What follows belongs to an exercise in optimizing a design on an open flow for small area and a short achievable clock period; a production flow would make more cautious choices. Function was checked by simulation only, so behaviour that the tests miss may differ from the original. The series may have gaps, and a smaller design here may also do less where the tests do not look. Power is estimated from default activity; no workload was simulated.

**Run 1: logic cells by family**

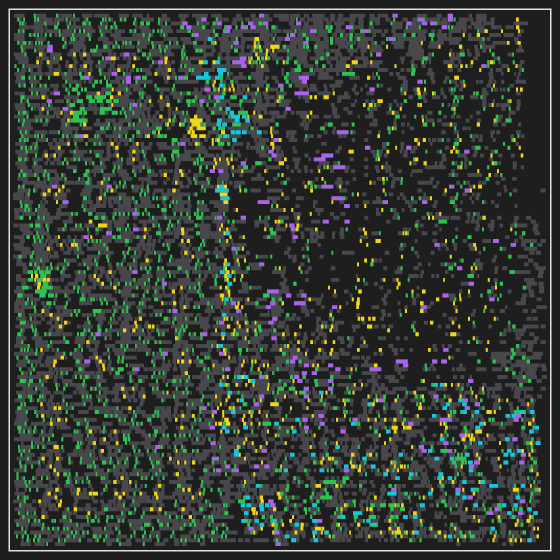
**Run 1: placed standard cells**

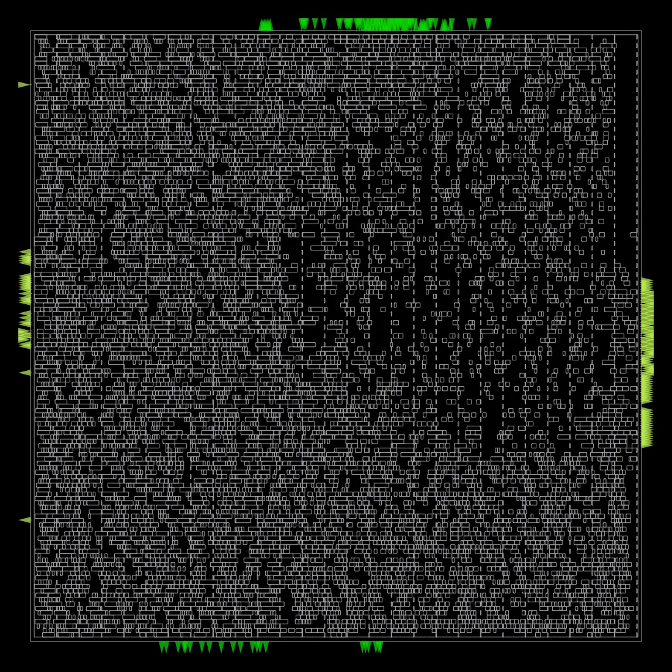
**Run 1: register map, names as in the netlist**

Other sequential cells in the stronger gray, the rest of the logic in the fainter gray.
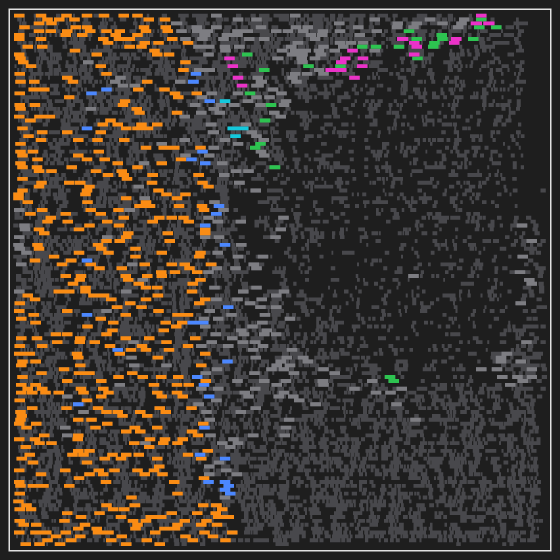
==> flow/design.v <==
module Adder #(parameter WIDTH=32)
    (
	  input	[WIDTH-1:0] DATA_A,
	  input	[WIDTH-1:0] DATA_B,
	  output [WIDTH-1:0] OUT
    );
assign OUT = DATA_A + DATA_B;
endmodule	 
module ALU #(parameter WIDTH=8)
    (
	  input [3:0] control,
	  input CI,
	  input [WIDTH-1:0] DATA_A,
	  input [WIDTH-1:0] DATA_B,
      output reg [WIDTH-1:0] OUT,
	  output reg CO,
	  output reg OVF,
	  output N, Z
    );
localparam AND=4'b0000,
		  EXOR=4'b0001,
		  SubtractionAB=4'b0010,
		  SubtractionBA=4'b0011,
		  Addition=4'b0100,
		  Addition_Carry=4'b0101,
		  SubtractionAB_Carry=4'b0110,
		  SubtractionBA_Carry=4'b0111,
		  ORR=4'b1100,
		  Move=4'b1101,
		  Bit_Clear=4'b1110,
		  Move_Not=4'b1111;
assign N = OUT[WIDTH-1];
assign Z = ~(|OUT);
always@(*) begin
	case(control)
		AND:begin
			OUT = DATA_A & DATA_B;
			CO = 1'b0;
			OVF = 1'b0;
		end
		EXOR:begin
			OUT = DATA_A ^ DATA_B;
			CO = 1'b0;
			OVF = 1'b0;
		end
		SubtractionAB:begin
			{CO,OUT} =  DATA_A +  $unsigned(~DATA_B) +  1'b1;
			OVF = (DATA_A[WIDTH-1] & ~DATA_B[WIDTH-1] & ~OUT[WIDTH-1]) | (~DATA_A[WIDTH-1] & DATA_B[WIDTH-1] & OUT[WIDTH-1]);
		end
		SubtractionBA:begin
			{CO,OUT} =  DATA_B +  $unsigned(~DATA_A) +  1'b1;
			OVF = (DATA_B[WIDTH-1] & ~DATA_A[WIDTH-1] & ~OUT[WIDTH-1]) | (~DATA_B[WIDTH-1] & DATA_A[WIDTH-1] & OUT[WIDTH-1]);
		end
		Addition:begin
			{CO,OUT} = DATA_A + DATA_B;
			OVF = (DATA_A[WIDTH-1] & DATA_B[WIDTH-1] & ~OUT[WIDTH-1]) | (~DATA_A[WIDTH-1] & ~DATA_B[WIDTH-1] & OUT[WIDTH-1]);
		end
		Addition_Carry:begin
			{CO,OUT} = DATA_A + DATA_B + CI;
			OVF = (DATA_A[WIDTH-1] & DATA_B[WIDTH-1] & ~OUT[WIDTH-1]) | (~DATA_A[WIDTH-1] & ~DATA_B[WIDTH-1] & OUT[WIDTH-1]);
		end
		SubtractionAB_Carry:begin
			{CO,OUT} =  DATA_A +  $unsigned(~DATA_B) + CI;
			OVF = (DATA_A[WIDTH-1] & ~DATA_B[WIDTH-1] & ~OUT[WIDTH-1]) | (~DATA_A[WIDTH-1] & DATA_B[WIDTH-1] & OUT[WIDTH-1]);
		end
		SubtractionBA_Carry:begin
			{CO,OUT} =  DATA_B +  $unsigned(~DATA_A) + CI;
			OVF = (DATA_B[WIDTH-1] & ~DATA_A[WIDTH-1] & ~OUT[WIDTH-1]) | (~DATA_B[WIDTH-1] & DATA_A[WIDTH-1] & OUT[WIDTH-1]);
		end
		ORR:begin
			OUT = DATA_A | DATA_B;
			CO = 1'b0;
			OVF = 1'b0;
		end
		Move:begin
			OUT = DATA_B;
			CO = 1'b0;
			OVF = 1'b0;
		end
		Bit_Clear:begin
			OUT = DATA_A ^ ~DATA_B;
			CO = 1'b0;
			OVF = 1'b0;
		end
		Move_Not:begin
			OUT = ~DATA_B;
			CO = 1'b0;
			OVF = 1'b0;
		end
		default:begin
		OUT = {WIDTH{1'b0}};
		CO = 1'b0;
		OVF = 1'b0;
		end
	endcase
end
endmodule	 
module Condition_Check(
	input clk, reset,
	input [3:0] CondE, FlagsE,
	input [1:0] FlagWriteE,
	output CarryIn,
	output CondEx
);
wire C,V,N,Z;
assign CarryIn = C;
Register_rsten #(2) CO_OVF_reg (.clk(clk),.reset(reset),.we(FlagWriteE[1]),.DATA(FlagsE[3:2]),.OUT({C,V}));
Register_rsten #(2) N_Z_reg (.clk(clk),.reset(reset),.we(FlagWriteE[0]),.DATA(FlagsE[1:0]),.OUT({N,Z}));
Mux_16to1 #(1) CondEx_mux(.select(CondE),.output_value(CondEx),
	.input_0(Z),.input_1(~Z),.input_2(C),.input_3(~C),
	.input_4(N),.input_5(~N),.input_6(V),.input_7(~V),
	.input_8(C & ~Z),.input_9(~C | Z),.input_10(N ~^ V),.input_11(N ^ V),
	.input_12(~Z & (N ~^ V)),.input_13(Z | (N ^ V)),.input_14(1'b1),.input_15(1'b0)
);
endmodule
module Controller(
	input clk,
	input [1:0] Op,
	input [5:0] Funct,	
	input Z_FLAG, 
	input [3:0] Rd,
	output reg PCSrcD,
	output reg BranchD,
	output reg RegWriteD,
	output reg MemWriteD,
	output reg MemtoRegD,
	output reg [3:0] ALUControlD,
	output reg ALUSrcD,
	output reg [1:0] FlagWriteD,
	output reg [1:0] ImmSrcD,
	output reg [1:0] RegSrcD
); 
always @(*) begin
	BranchD = 0;
	RegWriteD = 0;
	MemWriteD = 0;
	MemtoRegD = 0;
	ALUControlD = 0;
	ALUSrcD = 0;
	FlagWriteD = 0; 
	ImmSrcD = 0;
	RegSrcD = 0;
	case(Op)
		2'b00:begin
			MemtoRegD = 0; 
			MemWriteD = 0;
			ALUSrcD = 0;
			ImmSrcD = 0;
			RegSrcD = 0;
			case(Funct[4:1])				
				4'b0100: begin 
					ALUControlD = 4'b0100;
					RegWriteD = 1;
					FlagWriteD = 1;
				end			
				4'b0010: begin 
					ALUControlD = 4'b0010;
					RegWriteD = 1;
					FlagWriteD = 1;
				end				
				4'b0000: begin 
					ALUControlD = 4'b0000;
					RegWriteD = 1;
					FlagWriteD = 1;
				end			
				4'b1100: begin 
					ALUControlD = 4'b1100;
					RegWriteD = 1;
					FlagWriteD = 1;
				end	 
				4'b1101: begin 
					ALUControlD = 4'b1101;
					RegWriteD = 1;
					FlagWriteD = 0;
				end		
				4'b1010: begin 
					ALUControlD = 4'b0010;
					RegWriteD = 0;
					FlagWriteD = 1;
					end
				4'b1001: begin 
					ALUControlD = 4'b1101; 
					BranchD = 1;
					RegWriteD = 0;
					FlagWriteD = 0;
				end
				default: begin
					ALUControlD = 4'b0000; 
					RegWriteD = 0;
					FlagWriteD = 0;
				end
			endcase
		end	
		2'b01:begin
			case(Funct[0])
				1'b1: begin
					MemtoRegD = 1; 
					MemWriteD = 0;
					ALUControlD = 4'b0100;
					ALUSrcD = 1;
					ImmSrcD = 1;
					RegWriteD = 1;
					RegSrcD = 0;
				end			
				1'b0: begin
					RegSrcD = 2;
					MemtoRegD = 0;
					MemWriteD = 1;
					ALUControlD = 4'b0100;
					ALUSrcD = 1;
					ImmSrcD = 1;
					RegWriteD = 0;
				end	
				default:begin
					RegSrcD = 0;
					MemtoRegD = 0;
					MemWriteD = 0;
					ALUControlD = 0;
					ALUSrcD = 0;
					ImmSrcD = 0;
					RegWriteD = 0;
					end
			endcase		
		end	
		2'b10:begin
			MemtoRegD = 0;
			MemWriteD = 0;
			ImmSrcD = 2'b10;
			ALUSrcD = 1'b1;
			ALUControlD = 4'b0100;
			BranchD=1;
			case(Funct[5:4])
				2'b11: begin 
					RegSrcD = 2'b11;
					RegWriteD = 1;	
				end			
				2'b10: begin 
					RegSrcD = 2'b01;
					RegWriteD = 0;
				end
				default:begin
					RegSrcD = 0;
					RegWriteD = 0;
				end
			endcase
		end
		default:begin
			RegSrcD = 0;
			MemtoRegD = 0;
			MemWriteD = 0;
			ALUControlD = 0;
			ALUSrcD = 0;
			ImmSrcD = 0;
			RegWriteD = 0;
		end
	endcase
	PCSrcD = (Rd == 15) & (Funct != 4'b1001) & RegWriteD;
end
endmodule
module Controller_unit(
	input clk,reset,
	input [1:0] Op,
	input [5:0] Funct,
	input [3:0] Cond,
	input Z_FLAG,
	input [3:0] Rd,
	output [1:0] RegSrcD,
	output [1:0] ImmSrcD,
	output ALUSrcE,
	output [3:0] ALUControlE,
	output MemWriteM,
	output MemtoRegW,
	output Write_Z_ENABLE,
	output BranchTakenE,
	output MemtoRegE,
	output RegWriteW,
	output RegWriteM,
	output PCSrcD,
	output PCSrcE,
	output PCSrcM,
	output PCSrcW
);
assign BranchTakenE = BranchE & CondEx;
assign Write_Z_ENABLE = FlagWriteE[0];
wire [3:0] CondE;
wire CondEx;
wire BranchD;
wire RegWriteD;
wire MemWriteD;
wire MemtoRegD;
wire [3:0] ALUControlD;
wire ALUSrcD;
wire [1:0] FlagWriteD;
wire BranchE;
wire RegWriteE;
wire MemWriteE;
wire [1:0] FlagWriteE;
wire MemtoRegM;
wire BControl; 
wire FuncControl ; 
assign BControl = (Op == 2'b10); 
assign FuncControl = (Funct == 4'b0010); 
Controller my_controller(
	.clk(clk),
	.Op(Op),
	.Funct(Funct),	
	.Z_FLAG(Z_FLAG),
	.Rd(Rd),
	.PCSrcD(PCSrcD),
	.BranchD(BranchD),
	.RegWriteD(RegWriteD),
	.MemWriteD(MemWriteD),
	.MemtoRegD(MemtoRegD),
	.ALUControlD(ALUControlD),
	.ALUSrcD(ALUSrcD),
	.FlagWriteD(FlagWriteD),
	.ImmSrcD(ImmSrcD),
	.RegSrcD(RegSrcD)
);
Register_reset #(1) PCSrcD_Reg(
	.clk(clk),
	.reset(reset),
	.DATA(PCSrcD),
	.OUT(PCSrcE)
);
Register_reset #(1) BranchD_Reg(
	.clk(clk),
	.reset(reset),
	.DATA(BranchD),
	.OUT(BranchE)
);
Register_reset #(1) RegWriteE_Reg(
	.clk(clk),
	.reset(reset),
	.DATA(RegWriteD & (~(BControl | FuncControl))),
	.OUT(RegWriteE)
);
Register_reset #(1) MemWriteE_Reg(
	.clk(clk),
	.reset(reset),
	.DATA(MemWriteD),
	.OUT(MemWriteE)
);
Register_reset #(1) MemtoRegE_Reg(
	.clk(clk),
	.reset(reset),
	.DATA(MemtoRegD),
	.OUT(MemtoRegE)
);
Register_reset #(4) ALUControlE_Reg(
	.clk(clk),
	.reset(reset),
	.DATA(ALUControlD),
	.OUT(ALUControlE)
);
Register_reset #(1) ALUSrcE_Reg(
	.clk(clk),
	.reset(reset),
	.DATA(ALUSrcD),
	.OUT(ALUSrcE)
);
Register_reset #(2) FlagWriteE_Reg(
	.clk(clk),
	.reset(reset),
	.DATA(FlagWriteD),
	.OUT(FlagWriteE)
);
Register_reset #(4) Cond_Reg(
	.clk(clk),
	.reset(reset),
	.DATA(Cond),
	.OUT(CondE)
);
Condition_Check Condition_Check_unit (
	.clk(clk), 
	.reset(reset),
	.CondE(CondE), 
	.FlagsE({3'b000,Z_FLAG}),
	.FlagWriteE(FlagWriteE),
	.CondEx(CondEx)
);
Register_reset #(1) PCSrcM_Reg(
	.clk(clk),
	.reset(reset),
	.DATA((PCSrcE & CondEx)),
	.OUT(PCSrcM)
);
Register_reset #(1) RegWriteM_Reg(
	.clk(clk),
	.reset(reset),
	.DATA((RegWriteE & CondEx)),
	.OUT(RegWriteM)
);
Register_reset #(1) MemWriteM_Reg(
	.clk(clk),
	.reset(reset),
	.DATA((MemWriteE & CondEx)),
	.OUT(MemWriteM)
);
Register_reset #(1) MemtoRegM_Reg(
	.clk(clk),
	.reset(reset),
	.DATA(MemtoRegE),
	.OUT(MemtoRegM)
);
Register_reset #(1) PCSrcW_Reg(
	.clk(clk),
	.reset(reset),
	.DATA(PCSrcM),
	.OUT(PCSrcW)
);
Register_reset #(1) RegWriteW_Reg(
	.clk(clk),
	.reset(reset),
	.DATA(RegWriteM),
	.OUT(RegWriteW)
);
Register_reset #(1) MemtoRegW_Reg(
	.clk(clk),
	.reset(reset),
	.DATA(MemtoRegM),
	.OUT(MemtoRegW)
);
endmodule
module Decoder_4to16
    (
	  input [3:0] IN,
      output reg [15:0] OUT
    );
always @(*) begin
	case(IN)
		4'h0:OUT=16'h0001;
		4'h1:OUT=16'h0002;
		4'h2:OUT=16'h0004;
		4'h3:OUT=16'h0008;
		4'h4:OUT=16'h0010;
		4'h5:OUT=16'h0020;
		4'h6:OUT=16'h0040;
		4'h7:OUT=16'h0080;
		4'h8:OUT=16'h0100;
		4'h9:OUT=16'h0200;
		4'ha:OUT=16'h0400;
		4'hb:OUT=16'h0800;
		4'hc:OUT=16'h1000;
		4'hd:OUT=16'h2000;
		4'he:OUT=16'h4000;
		4'hf:OUT=16'h8000;
	endcase
end
endmodule
module Extender (
    output reg [31:0]Extended_data,
    input [23:0]DATA,
    input [1:0]select
);
always @(*) begin
    case (select)
        2'b00: Extended_data = {24'd0, DATA[7:0]};
        2'b01: Extended_data = {20'd0, DATA[11:0]};
        2'b10: Extended_data = {{6{DATA[23]}}, DATA[23:0], 2'b0};
        default: Extended_data = 32'd0;
    endcase
end
endmodule
module Hazard_unit(
	input MemtoRegE,
	input RegWriteW,
	input RegWriteM,
	input PCSrcD,
	input PCSrcE,
	input PCSrcM,
	input PCSrcW,
	input [3:0] RA1D,RA2D,RA1E,RA2E,WA3E,WA3M,WA3W,
	input BranchTakenE,
	output reg [1:0] ForwardBE,
	output reg [1:0] ForwardAE,
	output reg FlushE,
	output reg FlushD,
	output reg StallD,
	output reg StallF
);
wire Match_1E_M;
assign Match_1E_M = (RA1E == WA3M);
wire Match_1E_W;
assign Match_1E_W = (RA1E == WA3W);
wire Match_2E_M;
assign Match_2E_M = (RA2E == WA3M);
wire Match_2E_W;
assign Match_2E_W = (RA2E == WA3W);
wire Match_12D_E;
assign Match_12D_E = (RA1D == WA3E) | (RA2D == WA3E);
wire PCWrPendingF ;
assign PCWrPendingF= PCSrcD | PCSrcE | PCSrcM;
wire LDRstall ;
assign LDRstall= Match_12D_E & MemtoRegE;
always @(*) begin
	if(Match_1E_M & RegWriteM)begin
		ForwardAE = 2'b10;
	end
	else if(Match_1E_W & RegWriteW)begin
		ForwardAE = 2'b01;
	end
	else begin
		ForwardAE = 2'b00;
	end
	if(Match_2E_M & RegWriteM)begin
		ForwardBE = 2'b10;
	end
	else if(Match_2E_W & RegWriteW)begin
		ForwardBE = 2'b01;
	end
	else begin
		ForwardBE = 2'b00;
	end	
	StallF = LDRstall + PCWrPendingF;
	StallD = LDRstall;
	FlushD = PCWrPendingF + PCSrcW + BranchTakenE;
	FlushE = LDRstall + BranchTakenE;
end
endmodule
module Mux_16to1 #(parameter WIDTH=4)
    (
	  input [3:0] select,
	  input [WIDTH-1:0] input_0, input_1, input_2, input_3, input_4, input_5, input_6, input_7, input_8, input_9, input_10, input_11, input_12, input_13, input_14, input_15,
      output reg [WIDTH-1:0] output_value
    );
always@(*) begin
	case(select)
		4'b0000:output_value = input_0;
		4'b0001:output_value = input_1;
		4'b0010:output_value = input_2;
		4'b0011:output_value = input_3;
		4'b0100:output_value = input_4;
		4'b0101:output_value = input_5;
		4'b0110:output_value = input_6;
		4'b0111:output_value = input_7;
		4'b1000:output_value = input_8;
		4'b1001:output_value = input_9;
		4'b1010:output_value = input_10;
		4'b1011:output_value = input_11;
		4'b1100:output_value = input_12;
		4'b1101:output_value = input_13;
		4'b1110:output_value = input_14;
		4'b1111:output_value = input_15;
		default: output_value = {WIDTH{1'b0}};
	endcase
end
endmodule
module Mux_2to1 #(parameter WIDTH=4)
    (
	  input select,
	  input [WIDTH-1:0] input_0, input_1,
      output [WIDTH-1:0] output_value
    );
assign output_value = select ? input_1 : input_0;
endmodule
module Mux_4to1 #(parameter WIDTH=4)
    (
	  input [1:0] select,
	  input [WIDTH-1:0] input_0, input_1, input_2, input_3,
      output reg [WIDTH-1:0] output_value
    );
always@(*) begin
	case(select)
		2'b00:output_value = input_0;
		2'b01:output_value = input_1;
		2'b10:output_value = input_2;
		2'b11:output_value = input_3;
		default: output_value = {WIDTH{1'b0}};
	endcase
end
endmodule
module Register_en #(
     parameter WIDTH=8)
    (
	  input  clk, reset, en,
	  input	[WIDTH-1:0] DATA,
	  output reg [WIDTH-1:0] OUT
    );
always@(posedge clk) begin
	if (reset == 1'b1)
		OUT<={WIDTH{1'b0}};
	else if(en == 1'b1)
		OUT<=DATA;
end
endmodule	 
module Register_file #(parameter WIDTH=32)
    (
	  input clk, write_enable, reset,
	  input [3:0] Source_select_0, Source_select_1, Debug_Source_select, Destination_select,
	  input	[WIDTH-1:0] DATA, Reg_15,
	  output [WIDTH-1:0] out_0, out_1, Debug_out
    );
wire [WIDTH-1:0] Reg_Out [14:0];
wire [15:0] Reg_enable;
genvar i;
generate
    for (i = 0 ; i < 15 ; i = i + 1) begin : registers
        Register_rsten #(WIDTH) Reg (.clk(clk),.reset(reset),.we(Reg_enable[i]& write_enable),.DATA(DATA),.OUT(Reg_Out[i]));
    end
endgenerate
Decoder_4to16 dec (.IN(Destination_select),.OUT(Reg_enable));
Mux_16to1 #(WIDTH) mux_0 (.select(Source_select_0),
	.input_0 (Reg_Out[0]),
	.input_1 (Reg_Out[1]),
	.input_2 (Reg_Out[2]),
	.input_3 (Reg_Out[3]),
	.input_4 (Reg_Out[4]),
	.input_5 (Reg_Out[5]),
	.input_6 (Reg_Out[6]),
	.input_7 (Reg_Out[7]),
	.input_8 (Reg_Out[8]),
	.input_9 (Reg_Out[9]),
	.input_10(Reg_Out[10]),
	.input_11(Reg_Out[11]),
	.input_12(Reg_Out[12]),
	.input_13(Reg_Out[13]),
	.input_14(Reg_Out[14]),
	.input_15(Reg_15),
	.output_value(out_0)
    );
Mux_16to1 #(WIDTH) mux_1 (.select(Source_select_1),
	.input_0 (Reg_Out[0]),
	.input_1 (Reg_Out[1]),
	.input_2 (Reg_Out[2]),
	.input_3 (Reg_Out[3]),
	.input_4 (Reg_Out[4]),
	.input_5 (Reg_Out[5]),
	.input_6 (Reg_Out[6]),
	.input_7 (Reg_Out[7]),
	.input_8 (Reg_Out[8]),
	.input_9 (Reg_Out[9]),
	.input_10(Reg_Out[10]),
	.input_11(Reg_Out[11]),
	.input_12(Reg_Out[12]),
	.input_13(Reg_Out[13]),
	.input_14(Reg_Out[14]),
	.input_15(Reg_15),
	.output_value(out_1)
    );
Mux_16to1 #(WIDTH) mux_2 (.select(Debug_Source_select),
	.input_0 (Reg_Out[0]),
	.input_1 (Reg_Out[1]),
	.input_2 (Reg_Out[2]),
	.input_3 (Reg_Out[3]),
	.input_4 (Reg_Out[4]),
	.input_5 (Reg_Out[5]),
	.input_6 (Reg_Out[6]),
	.input_7 (Reg_Out[7]),
	.input_8 (Reg_Out[8]),
	.input_9 (Reg_Out[9]),
	.input_10(Reg_Out[10]),
	.input_11(Reg_Out[11]),
	.input_12(Reg_Out[12]),
	.input_13(Reg_Out[13]),
	.input_14(Reg_Out[14]),
	.input_15(Reg_15),
	.output_value(Debug_out)
    );	 
endmodule
module Register_reset#(
     parameter WIDTH=8)
    (
	  input  clk, reset,
	  input	[WIDTH-1:0] DATA,
	  output reg [WIDTH-1:0] OUT
    );
always@(posedge clk) begin
	if (reset == 1'b1)
		OUT<={WIDTH{1'b0}};		
	else	
		OUT<=DATA;
end
endmodule	 
module Register_rsten#(
     parameter WIDTH=8)
    (
	  input  clk, reset,we,
	  input	[WIDTH-1:0] DATA,
	  output reg [WIDTH-1:0] OUT
    );
always@(posedge clk) begin
	if (reset == 1'b1)
		OUT<={WIDTH{1'b0}};
	else if(we==1'b1)	
		OUT<=DATA;
end
endmodule	 
module shifter #(
     parameter WIDTH=8)
    (
	  input [1:0]  control,
	  input [4:0]  shamt,
	  input signed [WIDTH-1:0] DATA,
	  output reg signed [WIDTH-1:0] OUT
    );
localparam LSL=2'b00,
		  LSR=2'b01,
		  ASR=2'b10,
		  RR=2'b11;
always@(*) begin
	case(control)
	LSL: OUT = DATA << shamt;
	LSR: OUT = DATA >> shamt;
	ASR: OUT = DATA >>> shamt;
	RR: OUT = {DATA, DATA} >> shamt;
	endcase
end
endmodule	 
module datapath #(parameter WIDTH=32)
(
  input clk, reset,
  input PCSrcW,ALUSrcE,RegWriteW,MemtoRegW,MemWriteM,
  input [1:0] ImmSrcD,
  input [1:0] RegSrcD,
  input [3:0] ALUControlE,
  input [3:0] Debug_Source_select,
  input Write_Z_ENABLE,StallF,StallD,FlushD,FlushE,BranchTakenE,
  input [1:0] ForwardAE,ForwardBE,
  output [3:0] Cond,
  output [1:0] Op,
  output [5:0] Funct,
  output [WIDTH-1:0] PCFetch,
  output Z_FLAG,
  output [WIDTH-1:0] Debug_out,
  output [3:0] Rd,
  output [3:0] RA1D,RA2D,RA1E,RA2E,WA3E,WA3M,WA3W,
  input [WIDTH-1:0] InstrF,
  input [WIDTH-1:0] ReadDataM,
  output [WIDTH-1:0] DataAdrM,
  output [WIDTH-1:0] WriteDataOutM
);
wire [WIDTH-1:0] ALUResultE,PC_NEXT,PC_NEXT_NEXT,InstructionF,InstructionD,InstructionE,PCPlus4F,PCPlus8D,PCPlus4D, RD1, RD2,REG_FILE_DATA,SrcBEData;
wire [WIDTH-1:0] RD1E,RD2E,ExtImmD,ExtImmE,ALUOutM,ALUOutW,SrcAE,SrcB,SrcBE,WriteDataM,ReadDataW,ResultW; 
wire [WIDTH-1:0] SHIFT_DATA,SHIFTED_DATA;
wire Z_OUT;
wire [1:0] SHIFT_CONTROL;
wire [4:0] SHIFT_SHAMT;
wire [7:0] ROT_VALUE ;
wire I;
wire L;
wire BX;
wire [3:0] Rn,Rm,DestSelect;
wire [23:0] Inst;
assign ROT_VALUE = {InstructionE[11:8],InstructionE[11:8]}<< 1;
assign L = InstructionD[24] & InstructionD[27] &  (~InstructionD[26]) ;
assign BX = (InstructionE[24:21] == 4'b1001);
assign PCPlus8D = PCPlus4F;
assign Cond = InstructionD[31:28];
assign Op = InstructionD[27:26];
assign Funct = InstructionD[25:20];
assign Rd = InstructionD[15:12];
assign Rn = InstructionD[19:16];
assign Rm = InstructionD[3:0];
assign Inst = InstructionD[23:0];
Mux_2to1 #(32) PC_MUX_1 (
    .input_0(PCPlus4F),
    .input_1(ResultW),
    .select(PCSrcW),
    .output_value(PC_NEXT)
);
Mux_2to1 #(32) PC_MUX_2 (
    .input_0(PC_NEXT),
    .input_1(ALUResultE),
    .select(BranchTakenE),
    .output_value(PC_NEXT_NEXT)
);
Register_rsten #(32) Fetch_Register(
	.clk(clk),
	.reset(reset),
	.we(~StallF),
	.DATA(PC_NEXT_NEXT),
	.OUT(PCFetch)
);
Adder PC_PLUS_4(
	.DATA_A(PCFetch),
	.DATA_B(4),
	.OUT(PCPlus4F)
);
assign InstructionF = InstrF;
Register_rsten #(32) Decode_Register(
	.clk(clk),
	.reset(FlushD | reset),
	.we(~StallD),
	.DATA(InstructionF),
	.OUT(InstructionD)
);
Register_rsten #(32) Decode_PCPlus4D(
	.clk(clk),
	.reset(FlushD | reset),
	.we(~StallD),
	.DATA(PCPlus4F),
	.OUT(PCPlus4D)
);
Mux_2to1 RA1_MUX (
    .input_0(Rn),
    .input_1(4'b1111),
    .select(RegSrcD[0]),
    .output_value(RA1D)
);
Mux_2to1 RA2_MUX (
    .input_0(Rm),
    .input_1(Rd),
    .select(RegSrcD[1]),
    .output_value(RA2D)
);
Register_file #(WIDTH) reg_file_dp(
	.clk(clk),
	.write_enable(RegWriteW | L), 
	.reset(reset),
	.Source_select_0(RA1D), 
	.Source_select_1(RA2D), 
	.Destination_select(DestSelect), 
	.out_0(RD1),
	.out_1(RD2),
	.Debug_out(Debug_out), 
	.DATA(REG_FILE_DATA), 
	.Reg_15(PCPlus8D),
	.Debug_Source_select(Debug_Source_select) 
);
Mux_2to1 #(WIDTH) WD3_MUX (
    .input_0(ResultW ), 
    .input_1(PCPlus4D), 
    .select(L), 
    .output_value(REG_FILE_DATA)
);
Mux_2to1 #(4) WA3W_MUX (
    .input_0(WA3W ), 
    .input_1(4'b1110), 
    .select(L), 
    .output_value(DestSelect)
);
Extender EXTEND(
	.select(ImmSrcD),
	.Extended_data(ExtImmD),
	.DATA(Inst)
);
Register_reset #(32) Execute_Register_RD1(
	.clk(clk),
	.reset(FlushE | reset),
	.DATA(RD1),
	.OUT(RD1E)
);
Register_reset #(32) Execute_Instruction(
	.clk(clk),
	.reset(FlushE | reset),
	.DATA(InstructionD),
	.OUT(InstructionE)
);
Mux_2to1 #(2) SHIFT_MUX_CONTROL (
    .input_0(InstructionE[6:5]), 
    .input_1(2'b11), 
    .select(InstructionE[25]), 
    .output_value(SHIFT_CONTROL)
);
Mux_2to1 #(WIDTH) SHIFT_MUX_DATA (
    .input_0(SrcB ), 
    .input_1({24'b0,InstructionE[7:0]}), 
    .select(InstructionE[25]), 
    .output_value(SHIFT_DATA)
);
Mux_2to1 #(5) SHIFT_MUX_SHAMT(
    .input_0(InstructionE[11:7]), 
    .input_1(ROT_VALUE[4:0] ), 
    .select(InstructionE[25]), 
    .output_value(SHIFT_SHAMT)
);
shifter #(32) SHIFT(
	.control(SHIFT_CONTROL),
	.shamt(SHIFT_SHAMT),
	.DATA(SHIFT_DATA),
	.OUT(SHIFTED_DATA)
);
Mux_2to1 #(WIDTH) SRCBE_PRE_MUX (
    .input_0(SHIFTED_DATA ), 
    .input_1(RD2E), 
    .select(BX), 
    .output_value(SrcBEData)
);
Register_reset #(32) Execute_Register_RD2(
	.clk(clk),
	.reset(FlushE | reset),
	.DATA(RD2),
	.OUT(RD2E)
);
Register_reset #(4) Execute_Register_RA1E(
	.clk(clk),
	.reset(FlushE | reset),
	.DATA(RA1D),
	.OUT(RA1E)
);
Register_reset #(4) Execute_Register_RA2E(
	.clk(clk),
	.reset(FlushE | reset),
	.DATA(RA2D),
	.OUT(RA2E)
);
Register_reset #(4) Execute_Register_WA3D(
	.clk(clk),
	.reset(FlushE | reset),
	.DATA(Rd),
	.OUT(WA3E)
);
Register_reset #(32) Execute_Register_Extend(
	.clk(clk),
	.reset(reset | reset),
	.DATA(ExtImmD),
	.OUT(ExtImmE)
);
Mux_4to1 #(32) SRCAE_MUX(
    .input_0( RD1E),
    .input_1( ResultW),
	 .input_2( ALUOutM),
	 .input_3( 0),
    .select(ForwardAE),
    .output_value(SrcAE)
);
Mux_4to1 #(32) SRCBE_MUX(
    .input_0( RD2E ),
    .input_1( ResultW),
	 .input_2( ALUOutM),
	 .input_3( 0),
    .select(ForwardBE),
    .output_value(SrcB)
);
Mux_2to1 #(32) SRCBE_MUX_2(
    .input_0( SrcBEData),
    .input_1( ExtImmE),
    .select(ALUSrcE),
    .output_value(SrcBE)
);
ALU #(WIDTH) ALU(
	.control(ALUControlE),
	.DATA_A(SrcAE),
	.CI(1'b0),
	.DATA_B(SrcBE),
	.OUT(ALUResultE), 
	.Z(Z_OUT)
);
Register_en #(1) reg_z(
	.clk(clk),
	.reset(reset),
	.DATA(Z_OUT),
	.OUT(Z_FLAG),
   .en(Write_Z_ENABLE)
);
Register_reset #(32) Execute_Register_ALUResultE(
	.clk(clk),
	.reset(reset),
	.DATA(ALUResultE),
	.OUT(ALUOutM)
);
Register_reset #(32) Execute_Register_RD2E(
	.clk(clk),
	.reset(reset | reset),
	.DATA(RD2E), 
	.OUT(WriteDataM)
);
Register_reset #(4) Execute_Register_WA3E(
	.clk(clk),
	.reset(reset ),
	.DATA(WA3E),
	.OUT(WA3M)
);
assign DataAdrM = ALUOutM;
assign WriteDataOutM = WriteDataM;
Register_reset #(32) Execute_Register_ReadDataM(
	.clk(clk),
	.reset(reset ),
	.DATA(ReadDataM),
	.OUT(ReadDataW)
);
Register_reset #(32) Execute_Register_ALUOutM(
	.clk(clk),
	.reset(reset | reset),
	.DATA(ALUOutM), 
	.OUT(ALUOutW)
);
Register_reset #(4) Execute_Register_WA3M(
	.clk(clk),
	.reset(reset),
	.DATA(WA3M),
	.OUT(WA3W)
);
Mux_2to1 #(32) ResultMuxW(
    .input_0( ALUOutW),
    .input_1( ReadDataW),
    .select(MemtoRegW),
    .output_value(ResultW)
);
endmodule
module Pipeline_Computer#(parameter WIDTH=32)(
	input clk,
	input reset,
	input [3:0] debug_reg_select, 
	output [31:0] debug_reg_out,
	output [31:0] PCFetch,
	input [31:0] Instr,
	output [31:0] DataAdr,
	output [31:0] WriteData,
	output MemWrite,
	input [31:0] ReadData
);
assign MemWrite = MemWriteM;
wire [1:0] RegSrcD;
wire [1:0] ImmSrcD;
wire ALUSrcE;
wire [3:0] ALUControlE;
wire MemWriteM;
wire BranchTakenE;
wire MemtoRegW;
wire [3:0] RA1D,RA2D,RA1E,RA2E,WA3E,WA3M,WA3W;
wire [3:0] Cond;
wire [3:0] Rd;
wire [1:0] Op;
wire [5:0] Funct;
wire [1:0] ALUSrcB;
wire [3:0] RA1, RA2;
wire [3:0] State_reg;
wire [WIDTH-1:0] Rd1,Rd2,ALU_RESULT,Instruction,Result,SRC_A,SRC_B,Instr_read,Instr_write;
wire  Z_FLAG,Write_Z_ENABLE;
wire MemtoRegE;
wire RegWriteW;
wire RegWriteM;
wire PCSrcD;
wire PCSrcE;
wire PCSrcM;
wire PCSrcW;
wire StallF,StallD,FlushD,FlushE;
wire [1:0]ForwardAE,ForwardBE;
Controller_unit my_controller(
	.clk(clk),
	.reset(reset),
	.Op(Op),
	.Funct(Funct),
	.Cond(Cond),
	.Z_FLAG(Z_FLAG),
	.Rd(Rd),
	.RegSrcD(RegSrcD),
	.ImmSrcD(ImmSrcD),
	.ALUSrcE(ALUSrcE),
	.ALUControlE(ALUControlE),
	.MemWriteM(MemWriteM),
	.MemtoRegW(MemtoRegW),
	.Write_Z_ENABLE(Write_Z_ENABLE),
	.BranchTakenE(BranchTakenE),
	.MemtoRegE(MemtoRegE),
	.RegWriteW(RegWriteW),
	.RegWriteM(RegWriteM),
	.PCSrcD(PCSrcD),
	.PCSrcE(PCSrcE),
	.PCSrcM(PCSrcM),
	.PCSrcW(PCSrcW)
);
datapath #(32) my_datapath
(
  .clk(clk), .reset(reset),
  .PCSrcW(PCSrcW),.ALUSrcE(ALUSrcE),.RegWriteW(RegWriteW),.MemtoRegW(MemtoRegW),.MemWriteM(MemWriteM),
  .ImmSrcD(ImmSrcD),
  .RegSrcD(RegSrcD),
  .ALUControlE(ALUControlE),
  .Debug_Source_select(debug_reg_select),.BranchTakenE(BranchTakenE),
  .Write_Z_ENABLE(Write_Z_ENABLE),.StallF(StallF),.StallD(StallD),.FlushD(FlushD),.FlushE(FlushE),.ForwardAE(ForwardAE),.ForwardBE(ForwardBE),
  .Cond(Cond),.Rd(Rd),
  .Op(Op),
  .Funct(Funct),
  .PCFetch(PCFetch),
  .Z_FLAG(Z_FLAG),
  .Debug_out(debug_reg_out),
  .RA1D(RA1D),.RA2D(RA2D),.RA1E(RA1E),.RA2E(RA2E),.WA3E(WA3E),.WA3M(WA3M),.WA3W(WA3W),
  .InstrF(Instr),.ReadDataM(ReadData),.DataAdrM(DataAdr),.WriteDataOutM(WriteData)
);
Hazard_unit my_hazard_unit(
	.MemtoRegE(MemtoRegE),
	.RegWriteW(RegWriteW),
	.RegWriteM(RegWriteM),
	.PCSrcD(PCSrcD),
	.PCSrcE(PCSrcE),
	.PCSrcM(PCSrcM),
	.PCSrcW(PCSrcW),
	.RA1D(RA1D),.RA2D(RA2D),.RA1E(RA1E),.RA2E(RA2E),.WA3E(WA3E),.WA3M(WA3M),.WA3W(WA3W),
	.BranchTakenE(BranchTakenE),
	.ForwardBE(ForwardBE),
	.ForwardAE(ForwardAE),
	.FlushE(FlushE),
	.FlushD(FlushD),
	.StallD(StallD),
	.StallF(StallF)
);
endmodule
==> flow/run.sh <==
#!/bin/bash
# synth_recipe.tcl (not shown) runs the flow's synth.tcl, then flattens the netlist and writes it again
# the make line also repeats each setting of config.mk as NAME=value (left out here)
make -C /OpenROAD-flow-scripts/flow DESIGN_CONFIG=/design/flow/config.mk WORK_HOME=/design/flow/orfs CLKGATE_MAP_FILE= SYNTH_SCRIPT=/design/flow/synth_recipe.tcl finish
==> flow/config.mk <==
export PLATFORM = sky130hd
export DESIGN_NAME = Pipeline_Computer
export DESIGN_NICKNAME = Pipeline_Computer
export VERILOG_FILES = /design/flow/design.v
export SDC_FILE = /design/flow/constraint.sdc
export NUM_CORES = 4
export LEC_CHECK = 0
export CAP_MARGIN = 20
export CORE_MARGIN = 2
export CORE_UTILIZATION = 40
export PLACE_DENSITY = 0.6
export SLEW_MARGIN = 20
==> flow/constraint.sdc <==
create_clock -name core_clock -period 10.0 [get_ports {clk}]
set_input_delay 2.0000 -clock core_clock [delete_from_list [all_inputs] [get_ports {clk}]]
set_output_delay 2.0000 -clock core_clock [all_outputs]
set_load 0.01 [all_outputs]
==> impl_metrics.py, run 1 <==
metrics = {
    "timing": {
        "setup_viol": 0,
        "report.final.slew_viol_count": 0,
        "min_period_ns": 9.81,
        "fin_setup_tns_ns": 0,
        "maxClockFrequency_mhz": 102,
        "relSlewSlack": 0.111,
        "tightest_slew_ns": 1.33,
        "clock_skew_ns": 0.0779,
        "finalHoldViolCount": 0,
        "period_share": 0.981,
        "rsz0062_at_grt": "false",
    },
    "cts": {
        "numClockSinks": 855,
        "clk-insertion-delay-late_ns": 0.75,
        "cts_tree": "yes",
        "clockBufferDepth": 3,
        "cts_buffers": 95,
        "post_cts_buffers": 0,
        "cts_htree_levels": 3,
        "cts-root-buf": "clkbuf_16",
        "clk_pin_slew_ns": 0.06,
    },
    "route": {
        "drt_iter0_markers": 12500,
        "vias": 69700,
        "route.detailed.drc": 0,
        "antenna_left": 0,
        "avgRoutedWirePerCell_um": 37.8,
        "post_drt_via_cell_ratio": 7.05,
        "drtPass1Iterations": 14,
        "wirelength_mm": 374,
    },
    "setup_path": {
        "worstPathArrival_ns": 10.43,
        "crit_buf_inv": 8,
        "startpoint_type": "flip-flop",
        "r2r-start": "my_controller.MemtoRegW_Reg.OUT",
        "worst-path-stages": 33,
        "slowest_stage": "a22oi_1",
        "cp-end-kind": "flip-flop",
        "slowest_delay_ns": 0.93,
        "r2r-end": "my_datapath.reg_z.OUT",
        "reg2regPathDepth": 33,
        "crit_family": "compound AO/OA/AOI/OAI gates",
        "crit_fanout": 16,
        "startpoint": "my_controller.MemtoRegW_Reg.OUT",
        "crit_type": "flip-flop to flip-flop",
        "cp.required_ns": 10.63,
        "rrSetupSlack_ns": 0.19,
        "crit_end": "my_datapath.reg_z.OUT",
        "cpMostUsedCell": "buf_4",
    },
    "power": {
        "vdd_ir_drop_max_v": 0.000140,
        "p_leak_nw": 24.9,
        "powerDensity_nw_per_um2": 163,
        "clock_power_share": 0.351,
        "sw_frac_of_total": 0.369,
        "internal_power_mw": 6.88,
        "total_power_mw": 10.9,
        "p_sw_mw": 4.03,
        "p_seq_frac": 0.335,
        "pwr-share-comb": 0.314,
    },
    "grt": {
        "grt_first_pass_wirelength_mm": 508,
        "grt_pass1_vias": 62900,
        "grt_start_max_net_pins": 189,
        "grtUsageTotal": 0.502,
        "overflow": 0,
        "grt_antenna_before_repair": 42,
    },
    "layout": {
        "fin_area_sq_um": 66800,
        "num-fill-cells": 13900,
        "syn2layout_area_growth_pct": 19.4,
        "final_layout_size_suffix_gt1_frac": 0.125,
        "fin_cells": 9892,
        "layout.nets": 8123,
    },
    "placed_design": {
        "hpwlAfterDp_mm": 263,
        "io_buffers": 198,
        "dpl-instance-area_sq_um": 63200,
        "dp_cells": 9696,
        "place_congestion": 1.11,
    },
    "floorplan": {
        "dieArea_sq_um": 143000,
        "core-area_sq_um": 139000,
        "start_util": 0.402,
        "die_h_um": 378,
        "die_w_um": 378,
        "io-pin-count": 199,
    },
    "logic_synthesis": {
        "dominantRegCellSynth": "dfxtp_1",
        "ys_types": 108,
        "synth_top_area_frac": 0.306,
        "synthArstFlopShare": 0,
        "synth.top_cells.by_count": "nor2_1 (1603), dfxtp_1 (855), a21oi_1 (821), clkbuf_1 (572), a22oi_1 (464)",
        "syn_inst": 7646,
        "synth.most_common_cell": "nor2_1",
        "synthTopCellsByArea": "dfxtp_1 (31%), nor2_1 (11%), a21oi_1 (7.3%), a22oi_1 (6.2%), clkbuf_1 (3.8%)",
        "synth_fp_nets": 7852,
        "synth-seq-cells": 855,
        "synth_area_leader_cell": "dfxtp_1",
        "ys_warn_count": 17,
        "synth.yosys.seq_area_share": 0.306,
        "syn_area_per_cell_sq_um": 7.32,
        "synth_area_sq_um": 55900,
        "synth_edf_count": 0,
    },
    "hold_path": {
        "hp-class": "flip-flop to flip-flop",
    },
    "flow_run": {
        "maxCapViolCount": 0,
    },
    "outcome": {
        "status": "no timing/DRC/antenna violations",
    },
}
-- 'logic cells by family' (at the start) --
- nor cells: green (cells 1926; most used nor2_1; where all over the die)
- nand cells: yellow (cells 811; most used nand2_1; where all over the die)
- mux cells: purple (cells 206; most used mux2i_1; where all over the die)
- xor and xnor cells: cyan (cells 159; most used xnor2_1)

-- 'placed standard cells' (at the start) --
Seq area share: 0.257
row count: 137

-- 'register map, names as in the netlist' (at the start) --
- my_datapath.Execute_Instruction.OUT: magenta (sequential cells 21)
- my_datapath.Execute_Register_Extend.OUT: green (sequential cells 26)
- my_datapath.reg_file_dp.registers.Reg.OUT: orange (sequential cells 480)
- my_datapath.Execute_Register_RA2E.OUT: cyan (sequential cells 4; where north)
- my_datapath.Execute_Register_RD1.OUT: blue (sequential cells 32)
- not colored: 292

## run 1: logic make-up after synthesis
logic type      after synthesis  share of synthesized area
flops                       855                      0.306
fa+ha+maj                   136                     0.0308
mux                         206                     0.0400
compound gates             2603                      0.313
buf+inv                     764                     0.0529
simple gates               2923                      0.232
xor+xnor                    159                     0.0249
## run 1: how the worst min path moves through the flow
stage | from | endpoint | slack (ns) | cells past startpoint
3_5_place_dp | my_controller.MemWriteE_Reg.OUT | my_controller.MemWriteM_Reg.OUT | 0.41 | 1
5_1_grt | my_controller.MemWriteE_Reg.OUT | my_controller.MemWriteM_Reg.OUT | 0.45 | 1
3_3_place_gp | my_controller.MemWriteE_Reg.OUT | my_controller.MemWriteM_Reg.OUT | 0.41 | 1
4_1_cts | my_controller.MemWriteE_Reg.OUT | my_controller.MemWriteM_Reg.OUT | 0.43 | 1
6_report | my_controller.MemWriteE_Reg.OUT | my_controller.MemWriteM_Reg.OUT | 0.43 | 1
2_1_floorplan | my_controller.MemWriteE_Reg.OUT | my_controller.MemWriteM_Reg.OUT | 0.41 | 1
## run 1: flip-flops by register name, indices dropped and copies added (netlist names), 21 cells and up
| signal | flops |
|---|---|
| my_datapath.Execute_Register_RD1.OUT | 32 |
| my_datapath.Execute_Register_ALUOutM.OUT | 32 |
| my_datapath.Execute_Register_ReadDataM.OUT | 32 |
| my_datapath.Execute_Register_ALUResultE.OUT | 32 |
| my_datapath.reg_file_dp.registers.Reg.OUT | 480 |
| my_datapath.Execute_Instruction.OUT | 21 |
| my_datapath.Execute_Register_RD2.OUT | 32 |
| my_datapath.Execute_Register_Extend.OUT | 26 |
| my_datapath.Decode_PCPlus4D.OUT | 32 |
| my_datapath.Execute_Register_RD2E.OUT | 32 |
| my_datapath.Fetch_Register.OUT | 32 |
| my_datapath.Decode_Register.OUT | 32 |
## run 1: routing by layer
metal	vias up	track usage	routed length, um
met5	-	0.00343	216
met4	24	0.376	36200
met3	1852	0.193	53500
met2	5995	0.702	147000
met1	33200	0.620	137000
li1	28600	-	-
## run 1: final cells by class
cell class	instances	area (sq um)	share of cell area
Clock buffer	130	2700	0.0404
Timing Repair Buffer	819	6850	0.103
Inverter	119	447	0.00669
Sequential cell	855	17100	0.257
Antenna cell	17	42.5	0.000637
Clock inverter	49	693	0.0104
Tap cell	1876	2350	0.0352
Multi-Input combinational cell	6027	36600	0.548
## run 1: cell usage in the layout, fill, tap and decap left out, types with 46 or more instances in the layout
cell and instances:
nor2_1 1559, a22o_1 55, nor2b_1 152, nand4_1 119, o21ai_0 239, clkbuf_16 96
nor3_1 99, ha_1 133, a31oi_1 49, nand3_1 208, nand2_1 423, o22ai_1 81
and3_1 59, a211oi_1 104, a222oi_1 69, mux2i_1 172, buf_4 605, clkdlybuf4s50_1 197
xnor2_1 118, a22oi_1 464, a221oi_1 101, dfxtp_1 846, inv_1 109, and2_1 62
o31ai_1 46, a21oi_1 819, o221ai_1 51, o211ai_1 76
## run 1: power by group through the flow
stage          logic (mW)  clock network [mW]  registers (mW)
3_3_place_gp         3.24                   0            3.71
5_1_grt              3.50                3.96            3.64
3_5_place_dp         3.22                   0            3.71
2_1_floorplan        1.57                   0            3.61
6_report             3.43                3.83            3.65
4_1_cts              3.24                3.83            3.63
## run 1: worst register-to-register path, delay by kind of cell (launching register included)
kind	cells	cell delay, ns
AND/OR/NAND/NOR	9	2.16
multiplexers	3	1.20
adder cells (fa/ha/maj)	1	0.40
flip-flops	1	0.56
AO/OA/AOI/OAI	12	3.71
buffers and inverters	8	1.65
## run 1: through the flow
stage,hold slack (ns),setup slack (ns),utilization
floorplan,0.406,2.10,-
global placement,0.414,0.0524,0.454
detailed placement,0.415,0.145,0.454
CTS,0.429,0.0323,0.479
global route,0.452,0.0239,0.479
finish,0.427,0.195,0.480
## run 1: what timing repair did
item	4_1_cts	5_1_grt
endpoints found under the setup margin	0	7
hold buffers	0	0
gates resized for setup	0	13
--- run 2 (changed files replaced; the others as in run 1) ---
==> flow/design.v <==
module Pipeline_Computer#(parameter WIDTH=32)(
	input clk,
	input reset,
	input [3:0] debug_reg_select,
	output [31:0] debug_reg_out,
	output [31:0] PCFetch,
	input [31:0] Instr,
	output [31:0] DataAdr,
	output [31:0] WriteData,
	output MemWrite,
	input [31:0] ReadData
);
reg  [31:0] PC;
reg  [31:0] InstrD;
reg  [31:0] PCPlus4D;
reg  [31:0] RD1E;           
reg  [31:0] RD2E;           
reg  [31:0] ImmE;           
reg  [3:0]  WA3E;
reg  [1:0]  shtE;
reg  [4:0]  shamtE;
reg         useImmE, useRD2E;
reg         fA_M, fA_W, fA_R, fB_M, fB_W, fB_R;
reg         BranchE, RegWriteE, MemWriteE, MemtoRegE, PCSrcE, FlagWriteE;
reg  [3:0]  CondE;
reg         addE, subE, orrE, movE;
reg  [31:0] ALUOutM, WriteDataM;
reg  [3:0]  WA3M;
reg         PCSrcM, RegWriteM, MemWriteM, MemtoRegM;
reg  [31:0] ResultW;
reg  [3:0]  WA3W;
reg         PCSrcW, RegWriteW;
reg         Zf, Zc;
wire [31:0] PCPlus4F = PC + 32'd4;
assign PCFetch = PC;
wire [1:0] OpD    = InstrD[27:26];
wire [5:0] FunctD = InstrD[25:20];
wire [3:0] cmdD   = InstrD[24:21];
wire [3:0] RnD    = InstrD[19:16];
wire [3:0] RdD    = InstrD[15:12];
wire [3:0] RmD    = InstrD[3:0];
wire op00 = (OpD == 2'b00);
wire op01 = (OpD == 2'b01);
wire op10 = (OpD == 2'b10);
wire cADD = (cmdD == 4'b0100);
wire cSUB = (cmdD == 4'b0010);
wire cAND = (cmdD == 4'b0000);
wire cORR = (cmdD == 4'b1100);
wire cMOV = (cmdD == 4'b1101);
wire cCMP = (cmdD == 4'b1010);
wire cBX  = (cmdD == 4'b1001);
wire RegWriteD  = (op00 & (cADD | cSUB | cAND | cORR | cMOV)) | (op01 & FunctD[0]) | (op10 & FunctD[5] & FunctD[4]);
wire FlagWriteD = op00 & (cADD | cSUB | cAND | cORR | cCMP);
wire BranchD    = (op00 & cBX) | op10;
wire MemWriteD  = op01 & ~FunctD[0];
wire MemtoRegD  = op01 & FunctD[0];
wire ALUSrcD    = op01 | op10;
wire addD = op01 | op10 | (op00 & cADD);
wire subD = op00 & (cSUB | cCMP);
wire orrD = op00 & cORR;
wire movD = op00 & (cMOV | cBX);
wire RegSrc0 = op10 & FunctD[5];
wire RegSrc1 = (op01 & ~FunctD[0]) | (op10 & FunctD[5] & FunctD[4]);
wire PCSrcD = (RdD == 4'd15) & (FunctD != 6'b001001) & RegWriteD;
wire L = InstrD[24] & InstrD[27] & ~InstrD[26];
wire [3:0] RA1D = RegSrc0 ? 4'd15 : RnD;
wire [3:0] RA2D = RegSrc1 ? RdD : RmD;
wire [7:0]  imm8 = InstrD[7:0];
wire [4:0]  rot  = {InstrD[11:8], 1'b0};
wire [63:0] rotx = {24'd0, imm8, 24'd0, imm8} >> rot;
wire [31:0] rotimm = rotx[31:0];
wire [31:0] ImmD = op01 ? {20'd0, InstrD[11:0]} :
                   op10 ? {{6{InstrD[23]}}, InstrD[23:0], 2'b00} : rotimm;
wire        wen  = RegWriteW | L;
wire [3:0]  wdst = L ? 4'd14 : WA3W;
wire [31:0] wdat = (L ? PCPlus4D : ResultW) & {32{~reset}};
wire [31:0] rf [0:15];
genvar gi;
generate
	for (gi = 0; gi < 15; gi = gi + 1) begin : regs
		reg [31:0] q;
		always @(posedge clk)
			if (reset | (wen & (wdst == gi)))
				q <= wdat;
		assign rf[gi] = q;
	end
endgenerate
assign rf[15] = PCPlus4F;
wire [31:0] RD1 = rf[RA1D];
wire [31:0] RD2 = rf[RA2D];
assign debug_reg_out = rf[debug_reg_select];
wire CondEx;
wire BranchTakenE = BranchE & CondEx;
wire LDRstall   = MemtoRegE & ((RA1D == WA3E) | (RA2D == WA3E));
wire PCWrPending = PCSrcD | PCSrcE | PCSrcM;
wire StallF = LDRstall ^ PCWrPending;
wire StallD = LDRstall;
wire FlushD = PCWrPending ^ PCSrcW ^ BranchTakenE;
wire FlushE = LDRstall ^ BranchTakenE;
wire flE = reset | FlushE;
wire [3:0] nRA1E = flE ? 4'd0 : RA1D;
wire [3:0] nRA2E = flE ? 4'd0 : RA2D;
wire [3:0] nWA3M = reset ? 4'd0 : WA3E;
wire [3:0] nWA3W = reset ? 4'd0 : WA3M;
wire nRWM = ~reset & RegWriteE & CondEx;
wire nRWW = ~reset & RegWriteM;
wire nAM = nRWM & (nRA1E == nWA3M);
wire nAW = ~nAM & nRWW & (nRA1E == nWA3W);
wire nBM = nRWM & (nRA2E == nWA3M);
wire nBW = ~nBM & nRWW & (nRA2E == nWA3W);
assign CondEx = (CondE == 4'd0)  ? Zc  :
                (CondE == 4'd1)  ? ~Zc :
                (CondE == 4'd12) ? ~Zc :
                (CondE == 4'd13) ? Zc  :
                (CondE == 4'd3) | (CondE == 4'd5) | (CondE == 4'd7) | (CondE == 4'd9) |
                (CondE == 4'd10) | (CondE == 4'd14);
wire [31:0] SrcA = ({32{fA_M}} & ALUOutM) | ({32{fA_W}} & ResultW) | ({32{fA_R}} & RD1E);
wire [31:0] SrcB = ({32{fB_M}} & ALUOutM) | ({32{fB_W}} & ResultW) | ({32{fB_R}} & RD2E);
wire [63:0] shr = {(shtE[1] ? (shtE[0] ? SrcB : {32{SrcB[31]}}) : 32'd0), SrcB} >> shamtE;
wire [31:0] shifted = (shtE == 2'b00) ? SrcB << shamtE : shr[31:0];
wire [31:0] opB = useImmE ? ImmE : useRD2E ? RD2E : shifted;
wire [31:0] sum = SrcA + (opB ^ {32{subE}}) + {31'd0, subE};
wire [31:0] ALUResultE = (addE | subE) ? sum :
                         orrE ? (SrcA | opB) :
                         movE ? opB : (SrcA & opB);
wire Z_OUT = ~|ALUResultE;
wire [31:0] PCnext = BranchTakenE ? ALUResultE : (PCSrcW ? ResultW : PCPlus4F);
always @(posedge clk) begin
	if (reset) PC <= 32'd0;
	else if (~StallF) PC <= PCnext;
	if (reset | FlushD) InstrD <= 32'd0;
	else if (~StallD) InstrD <= Instr;
	if (~StallD) PCPlus4D <= PCPlus4F;
	RD1E <= RD1;
	ImmE <= ImmD;
	RD2E   <= flE ? 32'd0 : RD2;
	WA3E   <= flE ? 4'd0 : RdD;
	shtE   <= flE ? 2'd0 : InstrD[6:5];
	shamtE <= flE ? 5'd0 : InstrD[11:7];
	useImmE <= ~reset & (ALUSrcD | (~FlushE & InstrD[25] & ~cBX));
	useRD2E <= ~reset & ~ALUSrcD & ~FlushE & cBX;
	fA_M <= nAM;
	fA_W <= nAW;
	fA_R <= ~flE & ~nAM & ~nAW;
	fB_M <= nBM;
	fB_W <= nBW;
	fB_R <= ~nBM & ~nBW;
	BranchE    <= ~reset & BranchD;
	RegWriteE  <= ~reset & RegWriteD & ~op10 & (FunctD != 6'b000010);
	MemWriteE  <= ~reset & MemWriteD;
	MemtoRegE  <= ~reset & MemtoRegD;
	PCSrcE     <= ~reset & PCSrcD;
	FlagWriteE <= ~reset & FlagWriteD;
	CondE      <= reset ? 4'd0 : InstrD[31:28];
	addE <= ~reset & addD;
	subE <= ~reset & subD;
	orrE <= ~reset & orrD;
	movE <= ~reset & movD;
	if (reset) begin
		Zf <= 1'b0;
		Zc <= 1'b0;
	end else if (FlagWriteE) begin
		Zf <= Z_OUT;
		Zc <= Zf;
	end
	ALUOutM    <= reset ? 32'd0 : ALUResultE;
	WriteDataM <= reset ? 32'd0 : RD2E;
	WA3M       <= nWA3M;
	PCSrcM     <= ~reset & PCSrcE & CondEx;
	RegWriteM  <= nRWM;
	MemWriteM  <= ~reset & MemWriteE & CondEx;
	MemtoRegM  <= ~reset & MemtoRegE;
	ResultW   <= MemtoRegM ? ReadData : ALUOutM;
	WA3W      <= nWA3W;
	PCSrcW    <= ~reset & PCSrcM;
	RegWriteW <= nRWW;
end
assign DataAdr   = ALUOutM;
assign WriteData = WriteDataM;
assign MemWrite  = MemWriteM;
endmodule
**Run 2: wires at chosen ports, followed through buffers**

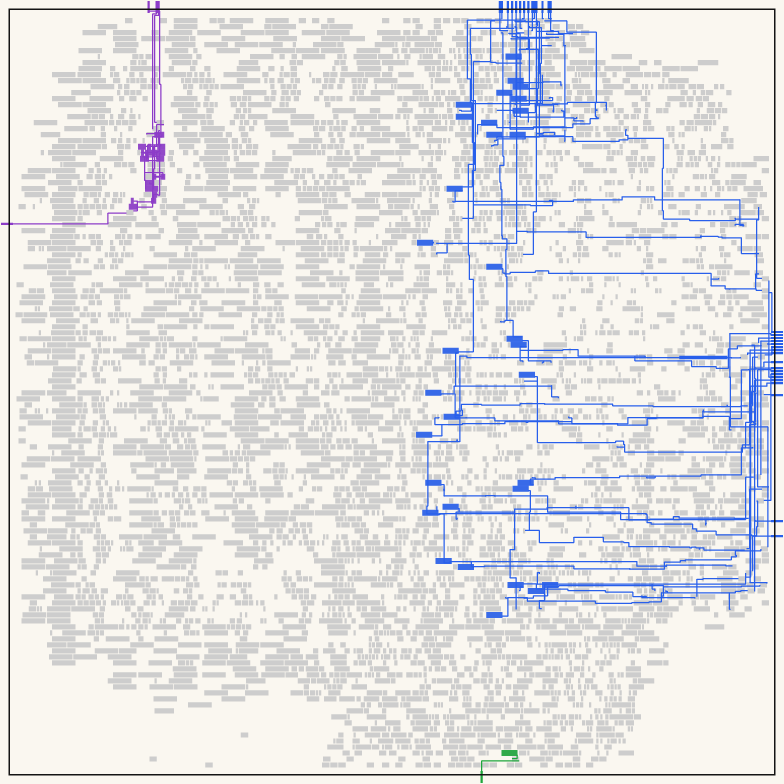
- debug_reg_select: purple (direction input; end cells 19; wire 460 um)
- MemWrite: green (direction output; end cells 1; wire 26.6 um)
- DataAdr: blue (direction output; end cells 32; wire 6120 um)

**Run 2: placed standard cells**

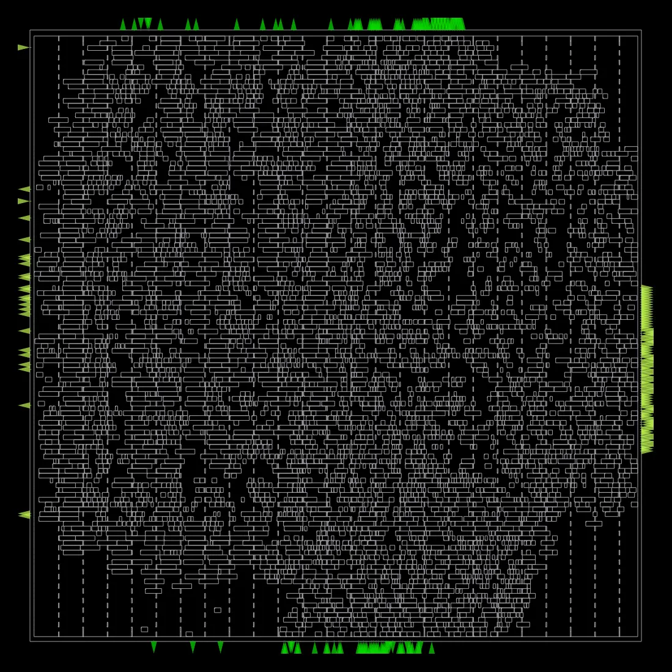
Well-Tap Cells: 1524
Seq area share: 0.394

**Run 2: logic cells by family**

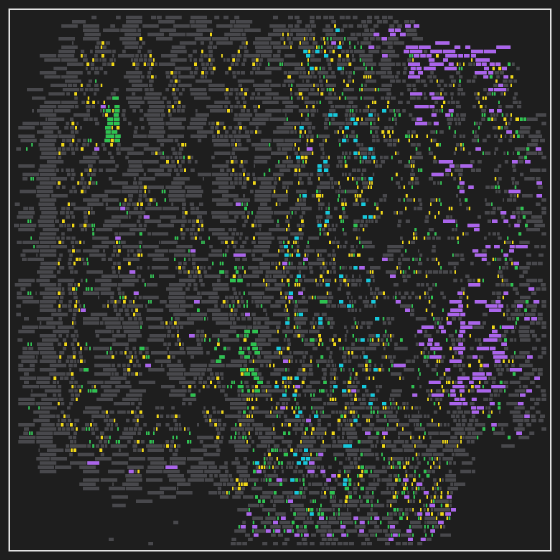
- nor cells: green (cells 568; most used nor2_1; where all over the die)
- mux cells: purple (cells 270; most used mux2i_1)
- xor and xnor cells: cyan (cells 87; most used xnor2_1; where a vertical strip down the middle)
- nand cells: yellow (cells 670; most used nand2_1; where all over the die)

==> run 2 against run 1 <==
  * Utilization decreased by 1.0 points
  * Clock power decreased by 5.2%
  * Maximum frequency increased by 22%
  * Die area decreased by 16%
  * Register-to-register slack improved by 2.4 ns
  * Count of clock-buffer cells in the layout decreased by 4
  * Design area decreased by 18%
  * Worst setup slack improved by 1.8 ns
  * Total power decreased by 8.3%
  * Final cell count decreased by 35%
  * Critical path depth decreased by 24
  * Critical endpoint is now debug_reg_out[20]
  * Largest cell class unchanged
==> impl_metrics.py, run 2 <==
metrics = {
    "logic_synthesis": {
        "syn_inst": 4715,
        "synth_top_area_frac": 0.328,
        "synth_area_sq_um": 46800,
        "synth_mux_area_frac": 0.0778,
        "synth_edf_count": 512,
        "synth-compound-area-share": 0.263,
        "ys_warn_count": 1,
        "synth-xor-area-share": 0.0163,
        "ys_types": 106,
        "synth.top_cells.by_count": "edfxtp_1 (512), a22oi_1 (473), nor2_1 (435), nand2_1 (350), clkbuf_1 (323)",
        "synth.yosys.seq_area_share": 0.459,
        "synthTopCellsByArea": "edfxtp_1 (33%), dfxtp_1 (13%), a22oi_1 (7.6%), nor2_1 (3.5%), a21oi_1 (3.0%)",
        "synthAdderAreaFrac": 0.00951,
        "synth_top_family_by_area": "compound AO/OA/AOI/OAI gates",
        "synthSimpleGateAreaFrac": 0.135,
        "syn_area_per_cell_sq_um": 9.93,
        "synth_area_leader_cell": "edfxtp_1",
        "synth-seq-cells": 817,
        "dominantRegCellSynth": "edfxtp_1",
        "synth_fp_nets": 4820,
        "synth.most_common_cell": "edfxtp_1",
        "synthArstFlopShare": 0,
    },
    "setup_path": {
        "rrSetupSlack_ns": 2.57,
        "r2r-end": "Zf",
        "reg2regPathDepth": 21,
        "worstPathArrival_ns": 6.03,
        "cp.required_ns": 8.00,
        "crit_fanout": 20,
        "r2r-start": "shamtE[0]",
        "cp-end-kind": "output pin",
        "crit_type": "input pin to output pin",
        "startpoint_type": "input pin",
    },
    "placed_design": {
        "hpwlAfterDp_mm": 169,
        "io_buffers": 198,
        "pre_cts_ws_ns": 2.30,
        "place_congestion": 1.09,
    },
    "route": {
        "avgRoutedWirePerCell_um": 40.2,
        "route.detailed.drc": 0,
        "antenna_left": 0,
        "vias": 47600,
        "drtPass1Iterations": 10,
        "wirelength_mm": 258,
        "drt_iter0_markers": 10200,
    },
    "grt": {
        "grt_antenna_before_repair": 18,
        "overflow": 0,
        "grt_first_pass_wirelength_mm": 355,
        "grtUsageTotal": 0.416,
        "grt_pass1_vias": 44800,
        "grt_start_max_net_pins": 77,
    },
    "cts": {
        "cts_resized": 0,
        "cts_buffers": 93,
        "cts-root-buf": "clkbuf_16",
        "clk-insertion-delay-late_ns": 0.71,
        "post_cts_buffers": 0,
        "numClockSinks": 817,
        "clockBufferDepth": 3,
        "cts_tree": "yes",
        "clk_pin_slew_ns": 0.06,
        "hold_buffers": 0,
    },
    "hold_path": {
        "worstHoldStart": "InstrD[31]",
        "hold_path_end": "CondE[3]",
        "hp-class": "flip-flop to flip-flop",
        "hold_depth": 1,
    },
    "timing": {
        "setup_viol": 0,
        "rsz0062_at_grt": "false",
        "report.final.slew_viol_count": 0,
        "fin_setup_tns_ns": 0,
        "maxClockFrequency_mhz": 124,
        "tightest_slew_ns": 1.29,
        "relSlewSlack": 0.133,
        "timing.final.ws_setup_ns": 1.97,
        "min_period_ns": 8.03,
        "period_share": 0.803,
        "finalHoldViolCount": 0,
        "clock_skew_ns": 0.0214,
    },
    "power": {
        "p_leak_nw": 19.5,
        "total_power_mw": 10.0,
        "vdd_ir_drop_max_v": 0.000130,
        "powerDensity_nw_per_um2": 183,
    },
    "floorplan": {
        "start_util": 0.403,
        "die_w_um": 346,
        "io-pin-count": 199,
        "die_h_um": 346,
        "num_rows": 125,
        "dieArea_sq_um": 120000,
    },
    "layout": {
        "final_common_cell": "edfxtp_1",
        "layout.nets": 4923,
        "final_layout_size_suffix_gt1_frac": 0.131,
        "largest-register": "regs.q",
        "largest_register_ffs": 480,
        "final_cell_mix": "edfxtp_1 (512), a22oi_1 (472), nor2_1 (398)",
        "syn2layout_area_growth_pct": 16.5,
        "final_util": 0.469,
        "num-fill-cells": 10800,
    },
    "outcome": {
        "status": "no timing/DRC/antenna violations",
    },
    "flow_run": {
        "maxCapViolCount": 0,
    },
}
## run 2: cell types whose count changed after synthesis, moves of 64 or more
cell      previous run  this run
edfxtp_1             0       512
nand2_1            435       350
xnor2_1            118        54
ha_1               133        34
clkbuf_1           572       323
dfxtp_1            855       305
nor2b_1            152        59
nor2_1            1603       435
a21oi_1            821       282
o21ai_0            250       165
nand3_1            213       149
## run 2: how the worst max path moves through the flow
stage | startpoint | endpoint | slack [ns] | cells past startpoint
global placement | debug_reg_select[2] | debug_reg_out[20] | 2.39 | 9
floorplan | shamtE[0] | Zf | 4.15 | 24
global route | debug_reg_select[3] | debug_reg_out[13] | 2.09 | 9
detailed placement | debug_reg_select[2] | debug_reg_out[26] | 2.30 | 9
CTS | debug_reg_select[2] | debug_reg_out[20] | 2.28 | 9
finish | debug_reg_select[2] | debug_reg_out[20] | 1.97 | 9
## run 2: logic make-up (layout without fill, tap and decap cells)
| kind of cell | after synthesis | in the layout |
|---|---|---|
| AOI/OAI and AO/OA | 1685 | 1685 |
| and+or+nand+nor | 1351 | 1351 |
| other | 0 | 3 |
| muxes | 270 | 270 |
| adders and majority gates | 35 | 35 |
| buffers and inverters | 470 | 653 |
| DFF | 817 | 817 |
| xor gates and xnor gates | 87 | 87 |
## run 2: area by class of cell
cell class                      instances  area [sq um]  share of cell area
Clock buffer                          126          2620              0.0480
Sequential cell                       817         21500               0.394
Clock inverter                         49           603              0.0111
Inverter                               57           214             0.00392
Timing Repair Buffer                  421          3680              0.0675
Tap cell                             1524          1910              0.0350
Antenna cell                            3          7.51            0.000138
Multi-Input combinational cell       3428         24000               0.440
## run 2: per-stage QoR
stage | hold slack, ns | cells | area (sq um)
finish | 0.465 | 6425 | 54500
global route | 0.476 | 6423 | 54500
CTS | 0.467 | 6420 | 54500
detailed placement | 0.458 | 6245 | 51200
global placement | 0.452 | 6245 | 51200
floorplan | 0.425 | 4715 | 46800
## run 2: metal layers
layer / global-route usage / up-vias / share of wire
li1: - / 18900 / -
met1: 0.499 / 22700 / 0.34
met2: 0.615 / 4601 / 0.42
met3: 0.150 / 1379 / 0.14
met4: 0.302 / 10 / 0.094
met5: 0 / - / 0.00024
## run 2: power breakdown
group	switching (mW)	total, mW	internal [mW]
Sequential	0.341	4.19	3.85
Clock	1.50	3.63	2.13
Combinational	1.45	2.18	0.729
## run 2: worst max-delay path: stages
cell,delay [ns]
clkdlybuf4s50_1,0.63
nand2b_1,0.41
nor3_2,0.98
buf_4,0.59
a222oi_1,0.20
nand3_1,0.15
a211oi_1,0.06
nor2_1,0.36
clkdlybuf4s50_1,0.62
==> inputs of run 3 (changes only) <==
--- a/flow/design.v
+++ b/flow/design.v
@@ -19,7 +19,7 @@
 reg  [3:0]  WA3E;
 reg  [1:0]  shtE;
 reg  [4:0]  shamtE;
-reg         useImmE, useRD2E;
+reg         useImmE, useRD2E, ALUSrcE;
 reg         fA_M, fA_W, fA_R, fB_M, fB_W, fB_R;
 reg         BranchE, RegWriteE, MemWriteE, MemtoRegE, PCSrcE, FlagWriteE;
 reg  [3:0]  CondE;
@@ -123,8 +123,16 @@
 wire [31:0] ALUResultE = (addE | subE) ? sum :
                          orrE ? (SrcA | opB) :
                          movE ? opB : (SrcA & opB);
-wire Z_OUT = ~|ALUResultE;
-wire [31:0] PCnext = BranchTakenE ? ALUResultE : (PCSrcW ? ResultW : PCPlus4F);
+wire [31:0] zX = SrcA;
+wire [31:0] zY = opB ^ {32{subE}};
+wire [31:0] zP = zX ^ zY;
+wire [31:0] zK = zX | zY;
+wire zArith = &(zP ~^ {zK[30:0], subE});
+wire zLogic = ~|(orrE ? (SrcA | opB) : movE ? opB : (SrcA & opB));
+wire Z_OUT = (addE | subE) ? zArith : zLogic;
+wire [31:0] BranchSum = SrcA + ImmE;
+wire [31:0] BranchTarget = ALUSrcE ? BranchSum : (useRD2E ? RD2E : SrcB);
+wire [31:0] PCnext = BranchTakenE ? BranchTarget : (PCSrcW ? ResultW : PCPlus4F);
 always @(posedge clk) begin
 	if (reset) PC <= 32'd0;
 	else if (~StallF) PC <= PCnext;
@@ -139,6 +147,7 @@
 	shamtE <= flE ? 5'd0 : InstrD[11:7];
 	useImmE <= ~reset & (ALUSrcD | (~FlushE & InstrD[25] & ~cBX));
 	useRD2E <= ~reset & ~ALUSrcD & ~FlushE & cBX;
+	ALUSrcE <= ~reset & ALUSrcD;
 	fA_M <= nAM;
 	fA_W <= nAW;
 	fA_R <= ~flE & ~nAM & ~nAW;
==> flow/flow/run.sh (new file) <==
#!/bin/bash
# Own layout flow: the standard flow (standard.sh) with two changes:
#  - synthesis maps with flow/abc_speed.script instead of ORFS's abc_speed.script
#    (everything else in synthesis is the standard script, so registers keep
#    their standard names and cells);
#  - the port buffers that global placement inserts are buf_2 cells.
set -euo pipefail
W=$PWD
PORTBUF="BUFFER_PORTS_ARGS=-buffer_cell sky130_fd_sc_hd__buf_2"

# ORFS scripts with only the ABC mapping script replaced, used for synthesis only
rm -rf "$W/synth_scripts"
cp -r "$FLOW_HOME/scripts" "$W/synth_scripts"
cp "$W/flow/abc_speed.script" "$W/synth_scripts/abc_speed.script"

bash standard.sh "SCRIPTS_DIR=$W/synth_scripts" "$PORTBUF" synth > "$W/synth.log" 2>&1
bash standard.sh "$PORTBUF" > "$W/layout.log" 2>&1
test -f "$W/out/final.def"
==> flow/flow/abc_speed.script (new file) <==
&get -n
&st
&dch
&nf
&put
buffer -c
topo
stime -c
upsize -c
dnsize -c
==> flow/standard.sh (new file) <==
#!/bin/bash
# synth_recipe.tcl (not shown) runs the flow's synth.tcl, then flattens the netlist and writes it again
# the make line also repeats each setting of config.mk as NAME=value (left out here)
make -C /OpenROAD-flow-scripts/flow DESIGN_CONFIG=/design/flow/config.mk WORK_HOME=/design/flow/orfs CLKGATE_MAP_FILE= SYNTH_SCRIPT=/design/flow/synth_recipe.tcl "${@:-finish}"
--- a/flow/config.mk
+++ b/flow/config.mk
@@ -7,6 +7,7 @@
 export LEC_CHECK = 0
 export CAP_MARGIN = 20
 export CORE_MARGIN = 2
-export CORE_UTILIZATION = 40
-export PLACE_DENSITY = 0.6
+export CORE_UTILIZATION = 60
+export PLACE_DENSITY = 0.7
+export SETUP_SLACK_MARGIN = 4.5
 export SLEW_MARGIN = 20
removed: flow/run.sh
**Run 3: wires at chosen ports, followed through buffers**

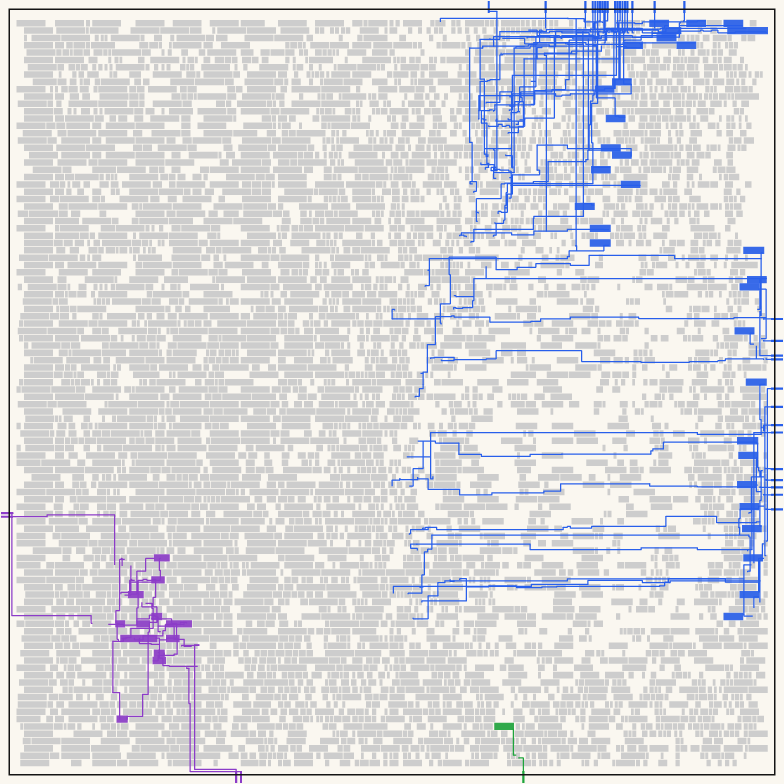
- MemWrite: green (direction output; end cells 1; wire 18.2 um)
- DataAdr: blue (direction output; end cells 32; wire 5300 um)
- debug_reg_select: purple (direction input; end cells 14; wire 684 um)

**Run 3: register map, names as in the netlist**

Other sequential cells in the stronger gray, the rest of the logic in the fainter gray.
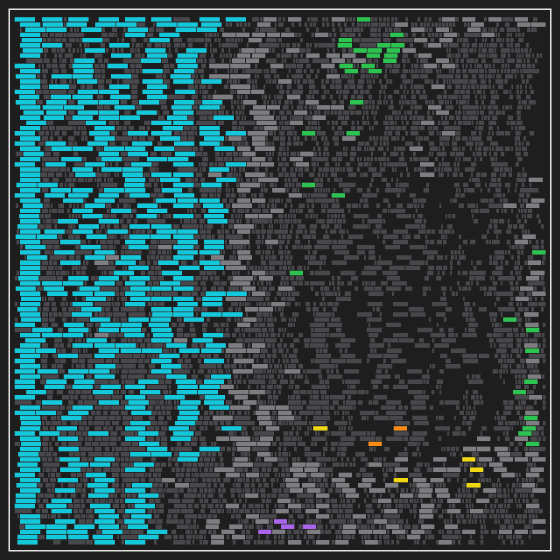
- CondE: purple (sequential cells 4; where south)
- shamtE: yellow (sequential cells 5; where south-east)
- regs.q: cyan (sequential cells 480)
- shtE: orange (sequential cells 2)
- ResultW: green (sequential cells 32)
- not colored: 295
Seq area share: 0.391
sequential power: 4.28 mW
post-layout util: 0.712
register area: 21600 sq um

**Run 3: pin map**

Pins as bars across the die edge, other pins in gray.
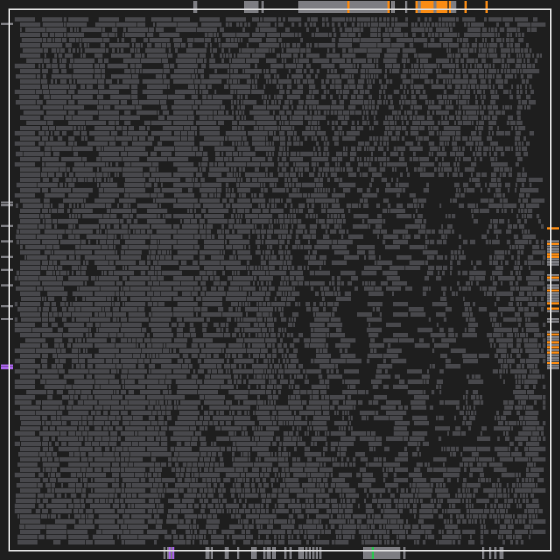
- debug_reg_select: purple (pins 4; direction input; edge 2 south, 2 west)
- DataAdr: orange (pins 32; direction output; edge 19 north, 13 east)
- MemWrite: green (pins 1; direction output; edge south)

==> run 3 against run 2 <==
  * Largest power group unchanged
  * Total power rose by 1.4%
  * Routed wire length decreased by 12%
  * First-iteration DRC count grew 35%
  * Sequential power is 2% higher
==> impl_metrics.py, run 3 <==
metrics = {
    "outcome": {
        "status": "no timing/DRC/antenna violations",
    },
    "timing": {
        "setup_viol": 0,
        "min_period_ns": 5.90,
        "clock_skew_ns": 0.0571,
        "fin_setup_tns_ns": 0,
        "tightest_slew_ns": 1.30,
        "rsz0062_at_grt": "true",
        "maxClockFrequency_mhz": 170,
        "relSlewSlack": 0.122,
        "finalHoldViolCount": 0,
        "report.final.slew_viol_count": 0,
        "timing.final.ws_setup_ns": 4.10,
        "period_share": 0.590,
    },
    "logic_synthesis": {
        "ys_types": 80,
        "synth_area_leader_cell": "edfxtp_1",
        "synth.most_common_cell": "edfxtp_1",
        "synth.top_cells.by_count": "edfxtp_1 (512), nor2_1 (452), nand2_1 (428), a21oi_1 (359), clkbuf_1 (340)",
        "synth-seq-cells": 818,
        "syn_area_per_cell_sq_um": 10.1,
        "synthTopCellsByArea": "edfxtp_1 (33%), dfxtp_1 (13%), a222oi_1 (6.7%), mux4_2 (5.8%), a21oi_1 (3.8%)",
        "synth_edf_count": 512,
        "synth_top_area_frac": 0.327,
        "synth.yosys.seq_area_share": 0.458,
        "synth_fp_nets": 4801,
        "syn_inst": 4633,
        "dominantRegCellSynth": "edfxtp_1",
        "synth_area_sq_um": 47000,
        "synthArstFlopShare": 0,
        "ys_warn_count": 1,
    },
    "layout": {
        "layout.nets": 4996,
        "largest_register_ffs": 480,
        "largest-register": "regs.q",
        "num-fill-cells": 5488,
        "final_common_cell": "edfxtp_1",
        "final_cell_mix": "edfxtp_1 (512), nand2_1 (421), nor2_1 (407)",
        "syn2layout_area_growth_pct": 17.4,
        "final_layout_size_suffix_gt1_frac": 0.223,
        "fin_area_sq_um": 55100,
    },
    "cts": {
        "cts-root-buf": "clkbuf_16",
        "clk_pin_slew_ns": 0.06,
        "clk-insertion-delay-late_ns": 0.71,
        "clockBufferDepth": 3,
        "cts_buffers": 87,
        "numClockSinks": 818,
        "hold_buffers": 0,
        "cts_tree": "yes",
        "cts_htree_levels": 3,
    },
    "route": {
        "wirelength_mm": 227,
        "route.detailed.drc": 0,
        "post_drt_via_cell_ratio": 8.09,
        "vias": 48100,
        "drt_iter0_markers": 13700,
        "antenna_left": 0,
        "avgRoutedWirePerCell_um": 38.2,
        "drtPass1Iterations": 22,
    },
    "floorplan": {
        "dieArea_sq_um": 80500,
        "num_rows": 102,
        "start_util": 0.606,
        "die_w_um": 284,
        "core-area_sq_um": 77500,
        "io-pin-count": 199,
        "die_h_um": 284,
    },
    "power": {
        "clock_power_share": 0.333,
        "internal_power_mw": 6.66,
        "vdd_ir_drop_max_v": 0.000218,
        "p_seq_frac": 0.422,
        "powerDensity_nw_per_um2": 184,
        "p_sw_mw": 3.48,
        "sw_frac_of_total": 0.343,
        "p_leak_nw": 20.9,
        "pwr-share-comb": 0.245,
    },
    "placed_design": {
        "pre_cts_ws_ns": 2.83,
        "dpl-instance-area_sq_um": 49600,
        "hpwlAfterDp_mm": 143,
        "io_buffers": 198,
        "place_congestion": 1.10,
    },
    "setup_path": {
        "worstPathArrival_ns": 3.90,
        "crit_buf_inv": 6,
        "cp-end-kind": "output pin",
        "crit_family": "buffers and inverters",
        "slowest_delay_ns": 0.38,
        "path_cells": "buf_12, nand2b_4, buf_4, buf_6, nor2_4, buf_12, clkbuf_16, a22o_1, a221oi_2, nand3_1, a211o_1, buf_6",
        "cp.required_ns": 8.00,
        "slowest_stage": "a211o_1",
        "crit_type": "input pin to output pin",
        "startpoint_type": "input pin",
        "crit_fanout": 6,
    },
    "hold_path": {
        "hp-class": "flip-flop to flip-flop",
    },
    "grt": {
        "grt_pass1_vias": 44800,
        "grt_antenna_before_repair": 15,
        "grtUsageTotal": 0.539,
        "grt_start_max_net_pins": 93,
        "overflow": 0,
        "grt_first_pass_wirelength_mm": 314,
    },
    "flow_run": {
        "maxCapViolCount": 0,
    },
}
-- run 3: changes by cell type after synthesis, moves of 68 or more --
cell,delta
a21oi_1,+77
mux4_2,+68
a22oi_1,-268
nand3_1,-79
a222oi_1,+202
nand2_1,+78
-- run 3: worst paths after layout --
check                      start                to  slack (ns)  cells after the start
min                   InstrD[31]          CondE[3]        0.46                      1
max reg2reg                 fB_M                Zf        4.18                     18
max          debug_reg_select[1]  debug_reg_out[2]        4.10                     12
min reg2reg           InstrD[31]          CondE[3]        0.46                      1
-- run 3: through the flow --
| step | std cells | hold slack, ns | power, mW |
|---|---|---|---|
| 6_report | 5949 | 0.462 | 10.1 |
| 5_1_grt | 5942 | 0.481 | 10.3 |
| 4_1_cts | 5892 | 0.461 | 9.81 |
| 3_5_place_dp | 5670 | 0.429 | 6.42 |
| 3_3_place_gp | 5670 | 0.423 | 6.42 |
| 2_1_floorplan | 4633 | 0.406 | 5.45 |
-- run 3: logic make-up after synthesis --
logic type | share of synthesized area
buffers and inverters | 0.0414
AND/OR/NAND/NOR | 0.129
AO/OA/AOI/OAI | 0.226
XOR/XNOR | 0.0280
adder cells (fa/ha/maj) | 0.0264
multiplexers | 0.0915
flip-flops | 0.458
-- run 3: worst reg2reg max path, stage by stage, from the launching register on --
cell       delay (ns)
dfxtp_4          0.41
buf_12           0.17
a222oi_1         0.34
buf_4            0.23
buf_6            0.13
buf_6            0.11
a21o_4           0.18
buf_4            0.17
a21oi_1          0.07
mux4_2           0.52
mux4_2           0.51
o221ai_1         0.49
o2bb2ai_1        0.28
o22ai_1          0.27
a221oi_1         0.30
nand3b_1         0.13
nor4_1           0.82
nand4_1          0.33
a311oi_2         0.30
-- run 3: routing by layer --
layer | share of wire | global-route usage | vias to the layer above
li1 | - | - | 18700
met1 | 0.31 | 0.634 | 22200
met2 | 0.39 | 0.750 | 5451
met3 | 0.18 | 0.253 | 1795
met4 | 0.12 | 0.436 | 10
met5 | 0.00029 | 0.00655 | -
-- run 3: what timing repair did --
item,CTS,global route
setup buffers,53,43
pin swaps,117,69
endpoints found under the setup margin,61,49
cloned,7,6
gates resized for setup,252,129
-- run 3: layout make-up --
| class | instances | area, sq um | area share |
|---|---|---|---|
| Multi-Input combinational cell | 3313 | 24900 | 0.452 |
| Sequential cell | 818 | 21600 | 0.391 |
| Timing Repair Buffer | 503 | 3950 | 0.0716 |
| Clock buffer | 112 | 2340 | 0.0425 |
| Tap cell | 1040 | 1300 | 0.0236 |
| Clock inverter | 50 | 606 | 0.0110 |
| Inverter | 105 | 435 | 0.00790 |
| Antenna cell | 8 | 20.0 | 0.000363 |
-- run 3: power by group through the flow --
stage | combinational [mW] | clock (mW) | sequential, mW
detailed placement | 2.13 | 0 | 4.29
global route | 2.54 | 3.47 | 4.27
floorplan | 1.32 | 0 | 4.12
CTS | 2.25 | 3.34 | 4.23
finish | 2.48 | 3.38 | 4.28
global placement | 2.13 | 0 | 4.29
==> inputs of run 4 (changes only) <==
==> flow/flow/abc_speed.script (replaced) <==
&get -n
&st
&dch
&nf -R 1000
&put
buffer -c
topo
stime -c
upsize -c
dnsize -c
--- a/flow/config.mk
+++ b/flow/config.mk
@@ -7,7 +7,7 @@
 export LEC_CHECK = 0
 export CAP_MARGIN = 20
 export CORE_MARGIN = 2
-export CORE_UTILIZATION = 60
-export PLACE_DENSITY = 0.7
+export CORE_UTILIZATION = 45
+export PLACE_DENSITY = 0.55
 export SETUP_SLACK_MARGIN = 4.5
 export SLEW_MARGIN = 20
**Run 4: wires at chosen ports, followed through buffers**

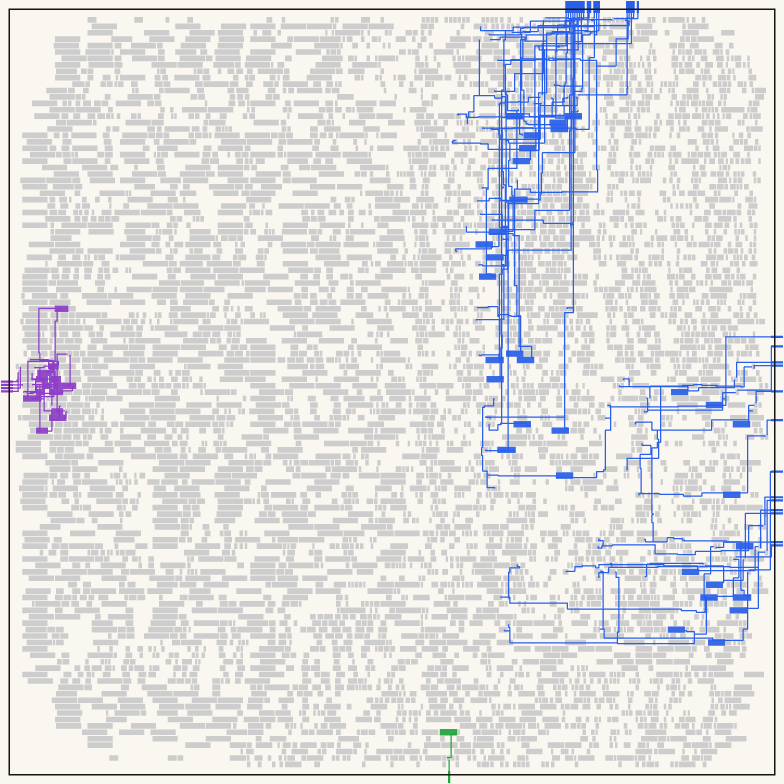
- DataAdr: blue (direction output; end cells 32; wire 5260 um)
- MemWrite: green (direction output; end cells 1; wire 19.6 um)
- debug_reg_select: purple (direction input; end cells 14; wire 396 um)
I/O pins: 199
PortBufs: 198

**Run 4: logic cells by family**

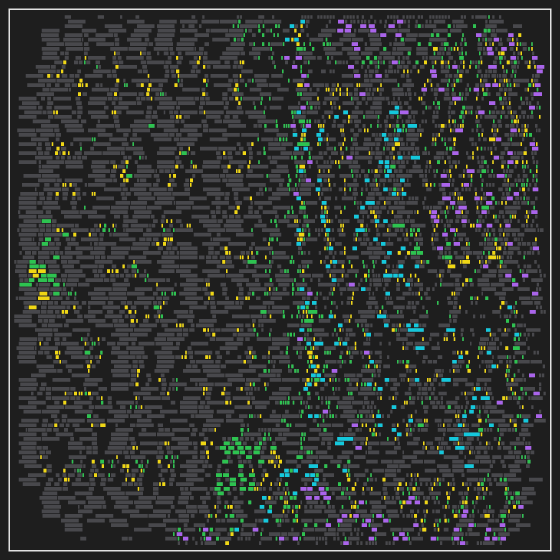
- xor and xnor cells: cyan (cells 145; most used xnor2_1)
- nand cells: yellow (cells 694; most used nand2_1; where all over the die)
- nor cells: green (cells 747; most used nor2_1; where all over the die)
- mux cells: purple (cells 161; most used mux2i_1)
commonest non-fill, non-tap cell in the layout: edfxtp_1
Layout Cells excl Fill: 6629

**Run 4: placed standard cells**

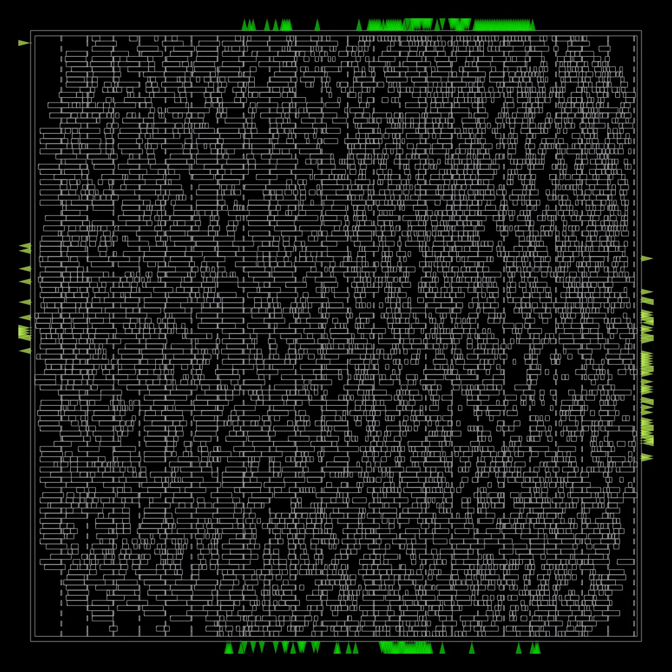
flip-flop and latch count: 818
post-layout util: 0.558
Seq area share: 0.380

==> run 4 against run 3 <==
  * Utilization is 15 points lower
  * Still clean
  * First-iteration DRC count is 24% lower
  * Routed wire length is 5.3% higher
  * Largest cell class unchanged
  * Sequential share of layout area is 1.0 points lower
  * Sequential power hardly changed
  * Largest power group unchanged
  * Clock skew is 0.027 ns lower
  * Combinational power is 7% higher
  * Synthesized cell count is 5.7% higher
==> impl_metrics.py, run 4 <==
metrics = {
    "layout": {
        "syn2layout_area_growth_pct": 23.2,
        "final_cell_mix": "edfxtp_1 (512), nor2_1 (482), nand2_1 (468)",
        "layout.nets": 5344,
        "num-fill-cells": 9189,
        "seq_area_sq_um": 21600,
        "final_layout_size_suffix_gt1_frac": 0.231,
        "largest_register_ffs": 480,
        "largest-register": "regs.q",
        "multi_input_comb_area_sq_um": 24800,
    },
    "cts": {
        "clockBufferDepth": 3,
        "clk_pin_slew_ns": 0.06,
        "numClockSinks": 818,
        "cts-root-buf": "clkbuf_16",
        "hold_buffers": 0,
        "cts_buffers": 94,
        "cts_tree": "yes",
        "cts_htree_levels": 3,
        "clk-insertion-delay-late_ns": 0.71,
    },
    "placed_design": {
        "hpwlAfterDp_mm": 147,
        "place_congestion": 1.03,
    },
    "logic_synthesis": {
        "synth_fp_nets": 5067,
        "synthSimpleGateAreaFrac": 0.145,
        "synth.yosys.seq_area_share": 0.467,
        "synth_top_family_by_area": "compound AO/OA/AOI/OAI gates",
        "synth_area_leader_cell": "edfxtp_1",
        "synth-seq-cells": 818,
        "synthTopCellsByArea": "edfxtp_1 (33%), dfxtp_1 (13%), a222oi_1 (6.7%), a21oi_1 (5.1%), nor2_1 (4.4%)",
        "ys_types": 82,
        "synth_area_sq_um": 46000,
        "synth-xor-area-share": 0.0276,
        "synth-compound-area-share": 0.254,
        "synth_top_area_frac": 0.334,
        "syn_inst": 4899,
        "synthAdderAreaFrac": 0.0270,
        "syn_area_per_cell_sq_um": 9.39,
        "dominantRegCellSynth": "edfxtp_1",
        "synth_mux_area_frac": 0.0369,
        "synth.most_common_cell": "nor2_1",
        "synth_edf_count": 512,
        "ys_warn_count": 1,
        "synthArstFlopShare": 0,
        "synth.top_cells.by_count": "nor2_1 (544), edfxtp_1 (512), nand2_1 (487), a21oi_1 (470), clkbuf_1 (317)",
    },
    "timing": {
        "setup_viol": 0,
        "clock_skew_ns": 0.0304,
        "min_period_ns": 5.97,
        "tightest_slew_ns": 1.11,
        "hold_slack_ns": 0.462,
        "maxClockFrequency_mhz": 167,
        "fin_setup_tns_ns": 0,
        "rsz0062_at_grt": "true",
        "period_share": 0.597,
        "finalHoldViolCount": 0,
        "relSlewSlack": 0.256,
        "report.final.slew_viol_count": 0,
    },
    "power": {
        "vdd_ir_drop_max_v": 0.000139,
        "powerDensity_nw_per_um2": 188,
        "p_leak_nw": 21.5,
    },
    "grt": {
        "grt_antenna_before_repair": 17,
        "overflow": 0,
        "grt_first_pass_wirelength_mm": 327,
        "grt_pass1_vias": 44200,
        "grt_start_max_net_pins": 88,
        "grtUsageTotal": 0.439,
    },
    "route": {
        "route.detailed.drc": 0,
        "antenna_left": 0,
        "vias": 47500,
        "avgRoutedWirePerCell_um": 36.1,
        "post_drt_via_cell_ratio": 7.16,
        "wirelength_mm": 239,
        "drtPass1Iterations": 14,
        "drt_iter0_markers": 10400,
    },
    "floorplan": {
        "num_rows": 117,
        "dieArea_sq_um": 105000,
        "start_util": 0.453,
        "die_w_um": 324,
        "die_h_um": 324,
        "core-area_sq_um": 102000,
    },
    "hold_path": {
        "hp-class": "flip-flop to flip-flop",
    },
    "setup_path": {
        "cp-end-kind": "output pin",
        "startpoint_type": "input pin",
        "cp.required_ns": 8.00,
        "worstPathArrival_ns": 3.97,
        "crit_fanout": 8,
        "crit_type": "input pin to output pin",
    },
    "outcome": {
        "status": "no timing/DRC/antenna violations",
    },
    "flow_run": {
        "maxCapViolCount": 0,
    },
}
==> run 4: layout make-up <==
cell class | count | share of cell area
diodes | 4 | 0.000177
clock buffers | 111 | 0.0445
multi-input cells | 3589 | 0.438
flip-flops and latches | 818 | 0.380
well taps | 1368 | 0.0302
clock inverters | 66 | 0.0143
repair buffers | 574 | 0.0859
inverters | 99 | 0.00660
==> run 4: final timing paths <==
| path | from | to | slack, ns | cells after the start |
|---|---|---|---|---|
| worst max-delay path | debug_reg_select[0] | debug_reg_out[15] | 4.03 | 10 |
| worst min-delay path | InstrD[31] | CondE[3] | 0.46 | 1 |
| worst max register to register | fB_R | ALUOutM[30] | 4.21 | 35 |
| worst min register to register | InstrD[31] | CondE[3] | 0.46 | 1 |
==> run 4: layer usage <==
metal / GRT usage / routed length, um
met1: 0.554 / 86400
met2: 0.638 / 99700
met3: 0.131 / 32400
met4: 0.319 / 20700
met5: 0 / 48
==> run 4: cell families (layout without fill, tap and decap cells) <==
group                      after synthesis  count (layout)
adders and majority gates               98              98
xor gates and xnor gates               145             145
DFF                                    818             818
and+or+nand+nor                       1506            1509
AOI/OAI and AO/OA                     1676            1676
other                                    0               4
buffers and inverters                  495             850
muxes                                  161             161
==> run 4: worst max-delay path: stages <==
cell	delay, ns
buf_8	0.13
nand2b_4	0.19
nor3_4	0.33
clkbuf_16	0.25
buf_4	0.18
a222oi_1	0.12
nand4_1	0.19
nor3_4	0.06
a21oi_4	0.34
buf_6	0.16
==> run 4: power by group <==
group,internal (mW),switching [mW],total [mW]
Combinational,0.936,1.71,2.65
Sequential,3.90,0.387,4.29
Clock,2.20,1.53,3.73
Total,7.04,3.63,10.7
==> run 4: through the flow <==
stage | setup WS, ns | cell area, sq um | instances | util | power, mW
after floorplan | 4.48 | 46100 | 4899 | - | 5.42
after global placement | 3.21 | 49100 | 6244 | 0.483 | 6.46
after detailed placement | 3.17 | 49100 | 6244 | 0.483 | 6.45
after CTS | 4.22 | 55300 | 6573 | 0.544 | 10.4
after global routing | 4.03 | 56700 | 6629 | 0.558 | 10.9
final | 4.03 | 56700 | 6629 | 0.558 | 10.7
==> run 4: what timing repair did <==
action	in CTS	in global routing
pin swaps	181	124
cloned	15	6
setup endpoints to repair	56	56
gates resized for setup	365	232
buffers inserted	137	46
==> inputs of run 5 (changes only) <==
--- a/flow/config.mk
+++ b/flow/config.mk
@@ -7,7 +7,8 @@
 export LEC_CHECK = 0
 export CAP_MARGIN = 20
 export CORE_MARGIN = 2
-export CORE_UTILIZATION = 45
-export PLACE_DENSITY = 0.55
+export CORE_UTILIZATION = 52
+export PLACE_DENSITY = 0.65
 export SETUP_SLACK_MARGIN = 4.5
 export SLEW_MARGIN = 20
+export TNS_END_PERCENT = 5
**Run 5: wires at chosen ports, followed through buffers**

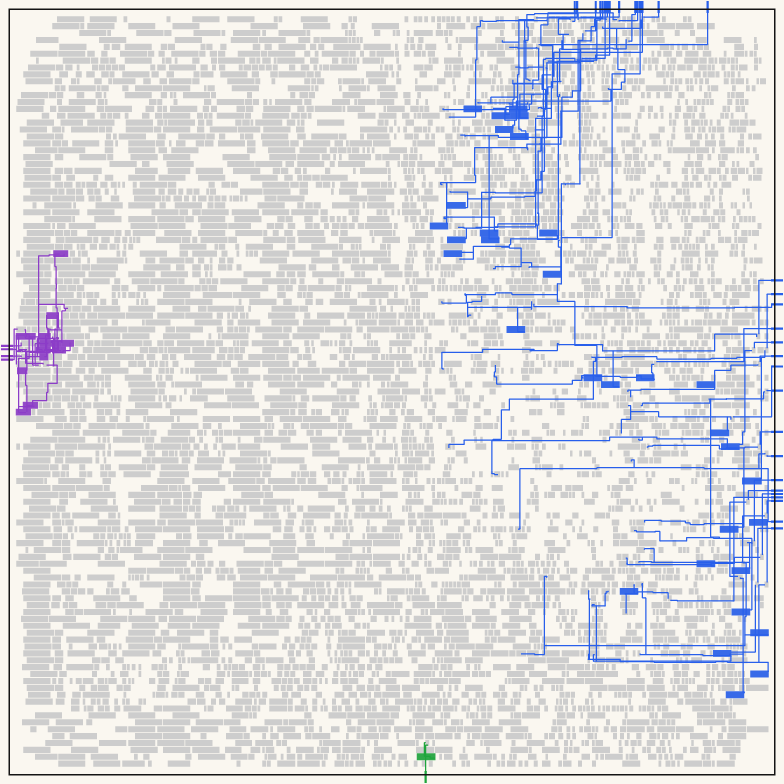
- MemWrite: green (direction output; end cells 1; wire 22.7 um)
- debug_reg_select: purple (direction input; end cells 14; wire 465 um)
- DataAdr: blue (direction output; end cells 32; wire 4860 um)

**Run 5: pin map**

Pins as bars across the die edge, other pins in gray.
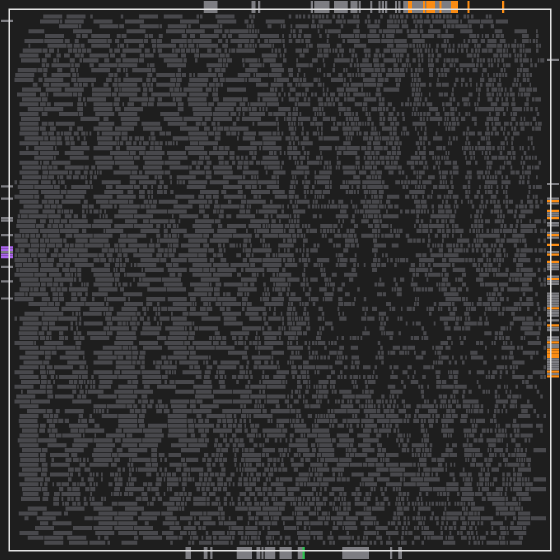
- debug_reg_select: purple (pins 4; direction input; edge west)
- DataAdr: orange (pins 32; direction output; edge 17 east, 15 north)
- MemWrite: green (pins 1; direction output; edge south)
- all pins by edge: 75 north, 56 east, 54 south, 14 west
width of the die: 302 um
DIE HEIGHT: 302 um

**Run 5: placed standard cells**

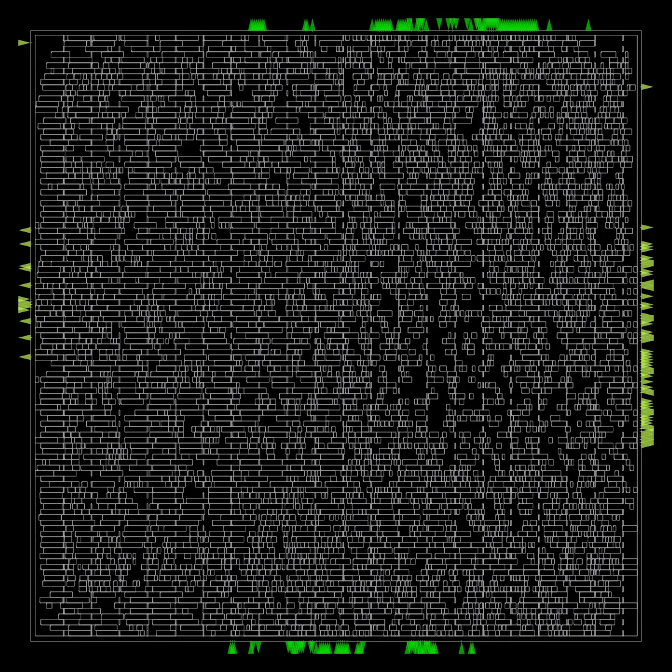
core area: 88100 sq um
post-layout util: 0.615
Layout Cells excl Fill: 6342

==> run 5 against run 4 <==
  * Still clean on timing, DRC and antenna
  * Global-route usage up 4.5 points
  * Final cell count down 4.3%
  * Routed wire length decreased by 4.4%
  * Critical path depth down 2
  * Die area is 13% lower
  * Via count down 0.56%
  * Total power is 4.5% lower
  * Sequential cell count stayed put
  * Design area fell by 4.4%
  * Critical path type unchanged
  * Largest power group unchanged
==> impl_metrics.py, run 5 <==
metrics = {
    "outcome": {
        "status": "no timing/DRC/antenna violations",
    },
    "layout": {
        "num-fill-cells": 7491,
        "syn2layout_area_growth_pct": 17.7,
        "seq_area_sq_um": 21500,
        "largest_register_ffs": 480,
        "layout.nets": 5276,
        "final_cell_mix": "edfxtp_1 (512), nor2_1 (494), nand2_1 (481)",
        "final_layout_size_suffix_gt1_frac": 0.186,
        "multi_input_comb_area_sq_um": 23800,
        "final_common_cell": "edfxtp_1",
        "largest-register": "regs.q",
    },
    "placed_design": {
        "io_buffers": 198,
        "dp_cells": 6043,
        "place_congestion": 1.09,
        "hpwlAfterDp_mm": 144,
    },
    "power": {
        "vdd_ir_drop_max_v": 0.000163,
        "powerDensity_nw_per_um2": 188,
        "total_power_mw": 10.2,
        "p_leak_nw": 20.8,
    },
    "route": {
        "antenna_left": 0,
        "wirelength_mm": 229,
        "vias": 47200,
        "post_drt_via_cell_ratio": 7.45,
        "drt_iter0_markers": 11100,
        "route.detailed.drc": 0,
        "avgRoutedWirePerCell_um": 36.1,
        "drtPass1Iterations": 19,
    },
    "floorplan": {
        "io-pin-count": 199,
        "num_rows": 109,
        "start_util": 0.522,
        "dieArea_sq_um": 90900,
    },
    "setup_path": {
        "startpoint_type": "input pin",
        "slowest_stage": "or4_2",
        "cpMostUsedCell": "buf_12",
        "crit_buf_inv": 4,
        "worstPathArrival_ns": 4.00,
        "slowest_delay_ns": 0.70,
        "path_cells": "buf_12, buf_4, or4_2, buf_12, nand3_1, a21oi_1, nor2_1, buf_2",
        "crit_type": "input pin to output pin",
        "cp.required_ns": 8.00,
        "crit_family": "simple AND/OR/NAND/NOR gates",
        "cp-end-kind": "output pin",
        "crit_fanout": 43,
    },
    "cts": {
        "hold_buffers": 0,
        "clockBufferDepth": 3,
        "cts-root-buf": "clkbuf_16",
        "cts_htree_levels": 3,
        "numClockSinks": 818,
        "clk-insertion-delay-late_ns": 0.72,
        "cts_tree": "yes",
        "cts_buffers": 88,
        "clk_pin_slew_ns": 0.06,
    },
    "logic_synthesis": {
        "synth_top_area_frac": 0.334,
        "syn_inst": 4899,
        "synthTopCellsByArea": "edfxtp_1 (33%), dfxtp_1 (13%), a222oi_1 (6.7%), a21oi_1 (5.1%), nor2_1 (4.4%)",
        "synth.top_cells.by_count": "nor2_1 (544), edfxtp_1 (512), nand2_1 (487), a21oi_1 (470), clkbuf_1 (317)",
        "synth-seq-cells": 818,
        "synth.most_common_cell": "nor2_1",
        "synth_area_sq_um": 46000,
        "syn_area_per_cell_sq_um": 9.39,
        "synth.yosys.seq_area_share": 0.467,
        "dominantRegCellSynth": "edfxtp_1",
        "ys_warn_count": 1,
        "synthArstFlopShare": 0,
        "synth_fp_nets": 5067,
        "synth_area_leader_cell": "edfxtp_1",
        "synth_edf_count": 512,
        "ys_types": 82,
    },
    "grt": {
        "grt_first_pass_wirelength_mm": 315,
        "overflow": 0,
        "grtUsageTotal": 0.484,
        "grt_start_max_net_pins": 81,
        "grt_pass1_vias": 43900,
        "grt_antenna_before_repair": 8,
    },
    "timing": {
        "report.final.slew_viol_count": 0,
        "clock_skew_ns": 0.0566,
        "relSlewSlack": 0.0845,
        "fin_setup_tns_ns": 0,
        "finalHoldViolCount": 0,
        "period_share": 0.600,
        "setup_viol": 0,
        "hold_slack_ns": 0.449,
        "tightest_slew_ns": 1.37,
        "min_period_ns": 6.00,
        "rsz0062_at_grt": "true",
        "maxClockFrequency_mhz": 167,
    },
    "hold_path": {
        "hp-class": "flip-flop to flip-flop",
    },
    "flow_run": {
        "maxCapViolCount": 0,
    },
}
-- run 5: cell counts after synthesis --
No cell type changed its count.
-- run 5: cell type report --
class | count | area share
Clock inverter | 37 | 0.00825
Sequential cell | 818 | 0.398
Tap cell | 1165 | 0.0269
Clock buffer | 120 | 0.0474
Multi-Input combinational cell | 3588 | 0.439
Timing Repair Buffer | 513 | 0.0741
Inverter | 99 | 0.00686
Antenna cell | 2 | 0.0000924
-- run 5: cell families (layout without fill, tap and decap cells) --
family / after synthesis / count (layout) / synth area share
muxes: 161 / 161 / 0.0369
xor gates and xnor gates: 145 / 145 / 0.0276
adders and majority gates: 98 / 98 / 0.0270
and+or+nand+nor: 1506 / 1508 / 0.145
buffers and inverters: 495 / 769 / 0.0417
other: 0 / 2 / 0
DFF: 818 / 818 / 0.467
AOI/OAI and AO/OA: 1676 / 1676 / 0.254
-- run 5: what timing repair did --
item                                    4_1_cts  5_1_grt
resized for setup                           206       73
cloned                                       10        3
pin swaps                                    77       40
buffers inserted                            105       22
endpoints found under the setup margin       57       65
-- run 5: layer usage --
layer / track usage / vias to the layer above / part of all wire
met1: 0.603 / 22200 / 0.35
met5: 0 / - / 0.00014
met2: 0.703 / 4472 / 0.41
met4: 0.359 / 4 / 0.097
li1: - / 19300 / -
met3: 0.152 / 1273 / 0.15
-- run 5: where the power goes --
group	leakage, nW	total, mW	internal (mW)	switching, mW
sequential	7.86	4.26	3.90	0.362
clock	1.49	3.45	1.99	1.46
combinational	11.5	2.48	0.827	1.65
total	20.8	10.2	6.72	3.47
-- run 5: worst paths after layout --
path / start / end / slack, ns / cells after the start
max: debug_reg_select[3] / debug_reg_out[29] / 4.00 / 8
min: MemWriteE / MemWriteM / 0.45 / 1
max reg2reg: fB_M / Zf / 4.13 / 39
min reg2reg: MemWriteE / MemWriteM / 0.45 / 1
-- run 5: metrics by stage --
| step | cell area (sq um) | setup WS, ns | utilization |
|---|---|---|---|
| CTS | 53700 | 4.25 | 0.609 |
| detailed placement | 48700 | 2.96 | 0.553 |
| floorplan | 46000 | 4.48 | - |
| finish | 54200 | 4.00 | 0.615 |
| global route | 54200 | 3.91 | 0.615 |
| global placement | 48700 | 2.96 | 0.553 |
==> inputs of run 6 (changes only) <==
--- a/flow/design.v
+++ b/flow/design.v
@@ -130,8 +130,7 @@
 wire zArith = &(zP ~^ {zK[30:0], subE});
 wire zLogic = ~|(orrE ? (SrcA | opB) : movE ? opB : (SrcA & opB));
 wire Z_OUT = (addE | subE) ? zArith : zLogic;
-wire [31:0] BranchSum = SrcA + ImmE;
-wire [31:0] BranchTarget = ALUSrcE ? BranchSum : (useRD2E ? RD2E : SrcB);
+wire [31:0] BranchTarget = ALUSrcE ? sum : opB;
 wire [31:0] PCnext = BranchTakenE ? BranchTarget : (PCSrcW ? ResultW : PCPlus4F);
 always @(posedge clk) begin
 	if (reset) PC <= 32'd0;
**Run 6: pin map**

Pins as bars across the die edge, other pins in gray.
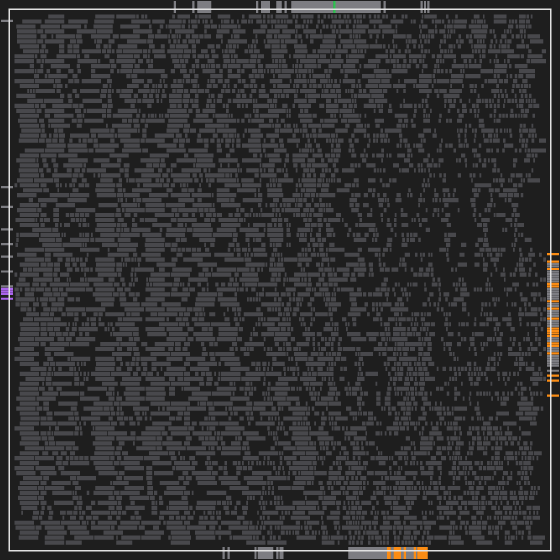
- MemWrite: green (pins 1; direction output; edge north)
- debug_reg_select: purple (pins 4; direction input; edge west)
- DataAdr: orange (pins 32; direction output; edge 18 east, 14 south)
- all pins by edge: 77 north, 62 south, 48 east, 12 west

**Run 6: wires at chosen ports, followed through buffers**

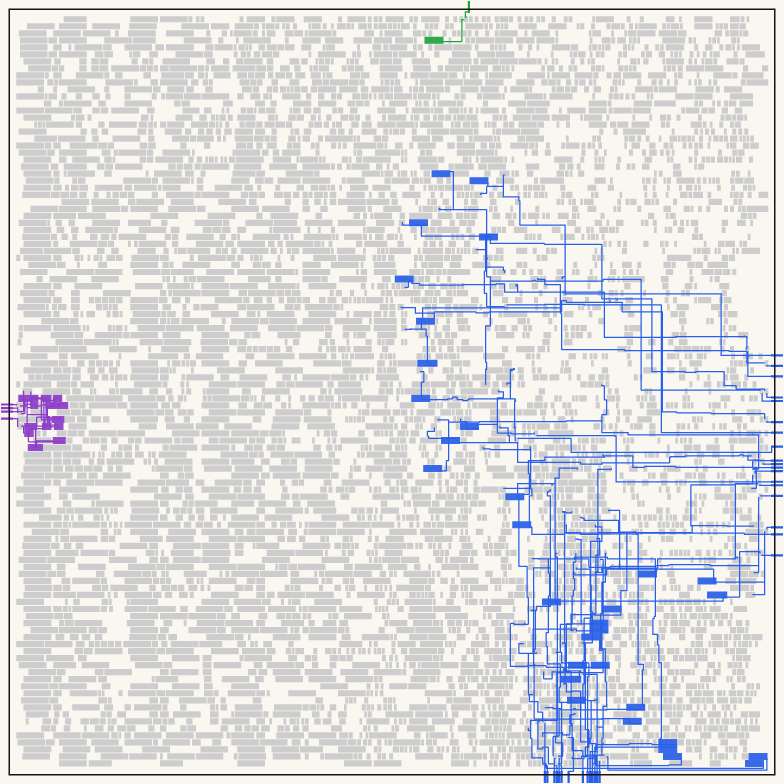
- DataAdr: blue (direction output; end cells 32; wire 5410 um)
- debug_reg_select: purple (direction input; end cells 14; wire 227 um)
- MemWrite: green (direction output; end cells 1; wire 21.1 um)

**Run 6: register map, names as in the netlist**

Other sequential cells in the stronger gray, the rest of the logic in the fainter gray.
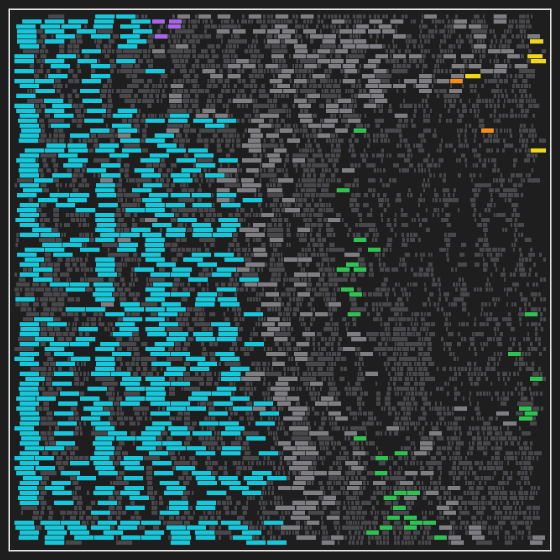
- regs.q: cyan (sequential cells 480)
- shamtE: yellow (sequential cells 5; where north-east)
- CondE: purple (sequential cells 4)
- shtE: orange (sequential cells 2)
- ResultW: green (sequential cells 32)
- not colored: 295

==> run 6 against run 5 <==
  * Still clean
  * Critical path depth up 14
  * Total power shrank 1.0%
  * Hold slack gained 0.011 ns
  * Clock skew is 0.031 ns lower
  * Sequential power barely moved
  * Largest cell class unchanged
==> impl_metrics.py, run 6 <==
metrics = {
    "outcome": {
        "status": "no timing/DRC/antenna violations",
    },
    "timing": {
        "tightest_slew_ns": 1.16,
        "fin_setup_tns_ns": 0,
        "timing.final.ws_setup_ns": 3.89,
        "period_share": 0.611,
        "setup_viol": 0,
        "clock_skew_ns": 0.0255,
        "relSlewSlack": 0.226,
        "maxClockFrequency_mhz": 164,
        "rsz0062_at_grt": "true",
        "finalHoldViolCount": 0,
        "report.final.slew_viol_count": 0,
        "min_period_ns": 6.11,
    },
    "logic_synthesis": {
        "synth_area_sq_um": 44300,
        "synth.most_common_cell": "edfxtp_1",
        "syn_area_per_cell_sq_um": 9.47,
        "ys_types": 71,
        "dominantRegCellSynth": "edfxtp_1",
        "synth_fp_nets": 4815,
        "synthTopCellsByArea": "edfxtp_1 (35%), dfxtp_1 (14%), a222oi_1 (7.0%), a21oi_1 (5.3%), nor2_1 (4.3%)",
        "syn_inst": 4679,
        "synth_edf_count": 512,
        "synth_top_area_frac": 0.347,
        "ys_warn_count": 1,
        "synth.top_cells.by_count": "edfxtp_1 (512), nor2_1 (506), nand2_1 (480), a21oi_1 (469), clkbuf_1 (327)",
        "synth-seq-cells": 818,
        "synth.yosys.seq_area_share": 0.485,
        "synth_area_leader_cell": "edfxtp_1",
        "synthArstFlopShare": 0,
    },
    "placed_design": {
        "place_congestion": 1.07,
        "dpl-instance-area_sq_um": 47100,
        "pre_cts_ws_ns": 2.54,
        "io_buffers": 198,
        "hpwlAfterDp_mm": 142,
    },
    "grt": {
        "grt_use_met1": 0.601,
        "grtUsageTotal": 0.480,
        "overflow": 0,
        "grt_start_max_net_pins": 95,
        "use_met3": 0.161,
        "use_met2": 0.692,
        "grt_pass1_vias": 40900,
        "grt.busiest_layer": "met2",
        "grt_first_pass_wirelength_mm": 299,
        "grt_antenna_before_repair": 12,
    },
    "floorplan": {
        "io-pin-count": 199,
        "die_w_um": 296,
        "num_rows": 107,
        "die_h_um": 296,
        "core-area_sq_um": 84900,
        "start_util": 0.522,
        "dieArea_sq_um": 87600,
    },
    "setup_path": {
        "slowest_stage": "a2bb2oi_2",
        "crit_fanout": 8,
        "crit_buf_inv": 3,
        "slowest_delay_ns": 0.57,
        "cp-end-kind": "flip-flop",
        "path_cells": "buf_6, nand2_1, nand2_4, o21ai_4, buf_4, a31oi_2, mux2i_2, buf_4, mux2i_1, nor2_1, a21oi_1, a21oi_1, o22ai_1, o21ai_0, a2bb2oi_2, xnor2_1, ha_1, a221oi_1, nand4_1, nor4_1, o211ai_1, a311oi_1",
        "crit_type": "flip-flop to flip-flop",
        "crit_family": "compound AO/OA/AOI/OAI gates",
        "cp.required_ns": 10.57,
        "startpoint_type": "flip-flop",
        "worstPathArrival_ns": 6.68,
    },
    "layout": {
        "largest_register_ffs": 480,
        "multi_input_comb_area_sq_um": 22400,
        "fin_area_sq_um": 52200,
        "final_common_cell": "edfxtp_1",
        "largest-register": "regs.q",
        "final_util": 0.615,
        "final_layout_size_suffix_gt1_frac": 0.193,
        "syn2layout_area_growth_pct": 17.7,
        "seq_area_sq_um": 21600,
        "final_cell_mix": "edfxtp_1 (512), nand2_1 (467), nor2_1 (454)",
        "num-fill-cells": 7306,
        "layout.nets": 4988,
    },
    "cts": {
        "clk-insertion-delay-late_ns": 0.67,
        "cts-root-buf": "clkbuf_16",
        "clk_pin_slew_ns": 0.06,
        "hold_buffers": 0,
        "cts_htree_levels": 3,
        "cts_buffers": 89,
        "cts_tree": "yes",
        "clockBufferDepth": 3,
        "numClockSinks": 818,
    },
    "flow_run": {
        "maxCapViolCount": 0,
    },
    "power": {
        "powerDensity_nw_per_um2": 193,
        "p_leak_nw": 19.7,
        "total_power_mw": 10.1,
        "vdd_ir_drop_max_v": 0.000170,
    },
    "route": {
        "route.detailed.drc": 0,
        "wirelength_mm": 218,
        "avgRoutedWirePerCell_um": 35.9,
        "vias": 44800,
        "antenna_left": 0,
        "post_drt_via_cell_ratio": 7.37,
        "drt_iter0_markers": 10700,
        "drtPass1Iterations": 15,
    },
    "hold_path": {
        "hp-class": "flip-flop to flip-flop",
    },
}
==> run 6: cell count changes in the layout (fill, tap and decap cells not counted), sizes merged, moves of 11 or more <==
cell	delta
o21ai	-30
nor2b	-17
mux2	-12
buf	-37
xor2	-43
nor2	-41
inv	+17
a31oi	-11
ha	-31
nor3	-22
xnor2	+26
nand4	+12
==> run 6: final timing paths <==
path / cells after the start / slack, ns / end / startpoint
setup / recovery: 22 / 3.89 / Zf / fB_M
hold / removal: 1 / 0.46 / PCSrcM / PCSrcE
setup reg to reg: 22 / 3.89 / Zf / fB_M
hold reg to reg: 1 / 0.46 / PCSrcM / PCSrcE
==> run 6: logic make-up after synthesis <==
| group | count (synthesis) | synth area share |
|---|---|---|
| buffers and inverters | 501 | 0.0428 |
| adders and majority gates | 66 | 0.0188 |
| xor gates and xnor gates | 128 | 0.0253 |
| muxes | 140 | 0.0331 |
| DFF | 818 | 0.485 |
| AOI/OAI and AO/OA | 1609 | 0.253 |
| and+or+nand+nor | 1417 | 0.142 |
==> run 6: area by class of cell <==
cell class	instances	area share
sequential	818	0.413
tap	1144	0.0274
inverter	111	0.00820
clock inverter	42	0.0106
clock buffer	123	0.0477
multi-input combinational	3360	0.429
antenna	6	0.000288
timing repair buffer	472	0.0641
==> run 6: where the power goes <==
part	total, mW	switching, mW	leakage [nW]	internal [mW]
Clock	3.49	1.45	1.48	2.04
Sequential	4.24	0.348	7.86	3.89
Combinational	2.36	1.59	10.4	0.774
Total	10.1	3.38	19.7	6.71
==> run 6: worst register-to-register path, stage by stage, from the launching register on <==
cell       delay (ns)
dfxtp_4          0.42
buf_6            0.15
nand2_1          0.10
nand2_4          0.14
o21ai_4          0.09
buf_4            0.17
a31oi_2          0.19
mux2i_2          0.13
buf_4            0.15
mux2i_1          0.20
nor2_1           0.07
a21oi_1          0.18
a21oi_1          0.17
o22ai_1          0.52
o21ai_0          0.21
a2bb2oi_2        0.57
xnor2_1          0.19
ha_1             0.58
a221oi_1         0.37
nand4_1          0.48
nor4_1           0.40
o211ai_1         0.22
a311oi_1         0.32
==> run 6: repair_timing <==
| item | 4_1_cts | 5_1_grt |
|---|---|---|
| hold endpoints to repair | 0 | 0 |
| cloned | 4 | 1 |
| setup buffers | 87 | 16 |
| pin swaps | 94 | 40 |
| setup endpoints to repair | 83 | 75 |
| gates resized for setup | 219 | 85 |
==> run 6: through the flow <==
| step | instances | hold slack, ns |
|---|---|---|
| floorplan | 4679 | 0.406 |
| global placement | 5795 | 0.436 |
| detailed placement | 5797 | 0.441 |
| CTS | 6053 | 0.457 |
| global route | 6073 | 0.470 |
| finish | 6076 | 0.461 |
==> run 6: layer usage <==
| metal | wire, um | vias to the layer above |
|---|---|---|
| met5 | 84 | - |
| met4 | 19900 | 12 |
| met3 | 33700 | 1080 |
| met2 | 90300 | 4231 |
| met1 | 74300 | 21100 |
| li1 | - | 18400 |
==> inputs of run 7 (changes only) <==
==> flow/flow/abc_speed.script (replaced) <==
&get -n
&st
&dch
&nf
&put
buffer -c
topo
stime -c
upsize -c
dnsize -c
**Run 7: register map, names as in the netlist**

Other sequential cells in the stronger gray, the rest of the logic in the fainter gray.
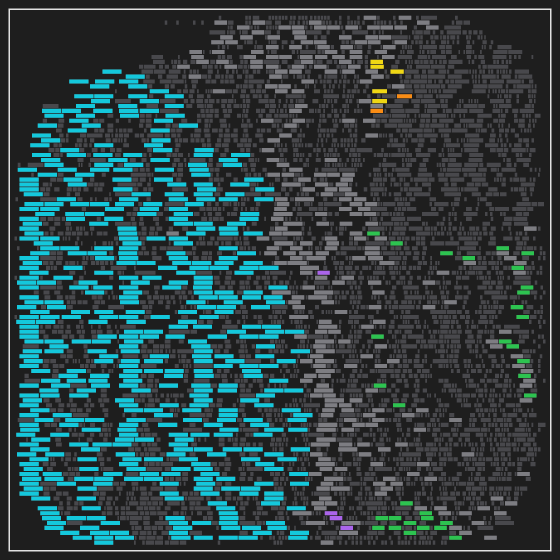
- CondE: purple (sequential cells 4)
- shtE: orange (sequential cells 2)
- ResultW: green (sequential cells 32)
- shamtE: yellow (sequential cells 5)
- regs.q: cyan (sequential cells 480)
- not colored: 295
Seq area share: 0.402
post-layout util: 0.619
register area: 21500 sq um
sequential power: 4.22 mW

**Run 7: placed standard cells**

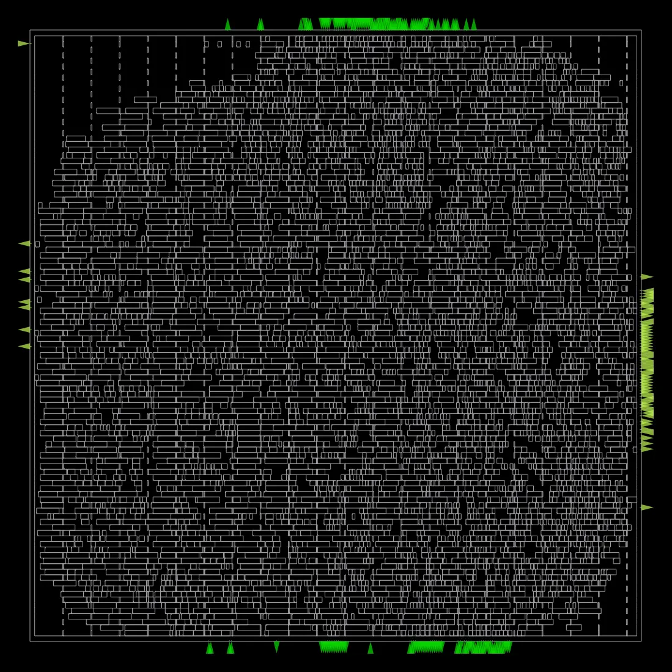
row count: 108
Well-Tap Cells: 1155
Layout Cells excl Fill: 5897
core area: 86600 sq um
fillers: 7099

**Run 7: pin map**

Pins as bars across the die edge, other pins in gray.
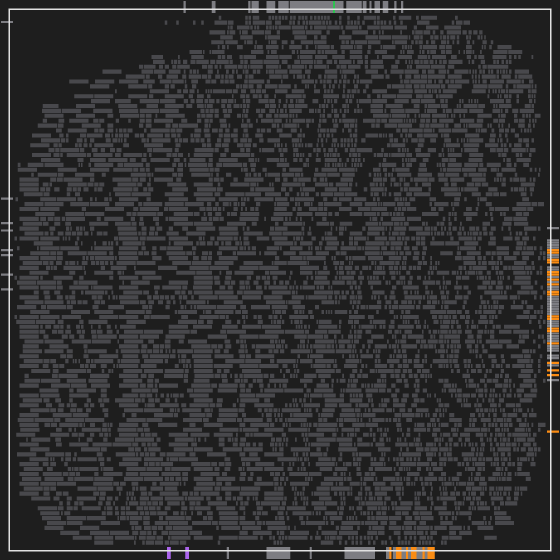
- debug_reg_select: purple (pins 4; direction input; edge south)
- DataAdr: orange (pins 32; direction output; edge 19 east, 13 south)
- MemWrite: green (pins 1; direction output; edge north)
- all pins by edge: 71 north, 66 south, 54 east, 8 west
DIE HEIGHT: 299 um
width of the die: 299 um

==> run 7 against run 6 <==
  * Critical path depth is 12 lower
  * Area after synthesis is 2.4% higher
  * Register-to-register slack better by 0.12 ns
  * Count of clock-buffer cells in the layout is 22 lower
  * Synthesized cell count is 4.8% lower
  * Hold slack worse by 0.0024 ns
  * Sequential power hardly changed
  * Sequential share of layout area is 1.1 points lower
  * Maximum frequency is 1.7% higher
  * Die area is 2.3% higher
  * Combinational power hardly changed
  * Highest routed layer unchanged
==> impl_metrics.py, run 7 <==
metrics = {
    "timing": {
        "clock_skew_ns": 0.0447,
        "hold_slack_ns": 0.458,
        "setup_viol": 0,
        "period_share": 0.601,
        "min_period_ns": 6.01,
        "finalHoldViolCount": 0,
        "maxClockFrequency_mhz": 166,
        "report.final.slew_viol_count": 0,
        "timing.final.ws_setup_ns": 3.99,
        "relSlewSlack": 0.175,
        "tightest_slew_ns": 1.23,
        "fin_setup_tns_ns": 0,
        "rsz0062_at_grt": "true",
    },
    "cts": {
        "clk_pin_slew_ns": 0.06,
        "cts_htree_levels": 3,
        "numClockSinks": 818,
        "cts_tree": "yes",
        "cts-root-buf": "clkbuf_16",
        "cts_buffers": 88,
    },
    "grt": {
        "grt_antenna_before_repair": 11,
        "grt_start_max_net_pins": 101,
        "grt_first_pass_wirelength_mm": 291,
        "grt_pass1_vias": 40600,
        "grtUsageTotal": 0.448,
        "overflow": 0,
    },
    "floorplan": {
        "start_util": 0.524,
        "io-pin-count": 199,
    },
    "logic_synthesis": {
        "dominantRegCellSynth": "edfxtp_1",
        "syn_inst": 4453,
        "synthTopCellsByArea": "edfxtp_1 (34%), dfxtp_1 (14%), a222oi_1 (7.0%), mux4_2 (4.7%), nand2_1 (3.6%)",
        "synth-seq-cells": 818,
        "synth.yosys.seq_area_share": 0.474,
        "synthArstFlopShare": 0,
        "ys_types": 78,
        "synth_area_sq_um": 45400,
        "synth_fp_nets": 4589,
        "syn_area_per_cell_sq_um": 10.2,
        "synth.most_common_cell": "edfxtp_1",
        "synth.top_cells.by_count": "edfxtp_1 (512), nand2_1 (431), nor2_1 (421), a21oi_1 (318), a222oi_1 (318)",
        "synth_edf_count": 512,
        "synth_top_area_frac": 0.339,
        "ys_warn_count": 1,
    },
    "layout": {
        "final_common_cell": "edfxtp_1",
        "largest-register": "regs.q",
        "fin_area_sq_um": 53600,
        "multi_input_comb_area_sq_um": 23500,
        "syn2layout_area_growth_pct": 18.1,
        "final_layout_size_suffix_gt1_frac": 0.219,
        "largest_register_ffs": 480,
        "final_cell_mix": "edfxtp_1 (512), nand2_1 (416), nor2_1 (380)",
        "layout.nets": 4797,
    },
    "route": {
        "wirelength_mm": 210,
        "drtPass1Iterations": 15,
        "drt_iter0_markers": 11100,
        "route.detailed.drc": 0,
        "antenna_left": 0,
        "vias": 44600,
        "post_drt_via_cell_ratio": 7.57,
        "avgRoutedWirePerCell_um": 35.6,
    },
    "placed_design": {
        "dp_cells": 5621,
        "hpwlAfterDp_mm": 130,
        "pre_cts_ws_ns": 3.25,
        "io_buffers": 198,
        "dpl-instance-area_sq_um": 48300,
        "place_congestion": 1.07,
    },
    "setup_path": {
        "worstPathArrival_ns": 4.01,
        "crit_type": "input pin to output pin",
        "startpoint_type": "input pin",
        "cp.required_ns": 8.00,
        "cp-end-kind": "output pin",
    },
    "hold_path": {
        "hp-class": "flip-flop to flip-flop",
    },
    "power": {
        "vdd_ir_drop_max_v": 0.000163,
        "powerDensity_nw_per_um2": 184,
        "total_power_mw": 9.86,
    },
    "outcome": {
        "status": "no timing/DRC/antenna violations",
    },
    "flow_run": {
        "maxCapViolCount": 0,
    },
}
-- run 7: report_power, final --
group	total, mW	internal (mW)	switching, mW
combinational	2.35	0.824	1.52
clock	3.29	1.83	1.46
sequential	4.22	3.89	0.329
total	9.86	6.55	3.31
-- run 7: layout make-up --
cell class	instances	share of cell area
clock buffer	101	0.0424
antenna	9	0.000420
tap	1155	0.0270
sequential	818	0.402
inverter	106	0.00756
multi-input combinational	3152	0.439
clock inverter	61	0.0110
timing repair buffer	495	0.0712
-- run 7: routing by layer --
metal  global-route usage  wire [um]
met3                0.156      33700
met2                0.652      87700
met5                    0         84
met4                0.325      19300
met1                0.555      69300
-- run 7: path summary, 6_finish.rpt --
check                                    startpoint           endpoint  slack (ns)  cells past startpoint
worst min-delay path                      MemWriteE          MemWriteM        0.46                      1
worst max register to register                 fB_M             PC[22]        4.01                     29
worst max-delay path            debug_reg_select[2]  debug_reg_out[27]        3.99                     10
worst min register to register            MemWriteE          MemWriteM        0.46                      1
-- run 7: worst max-delay path, cell delays in order --
cell and delay, ns:
buf_4 0.16, nand2b_4 0.20, nor3_2 0.23, buf_12 0.31, a222oi_1 0.15, and4_1 0.22
nand3_1 0.10, a21oi_2 0.07, nor2_1 0.31, buf_2 0.20
-- run 7: what timing repair did --
action | in CTS | in global routing
cloned | 7 | 8
setup endpoints to repair | 84 | 75
pin swaps | 37 | 42
buffers inserted | 44 | 45
resized for setup | 184 | 102
hold buffers | 0 | 0
-- run 7: kinds of logic (layout without fill, tap and decap cells) --
family | Yosys count | in the layout | synth area share
AO/OA/AOI/OAI | 1370 | 1371 | 0.222
AND/OR/NAND/NOR | 1305 | 1307 | 0.130
flip-flops | 818 | 818 | 0.474
buffers and inverters | 486 | 763 | 0.0412
multiplexers | 275 | 275 | 0.0895
XOR/XNOR | 133 | 133 | 0.0257
adder cells (fa/ha/maj) | 66 | 66 | 0.0184
other | 0 | 9 | 0

==> layout pictures side by side <==
Pin map.
Pins as bars across the die edge, other pins in gray.
shot_01.png
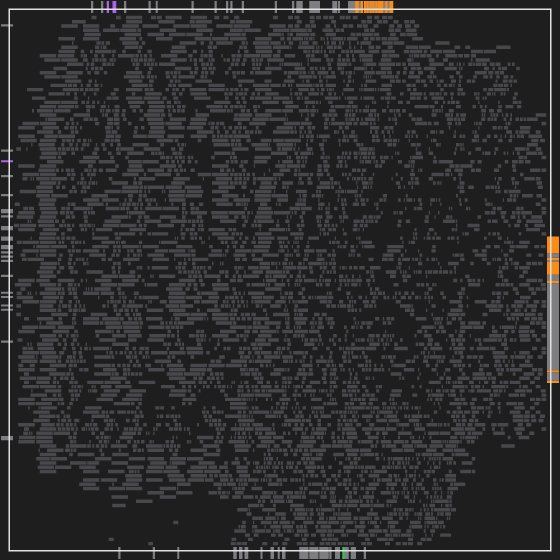
shot_02.png
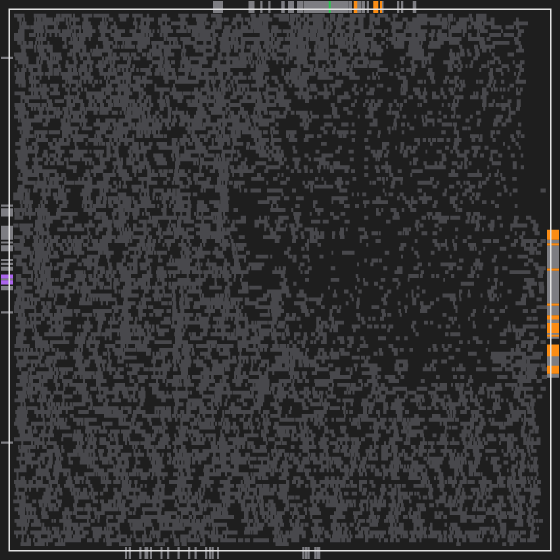
shot_03.png
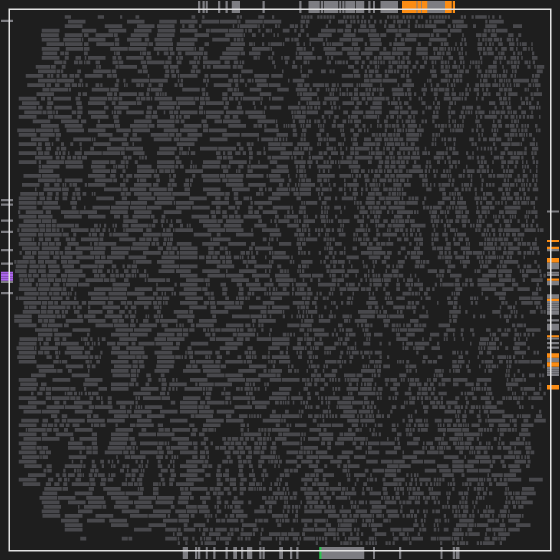
- run 1 = shot_02.png
- run 4 = shot_03.png
- run 2 = shot_01.png


==> notes/layouts.md <==
Pictures saved along the way, in no particular order.

Logic cells by family.
(a)
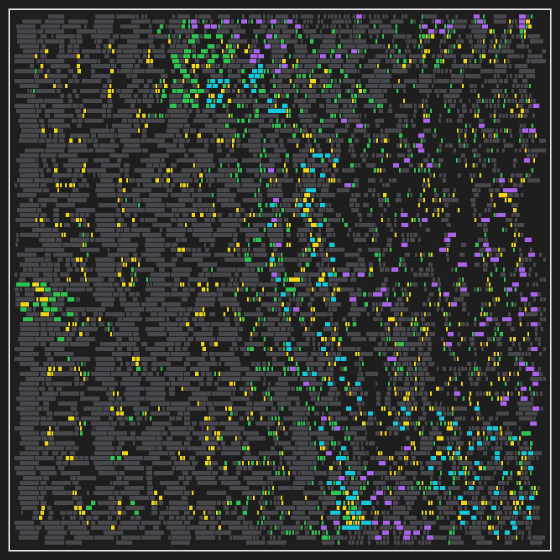
(b)
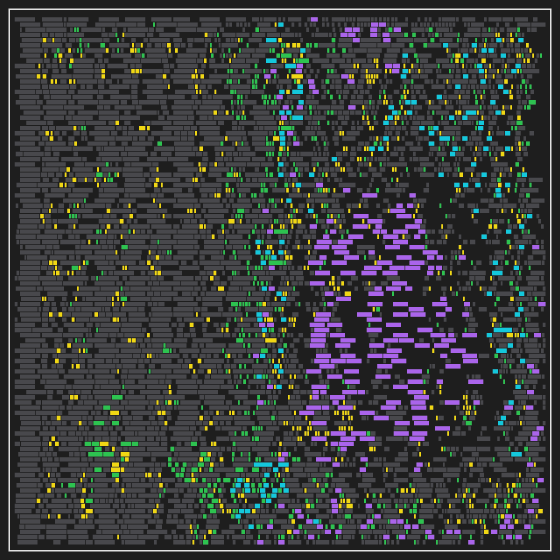
(c)
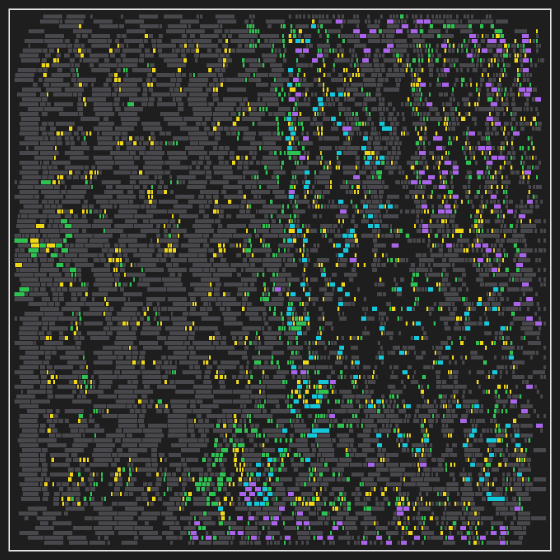
(d)
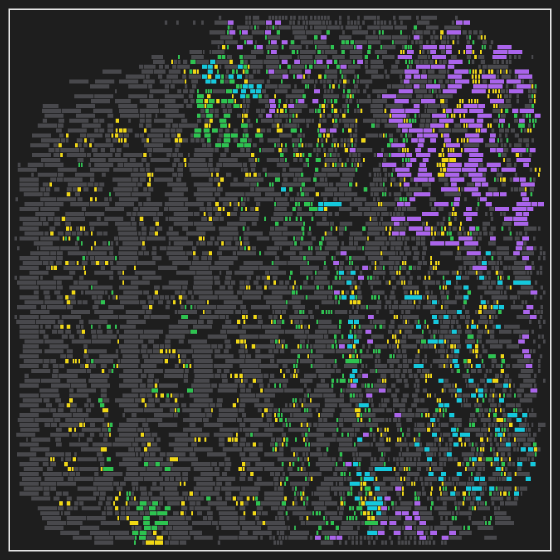
run 7 -> (d)
run 3 -> (b)
run 5 -> (c)
run 6 -> (a)

## separate check: timing with driven ports
No port has a modelled driver above. Below, the same layouts with a new extraction and two added sets of constraints. Step 1 sets driving cells, clkbuf_16 on the clock port and buf_2 on the other inputs (assumed; they add their load-dependent delay and slew). Step 2 moves the port delays by t, midway between the first and last clock arrival at a register: inputs arrive t later, outputs are due t later. That takes back most of the time a late clock gives input paths. a / b / c = ideal / step 1 / step 2; a / b = the first two.
run | t (ns) | slack for setup (ns) | worst setup path at the end | latest minus earliest clock arrival (ns) | worst slew at a driven data input, ns
run 1 | 0.789 | 0.195 / 0.195 / 0.195 | register to register | 0.079 / 0.079 | 0.09
run 2 | 0.782 | 1.967 / 1.907 / 1.907 | input to output | 0.029 / 0.029 | 0.13
run 3 | 0.758 | 4.101 / 3.975 / 3.975 | input to output | 0.058 / 0.059 | 0.12
run 4 | 0.768 | 4.027 / 3.989 / 3.989 | input to output | 0.037 / 0.037 | 0.10
run 5 | 0.764 | 4.000 / 3.951 / 3.951 | input to output | 0.058 / 0.057 | 0.08
run 6 | 0.733 | 3.885 / 3.832 / 3.883 | input to output | 0.027 / 0.026 | 0.08
run 7 | 0.727 | 3.989 / 3.966 / 3.966 | input to output | 0.046 / 0.046 | 0.08
After both steps every run listed still meets setup and hold. For run 3, which loses most, drivers alone change the setup slack by -0.126 ns; drivers and shift together by -0.126 ns.
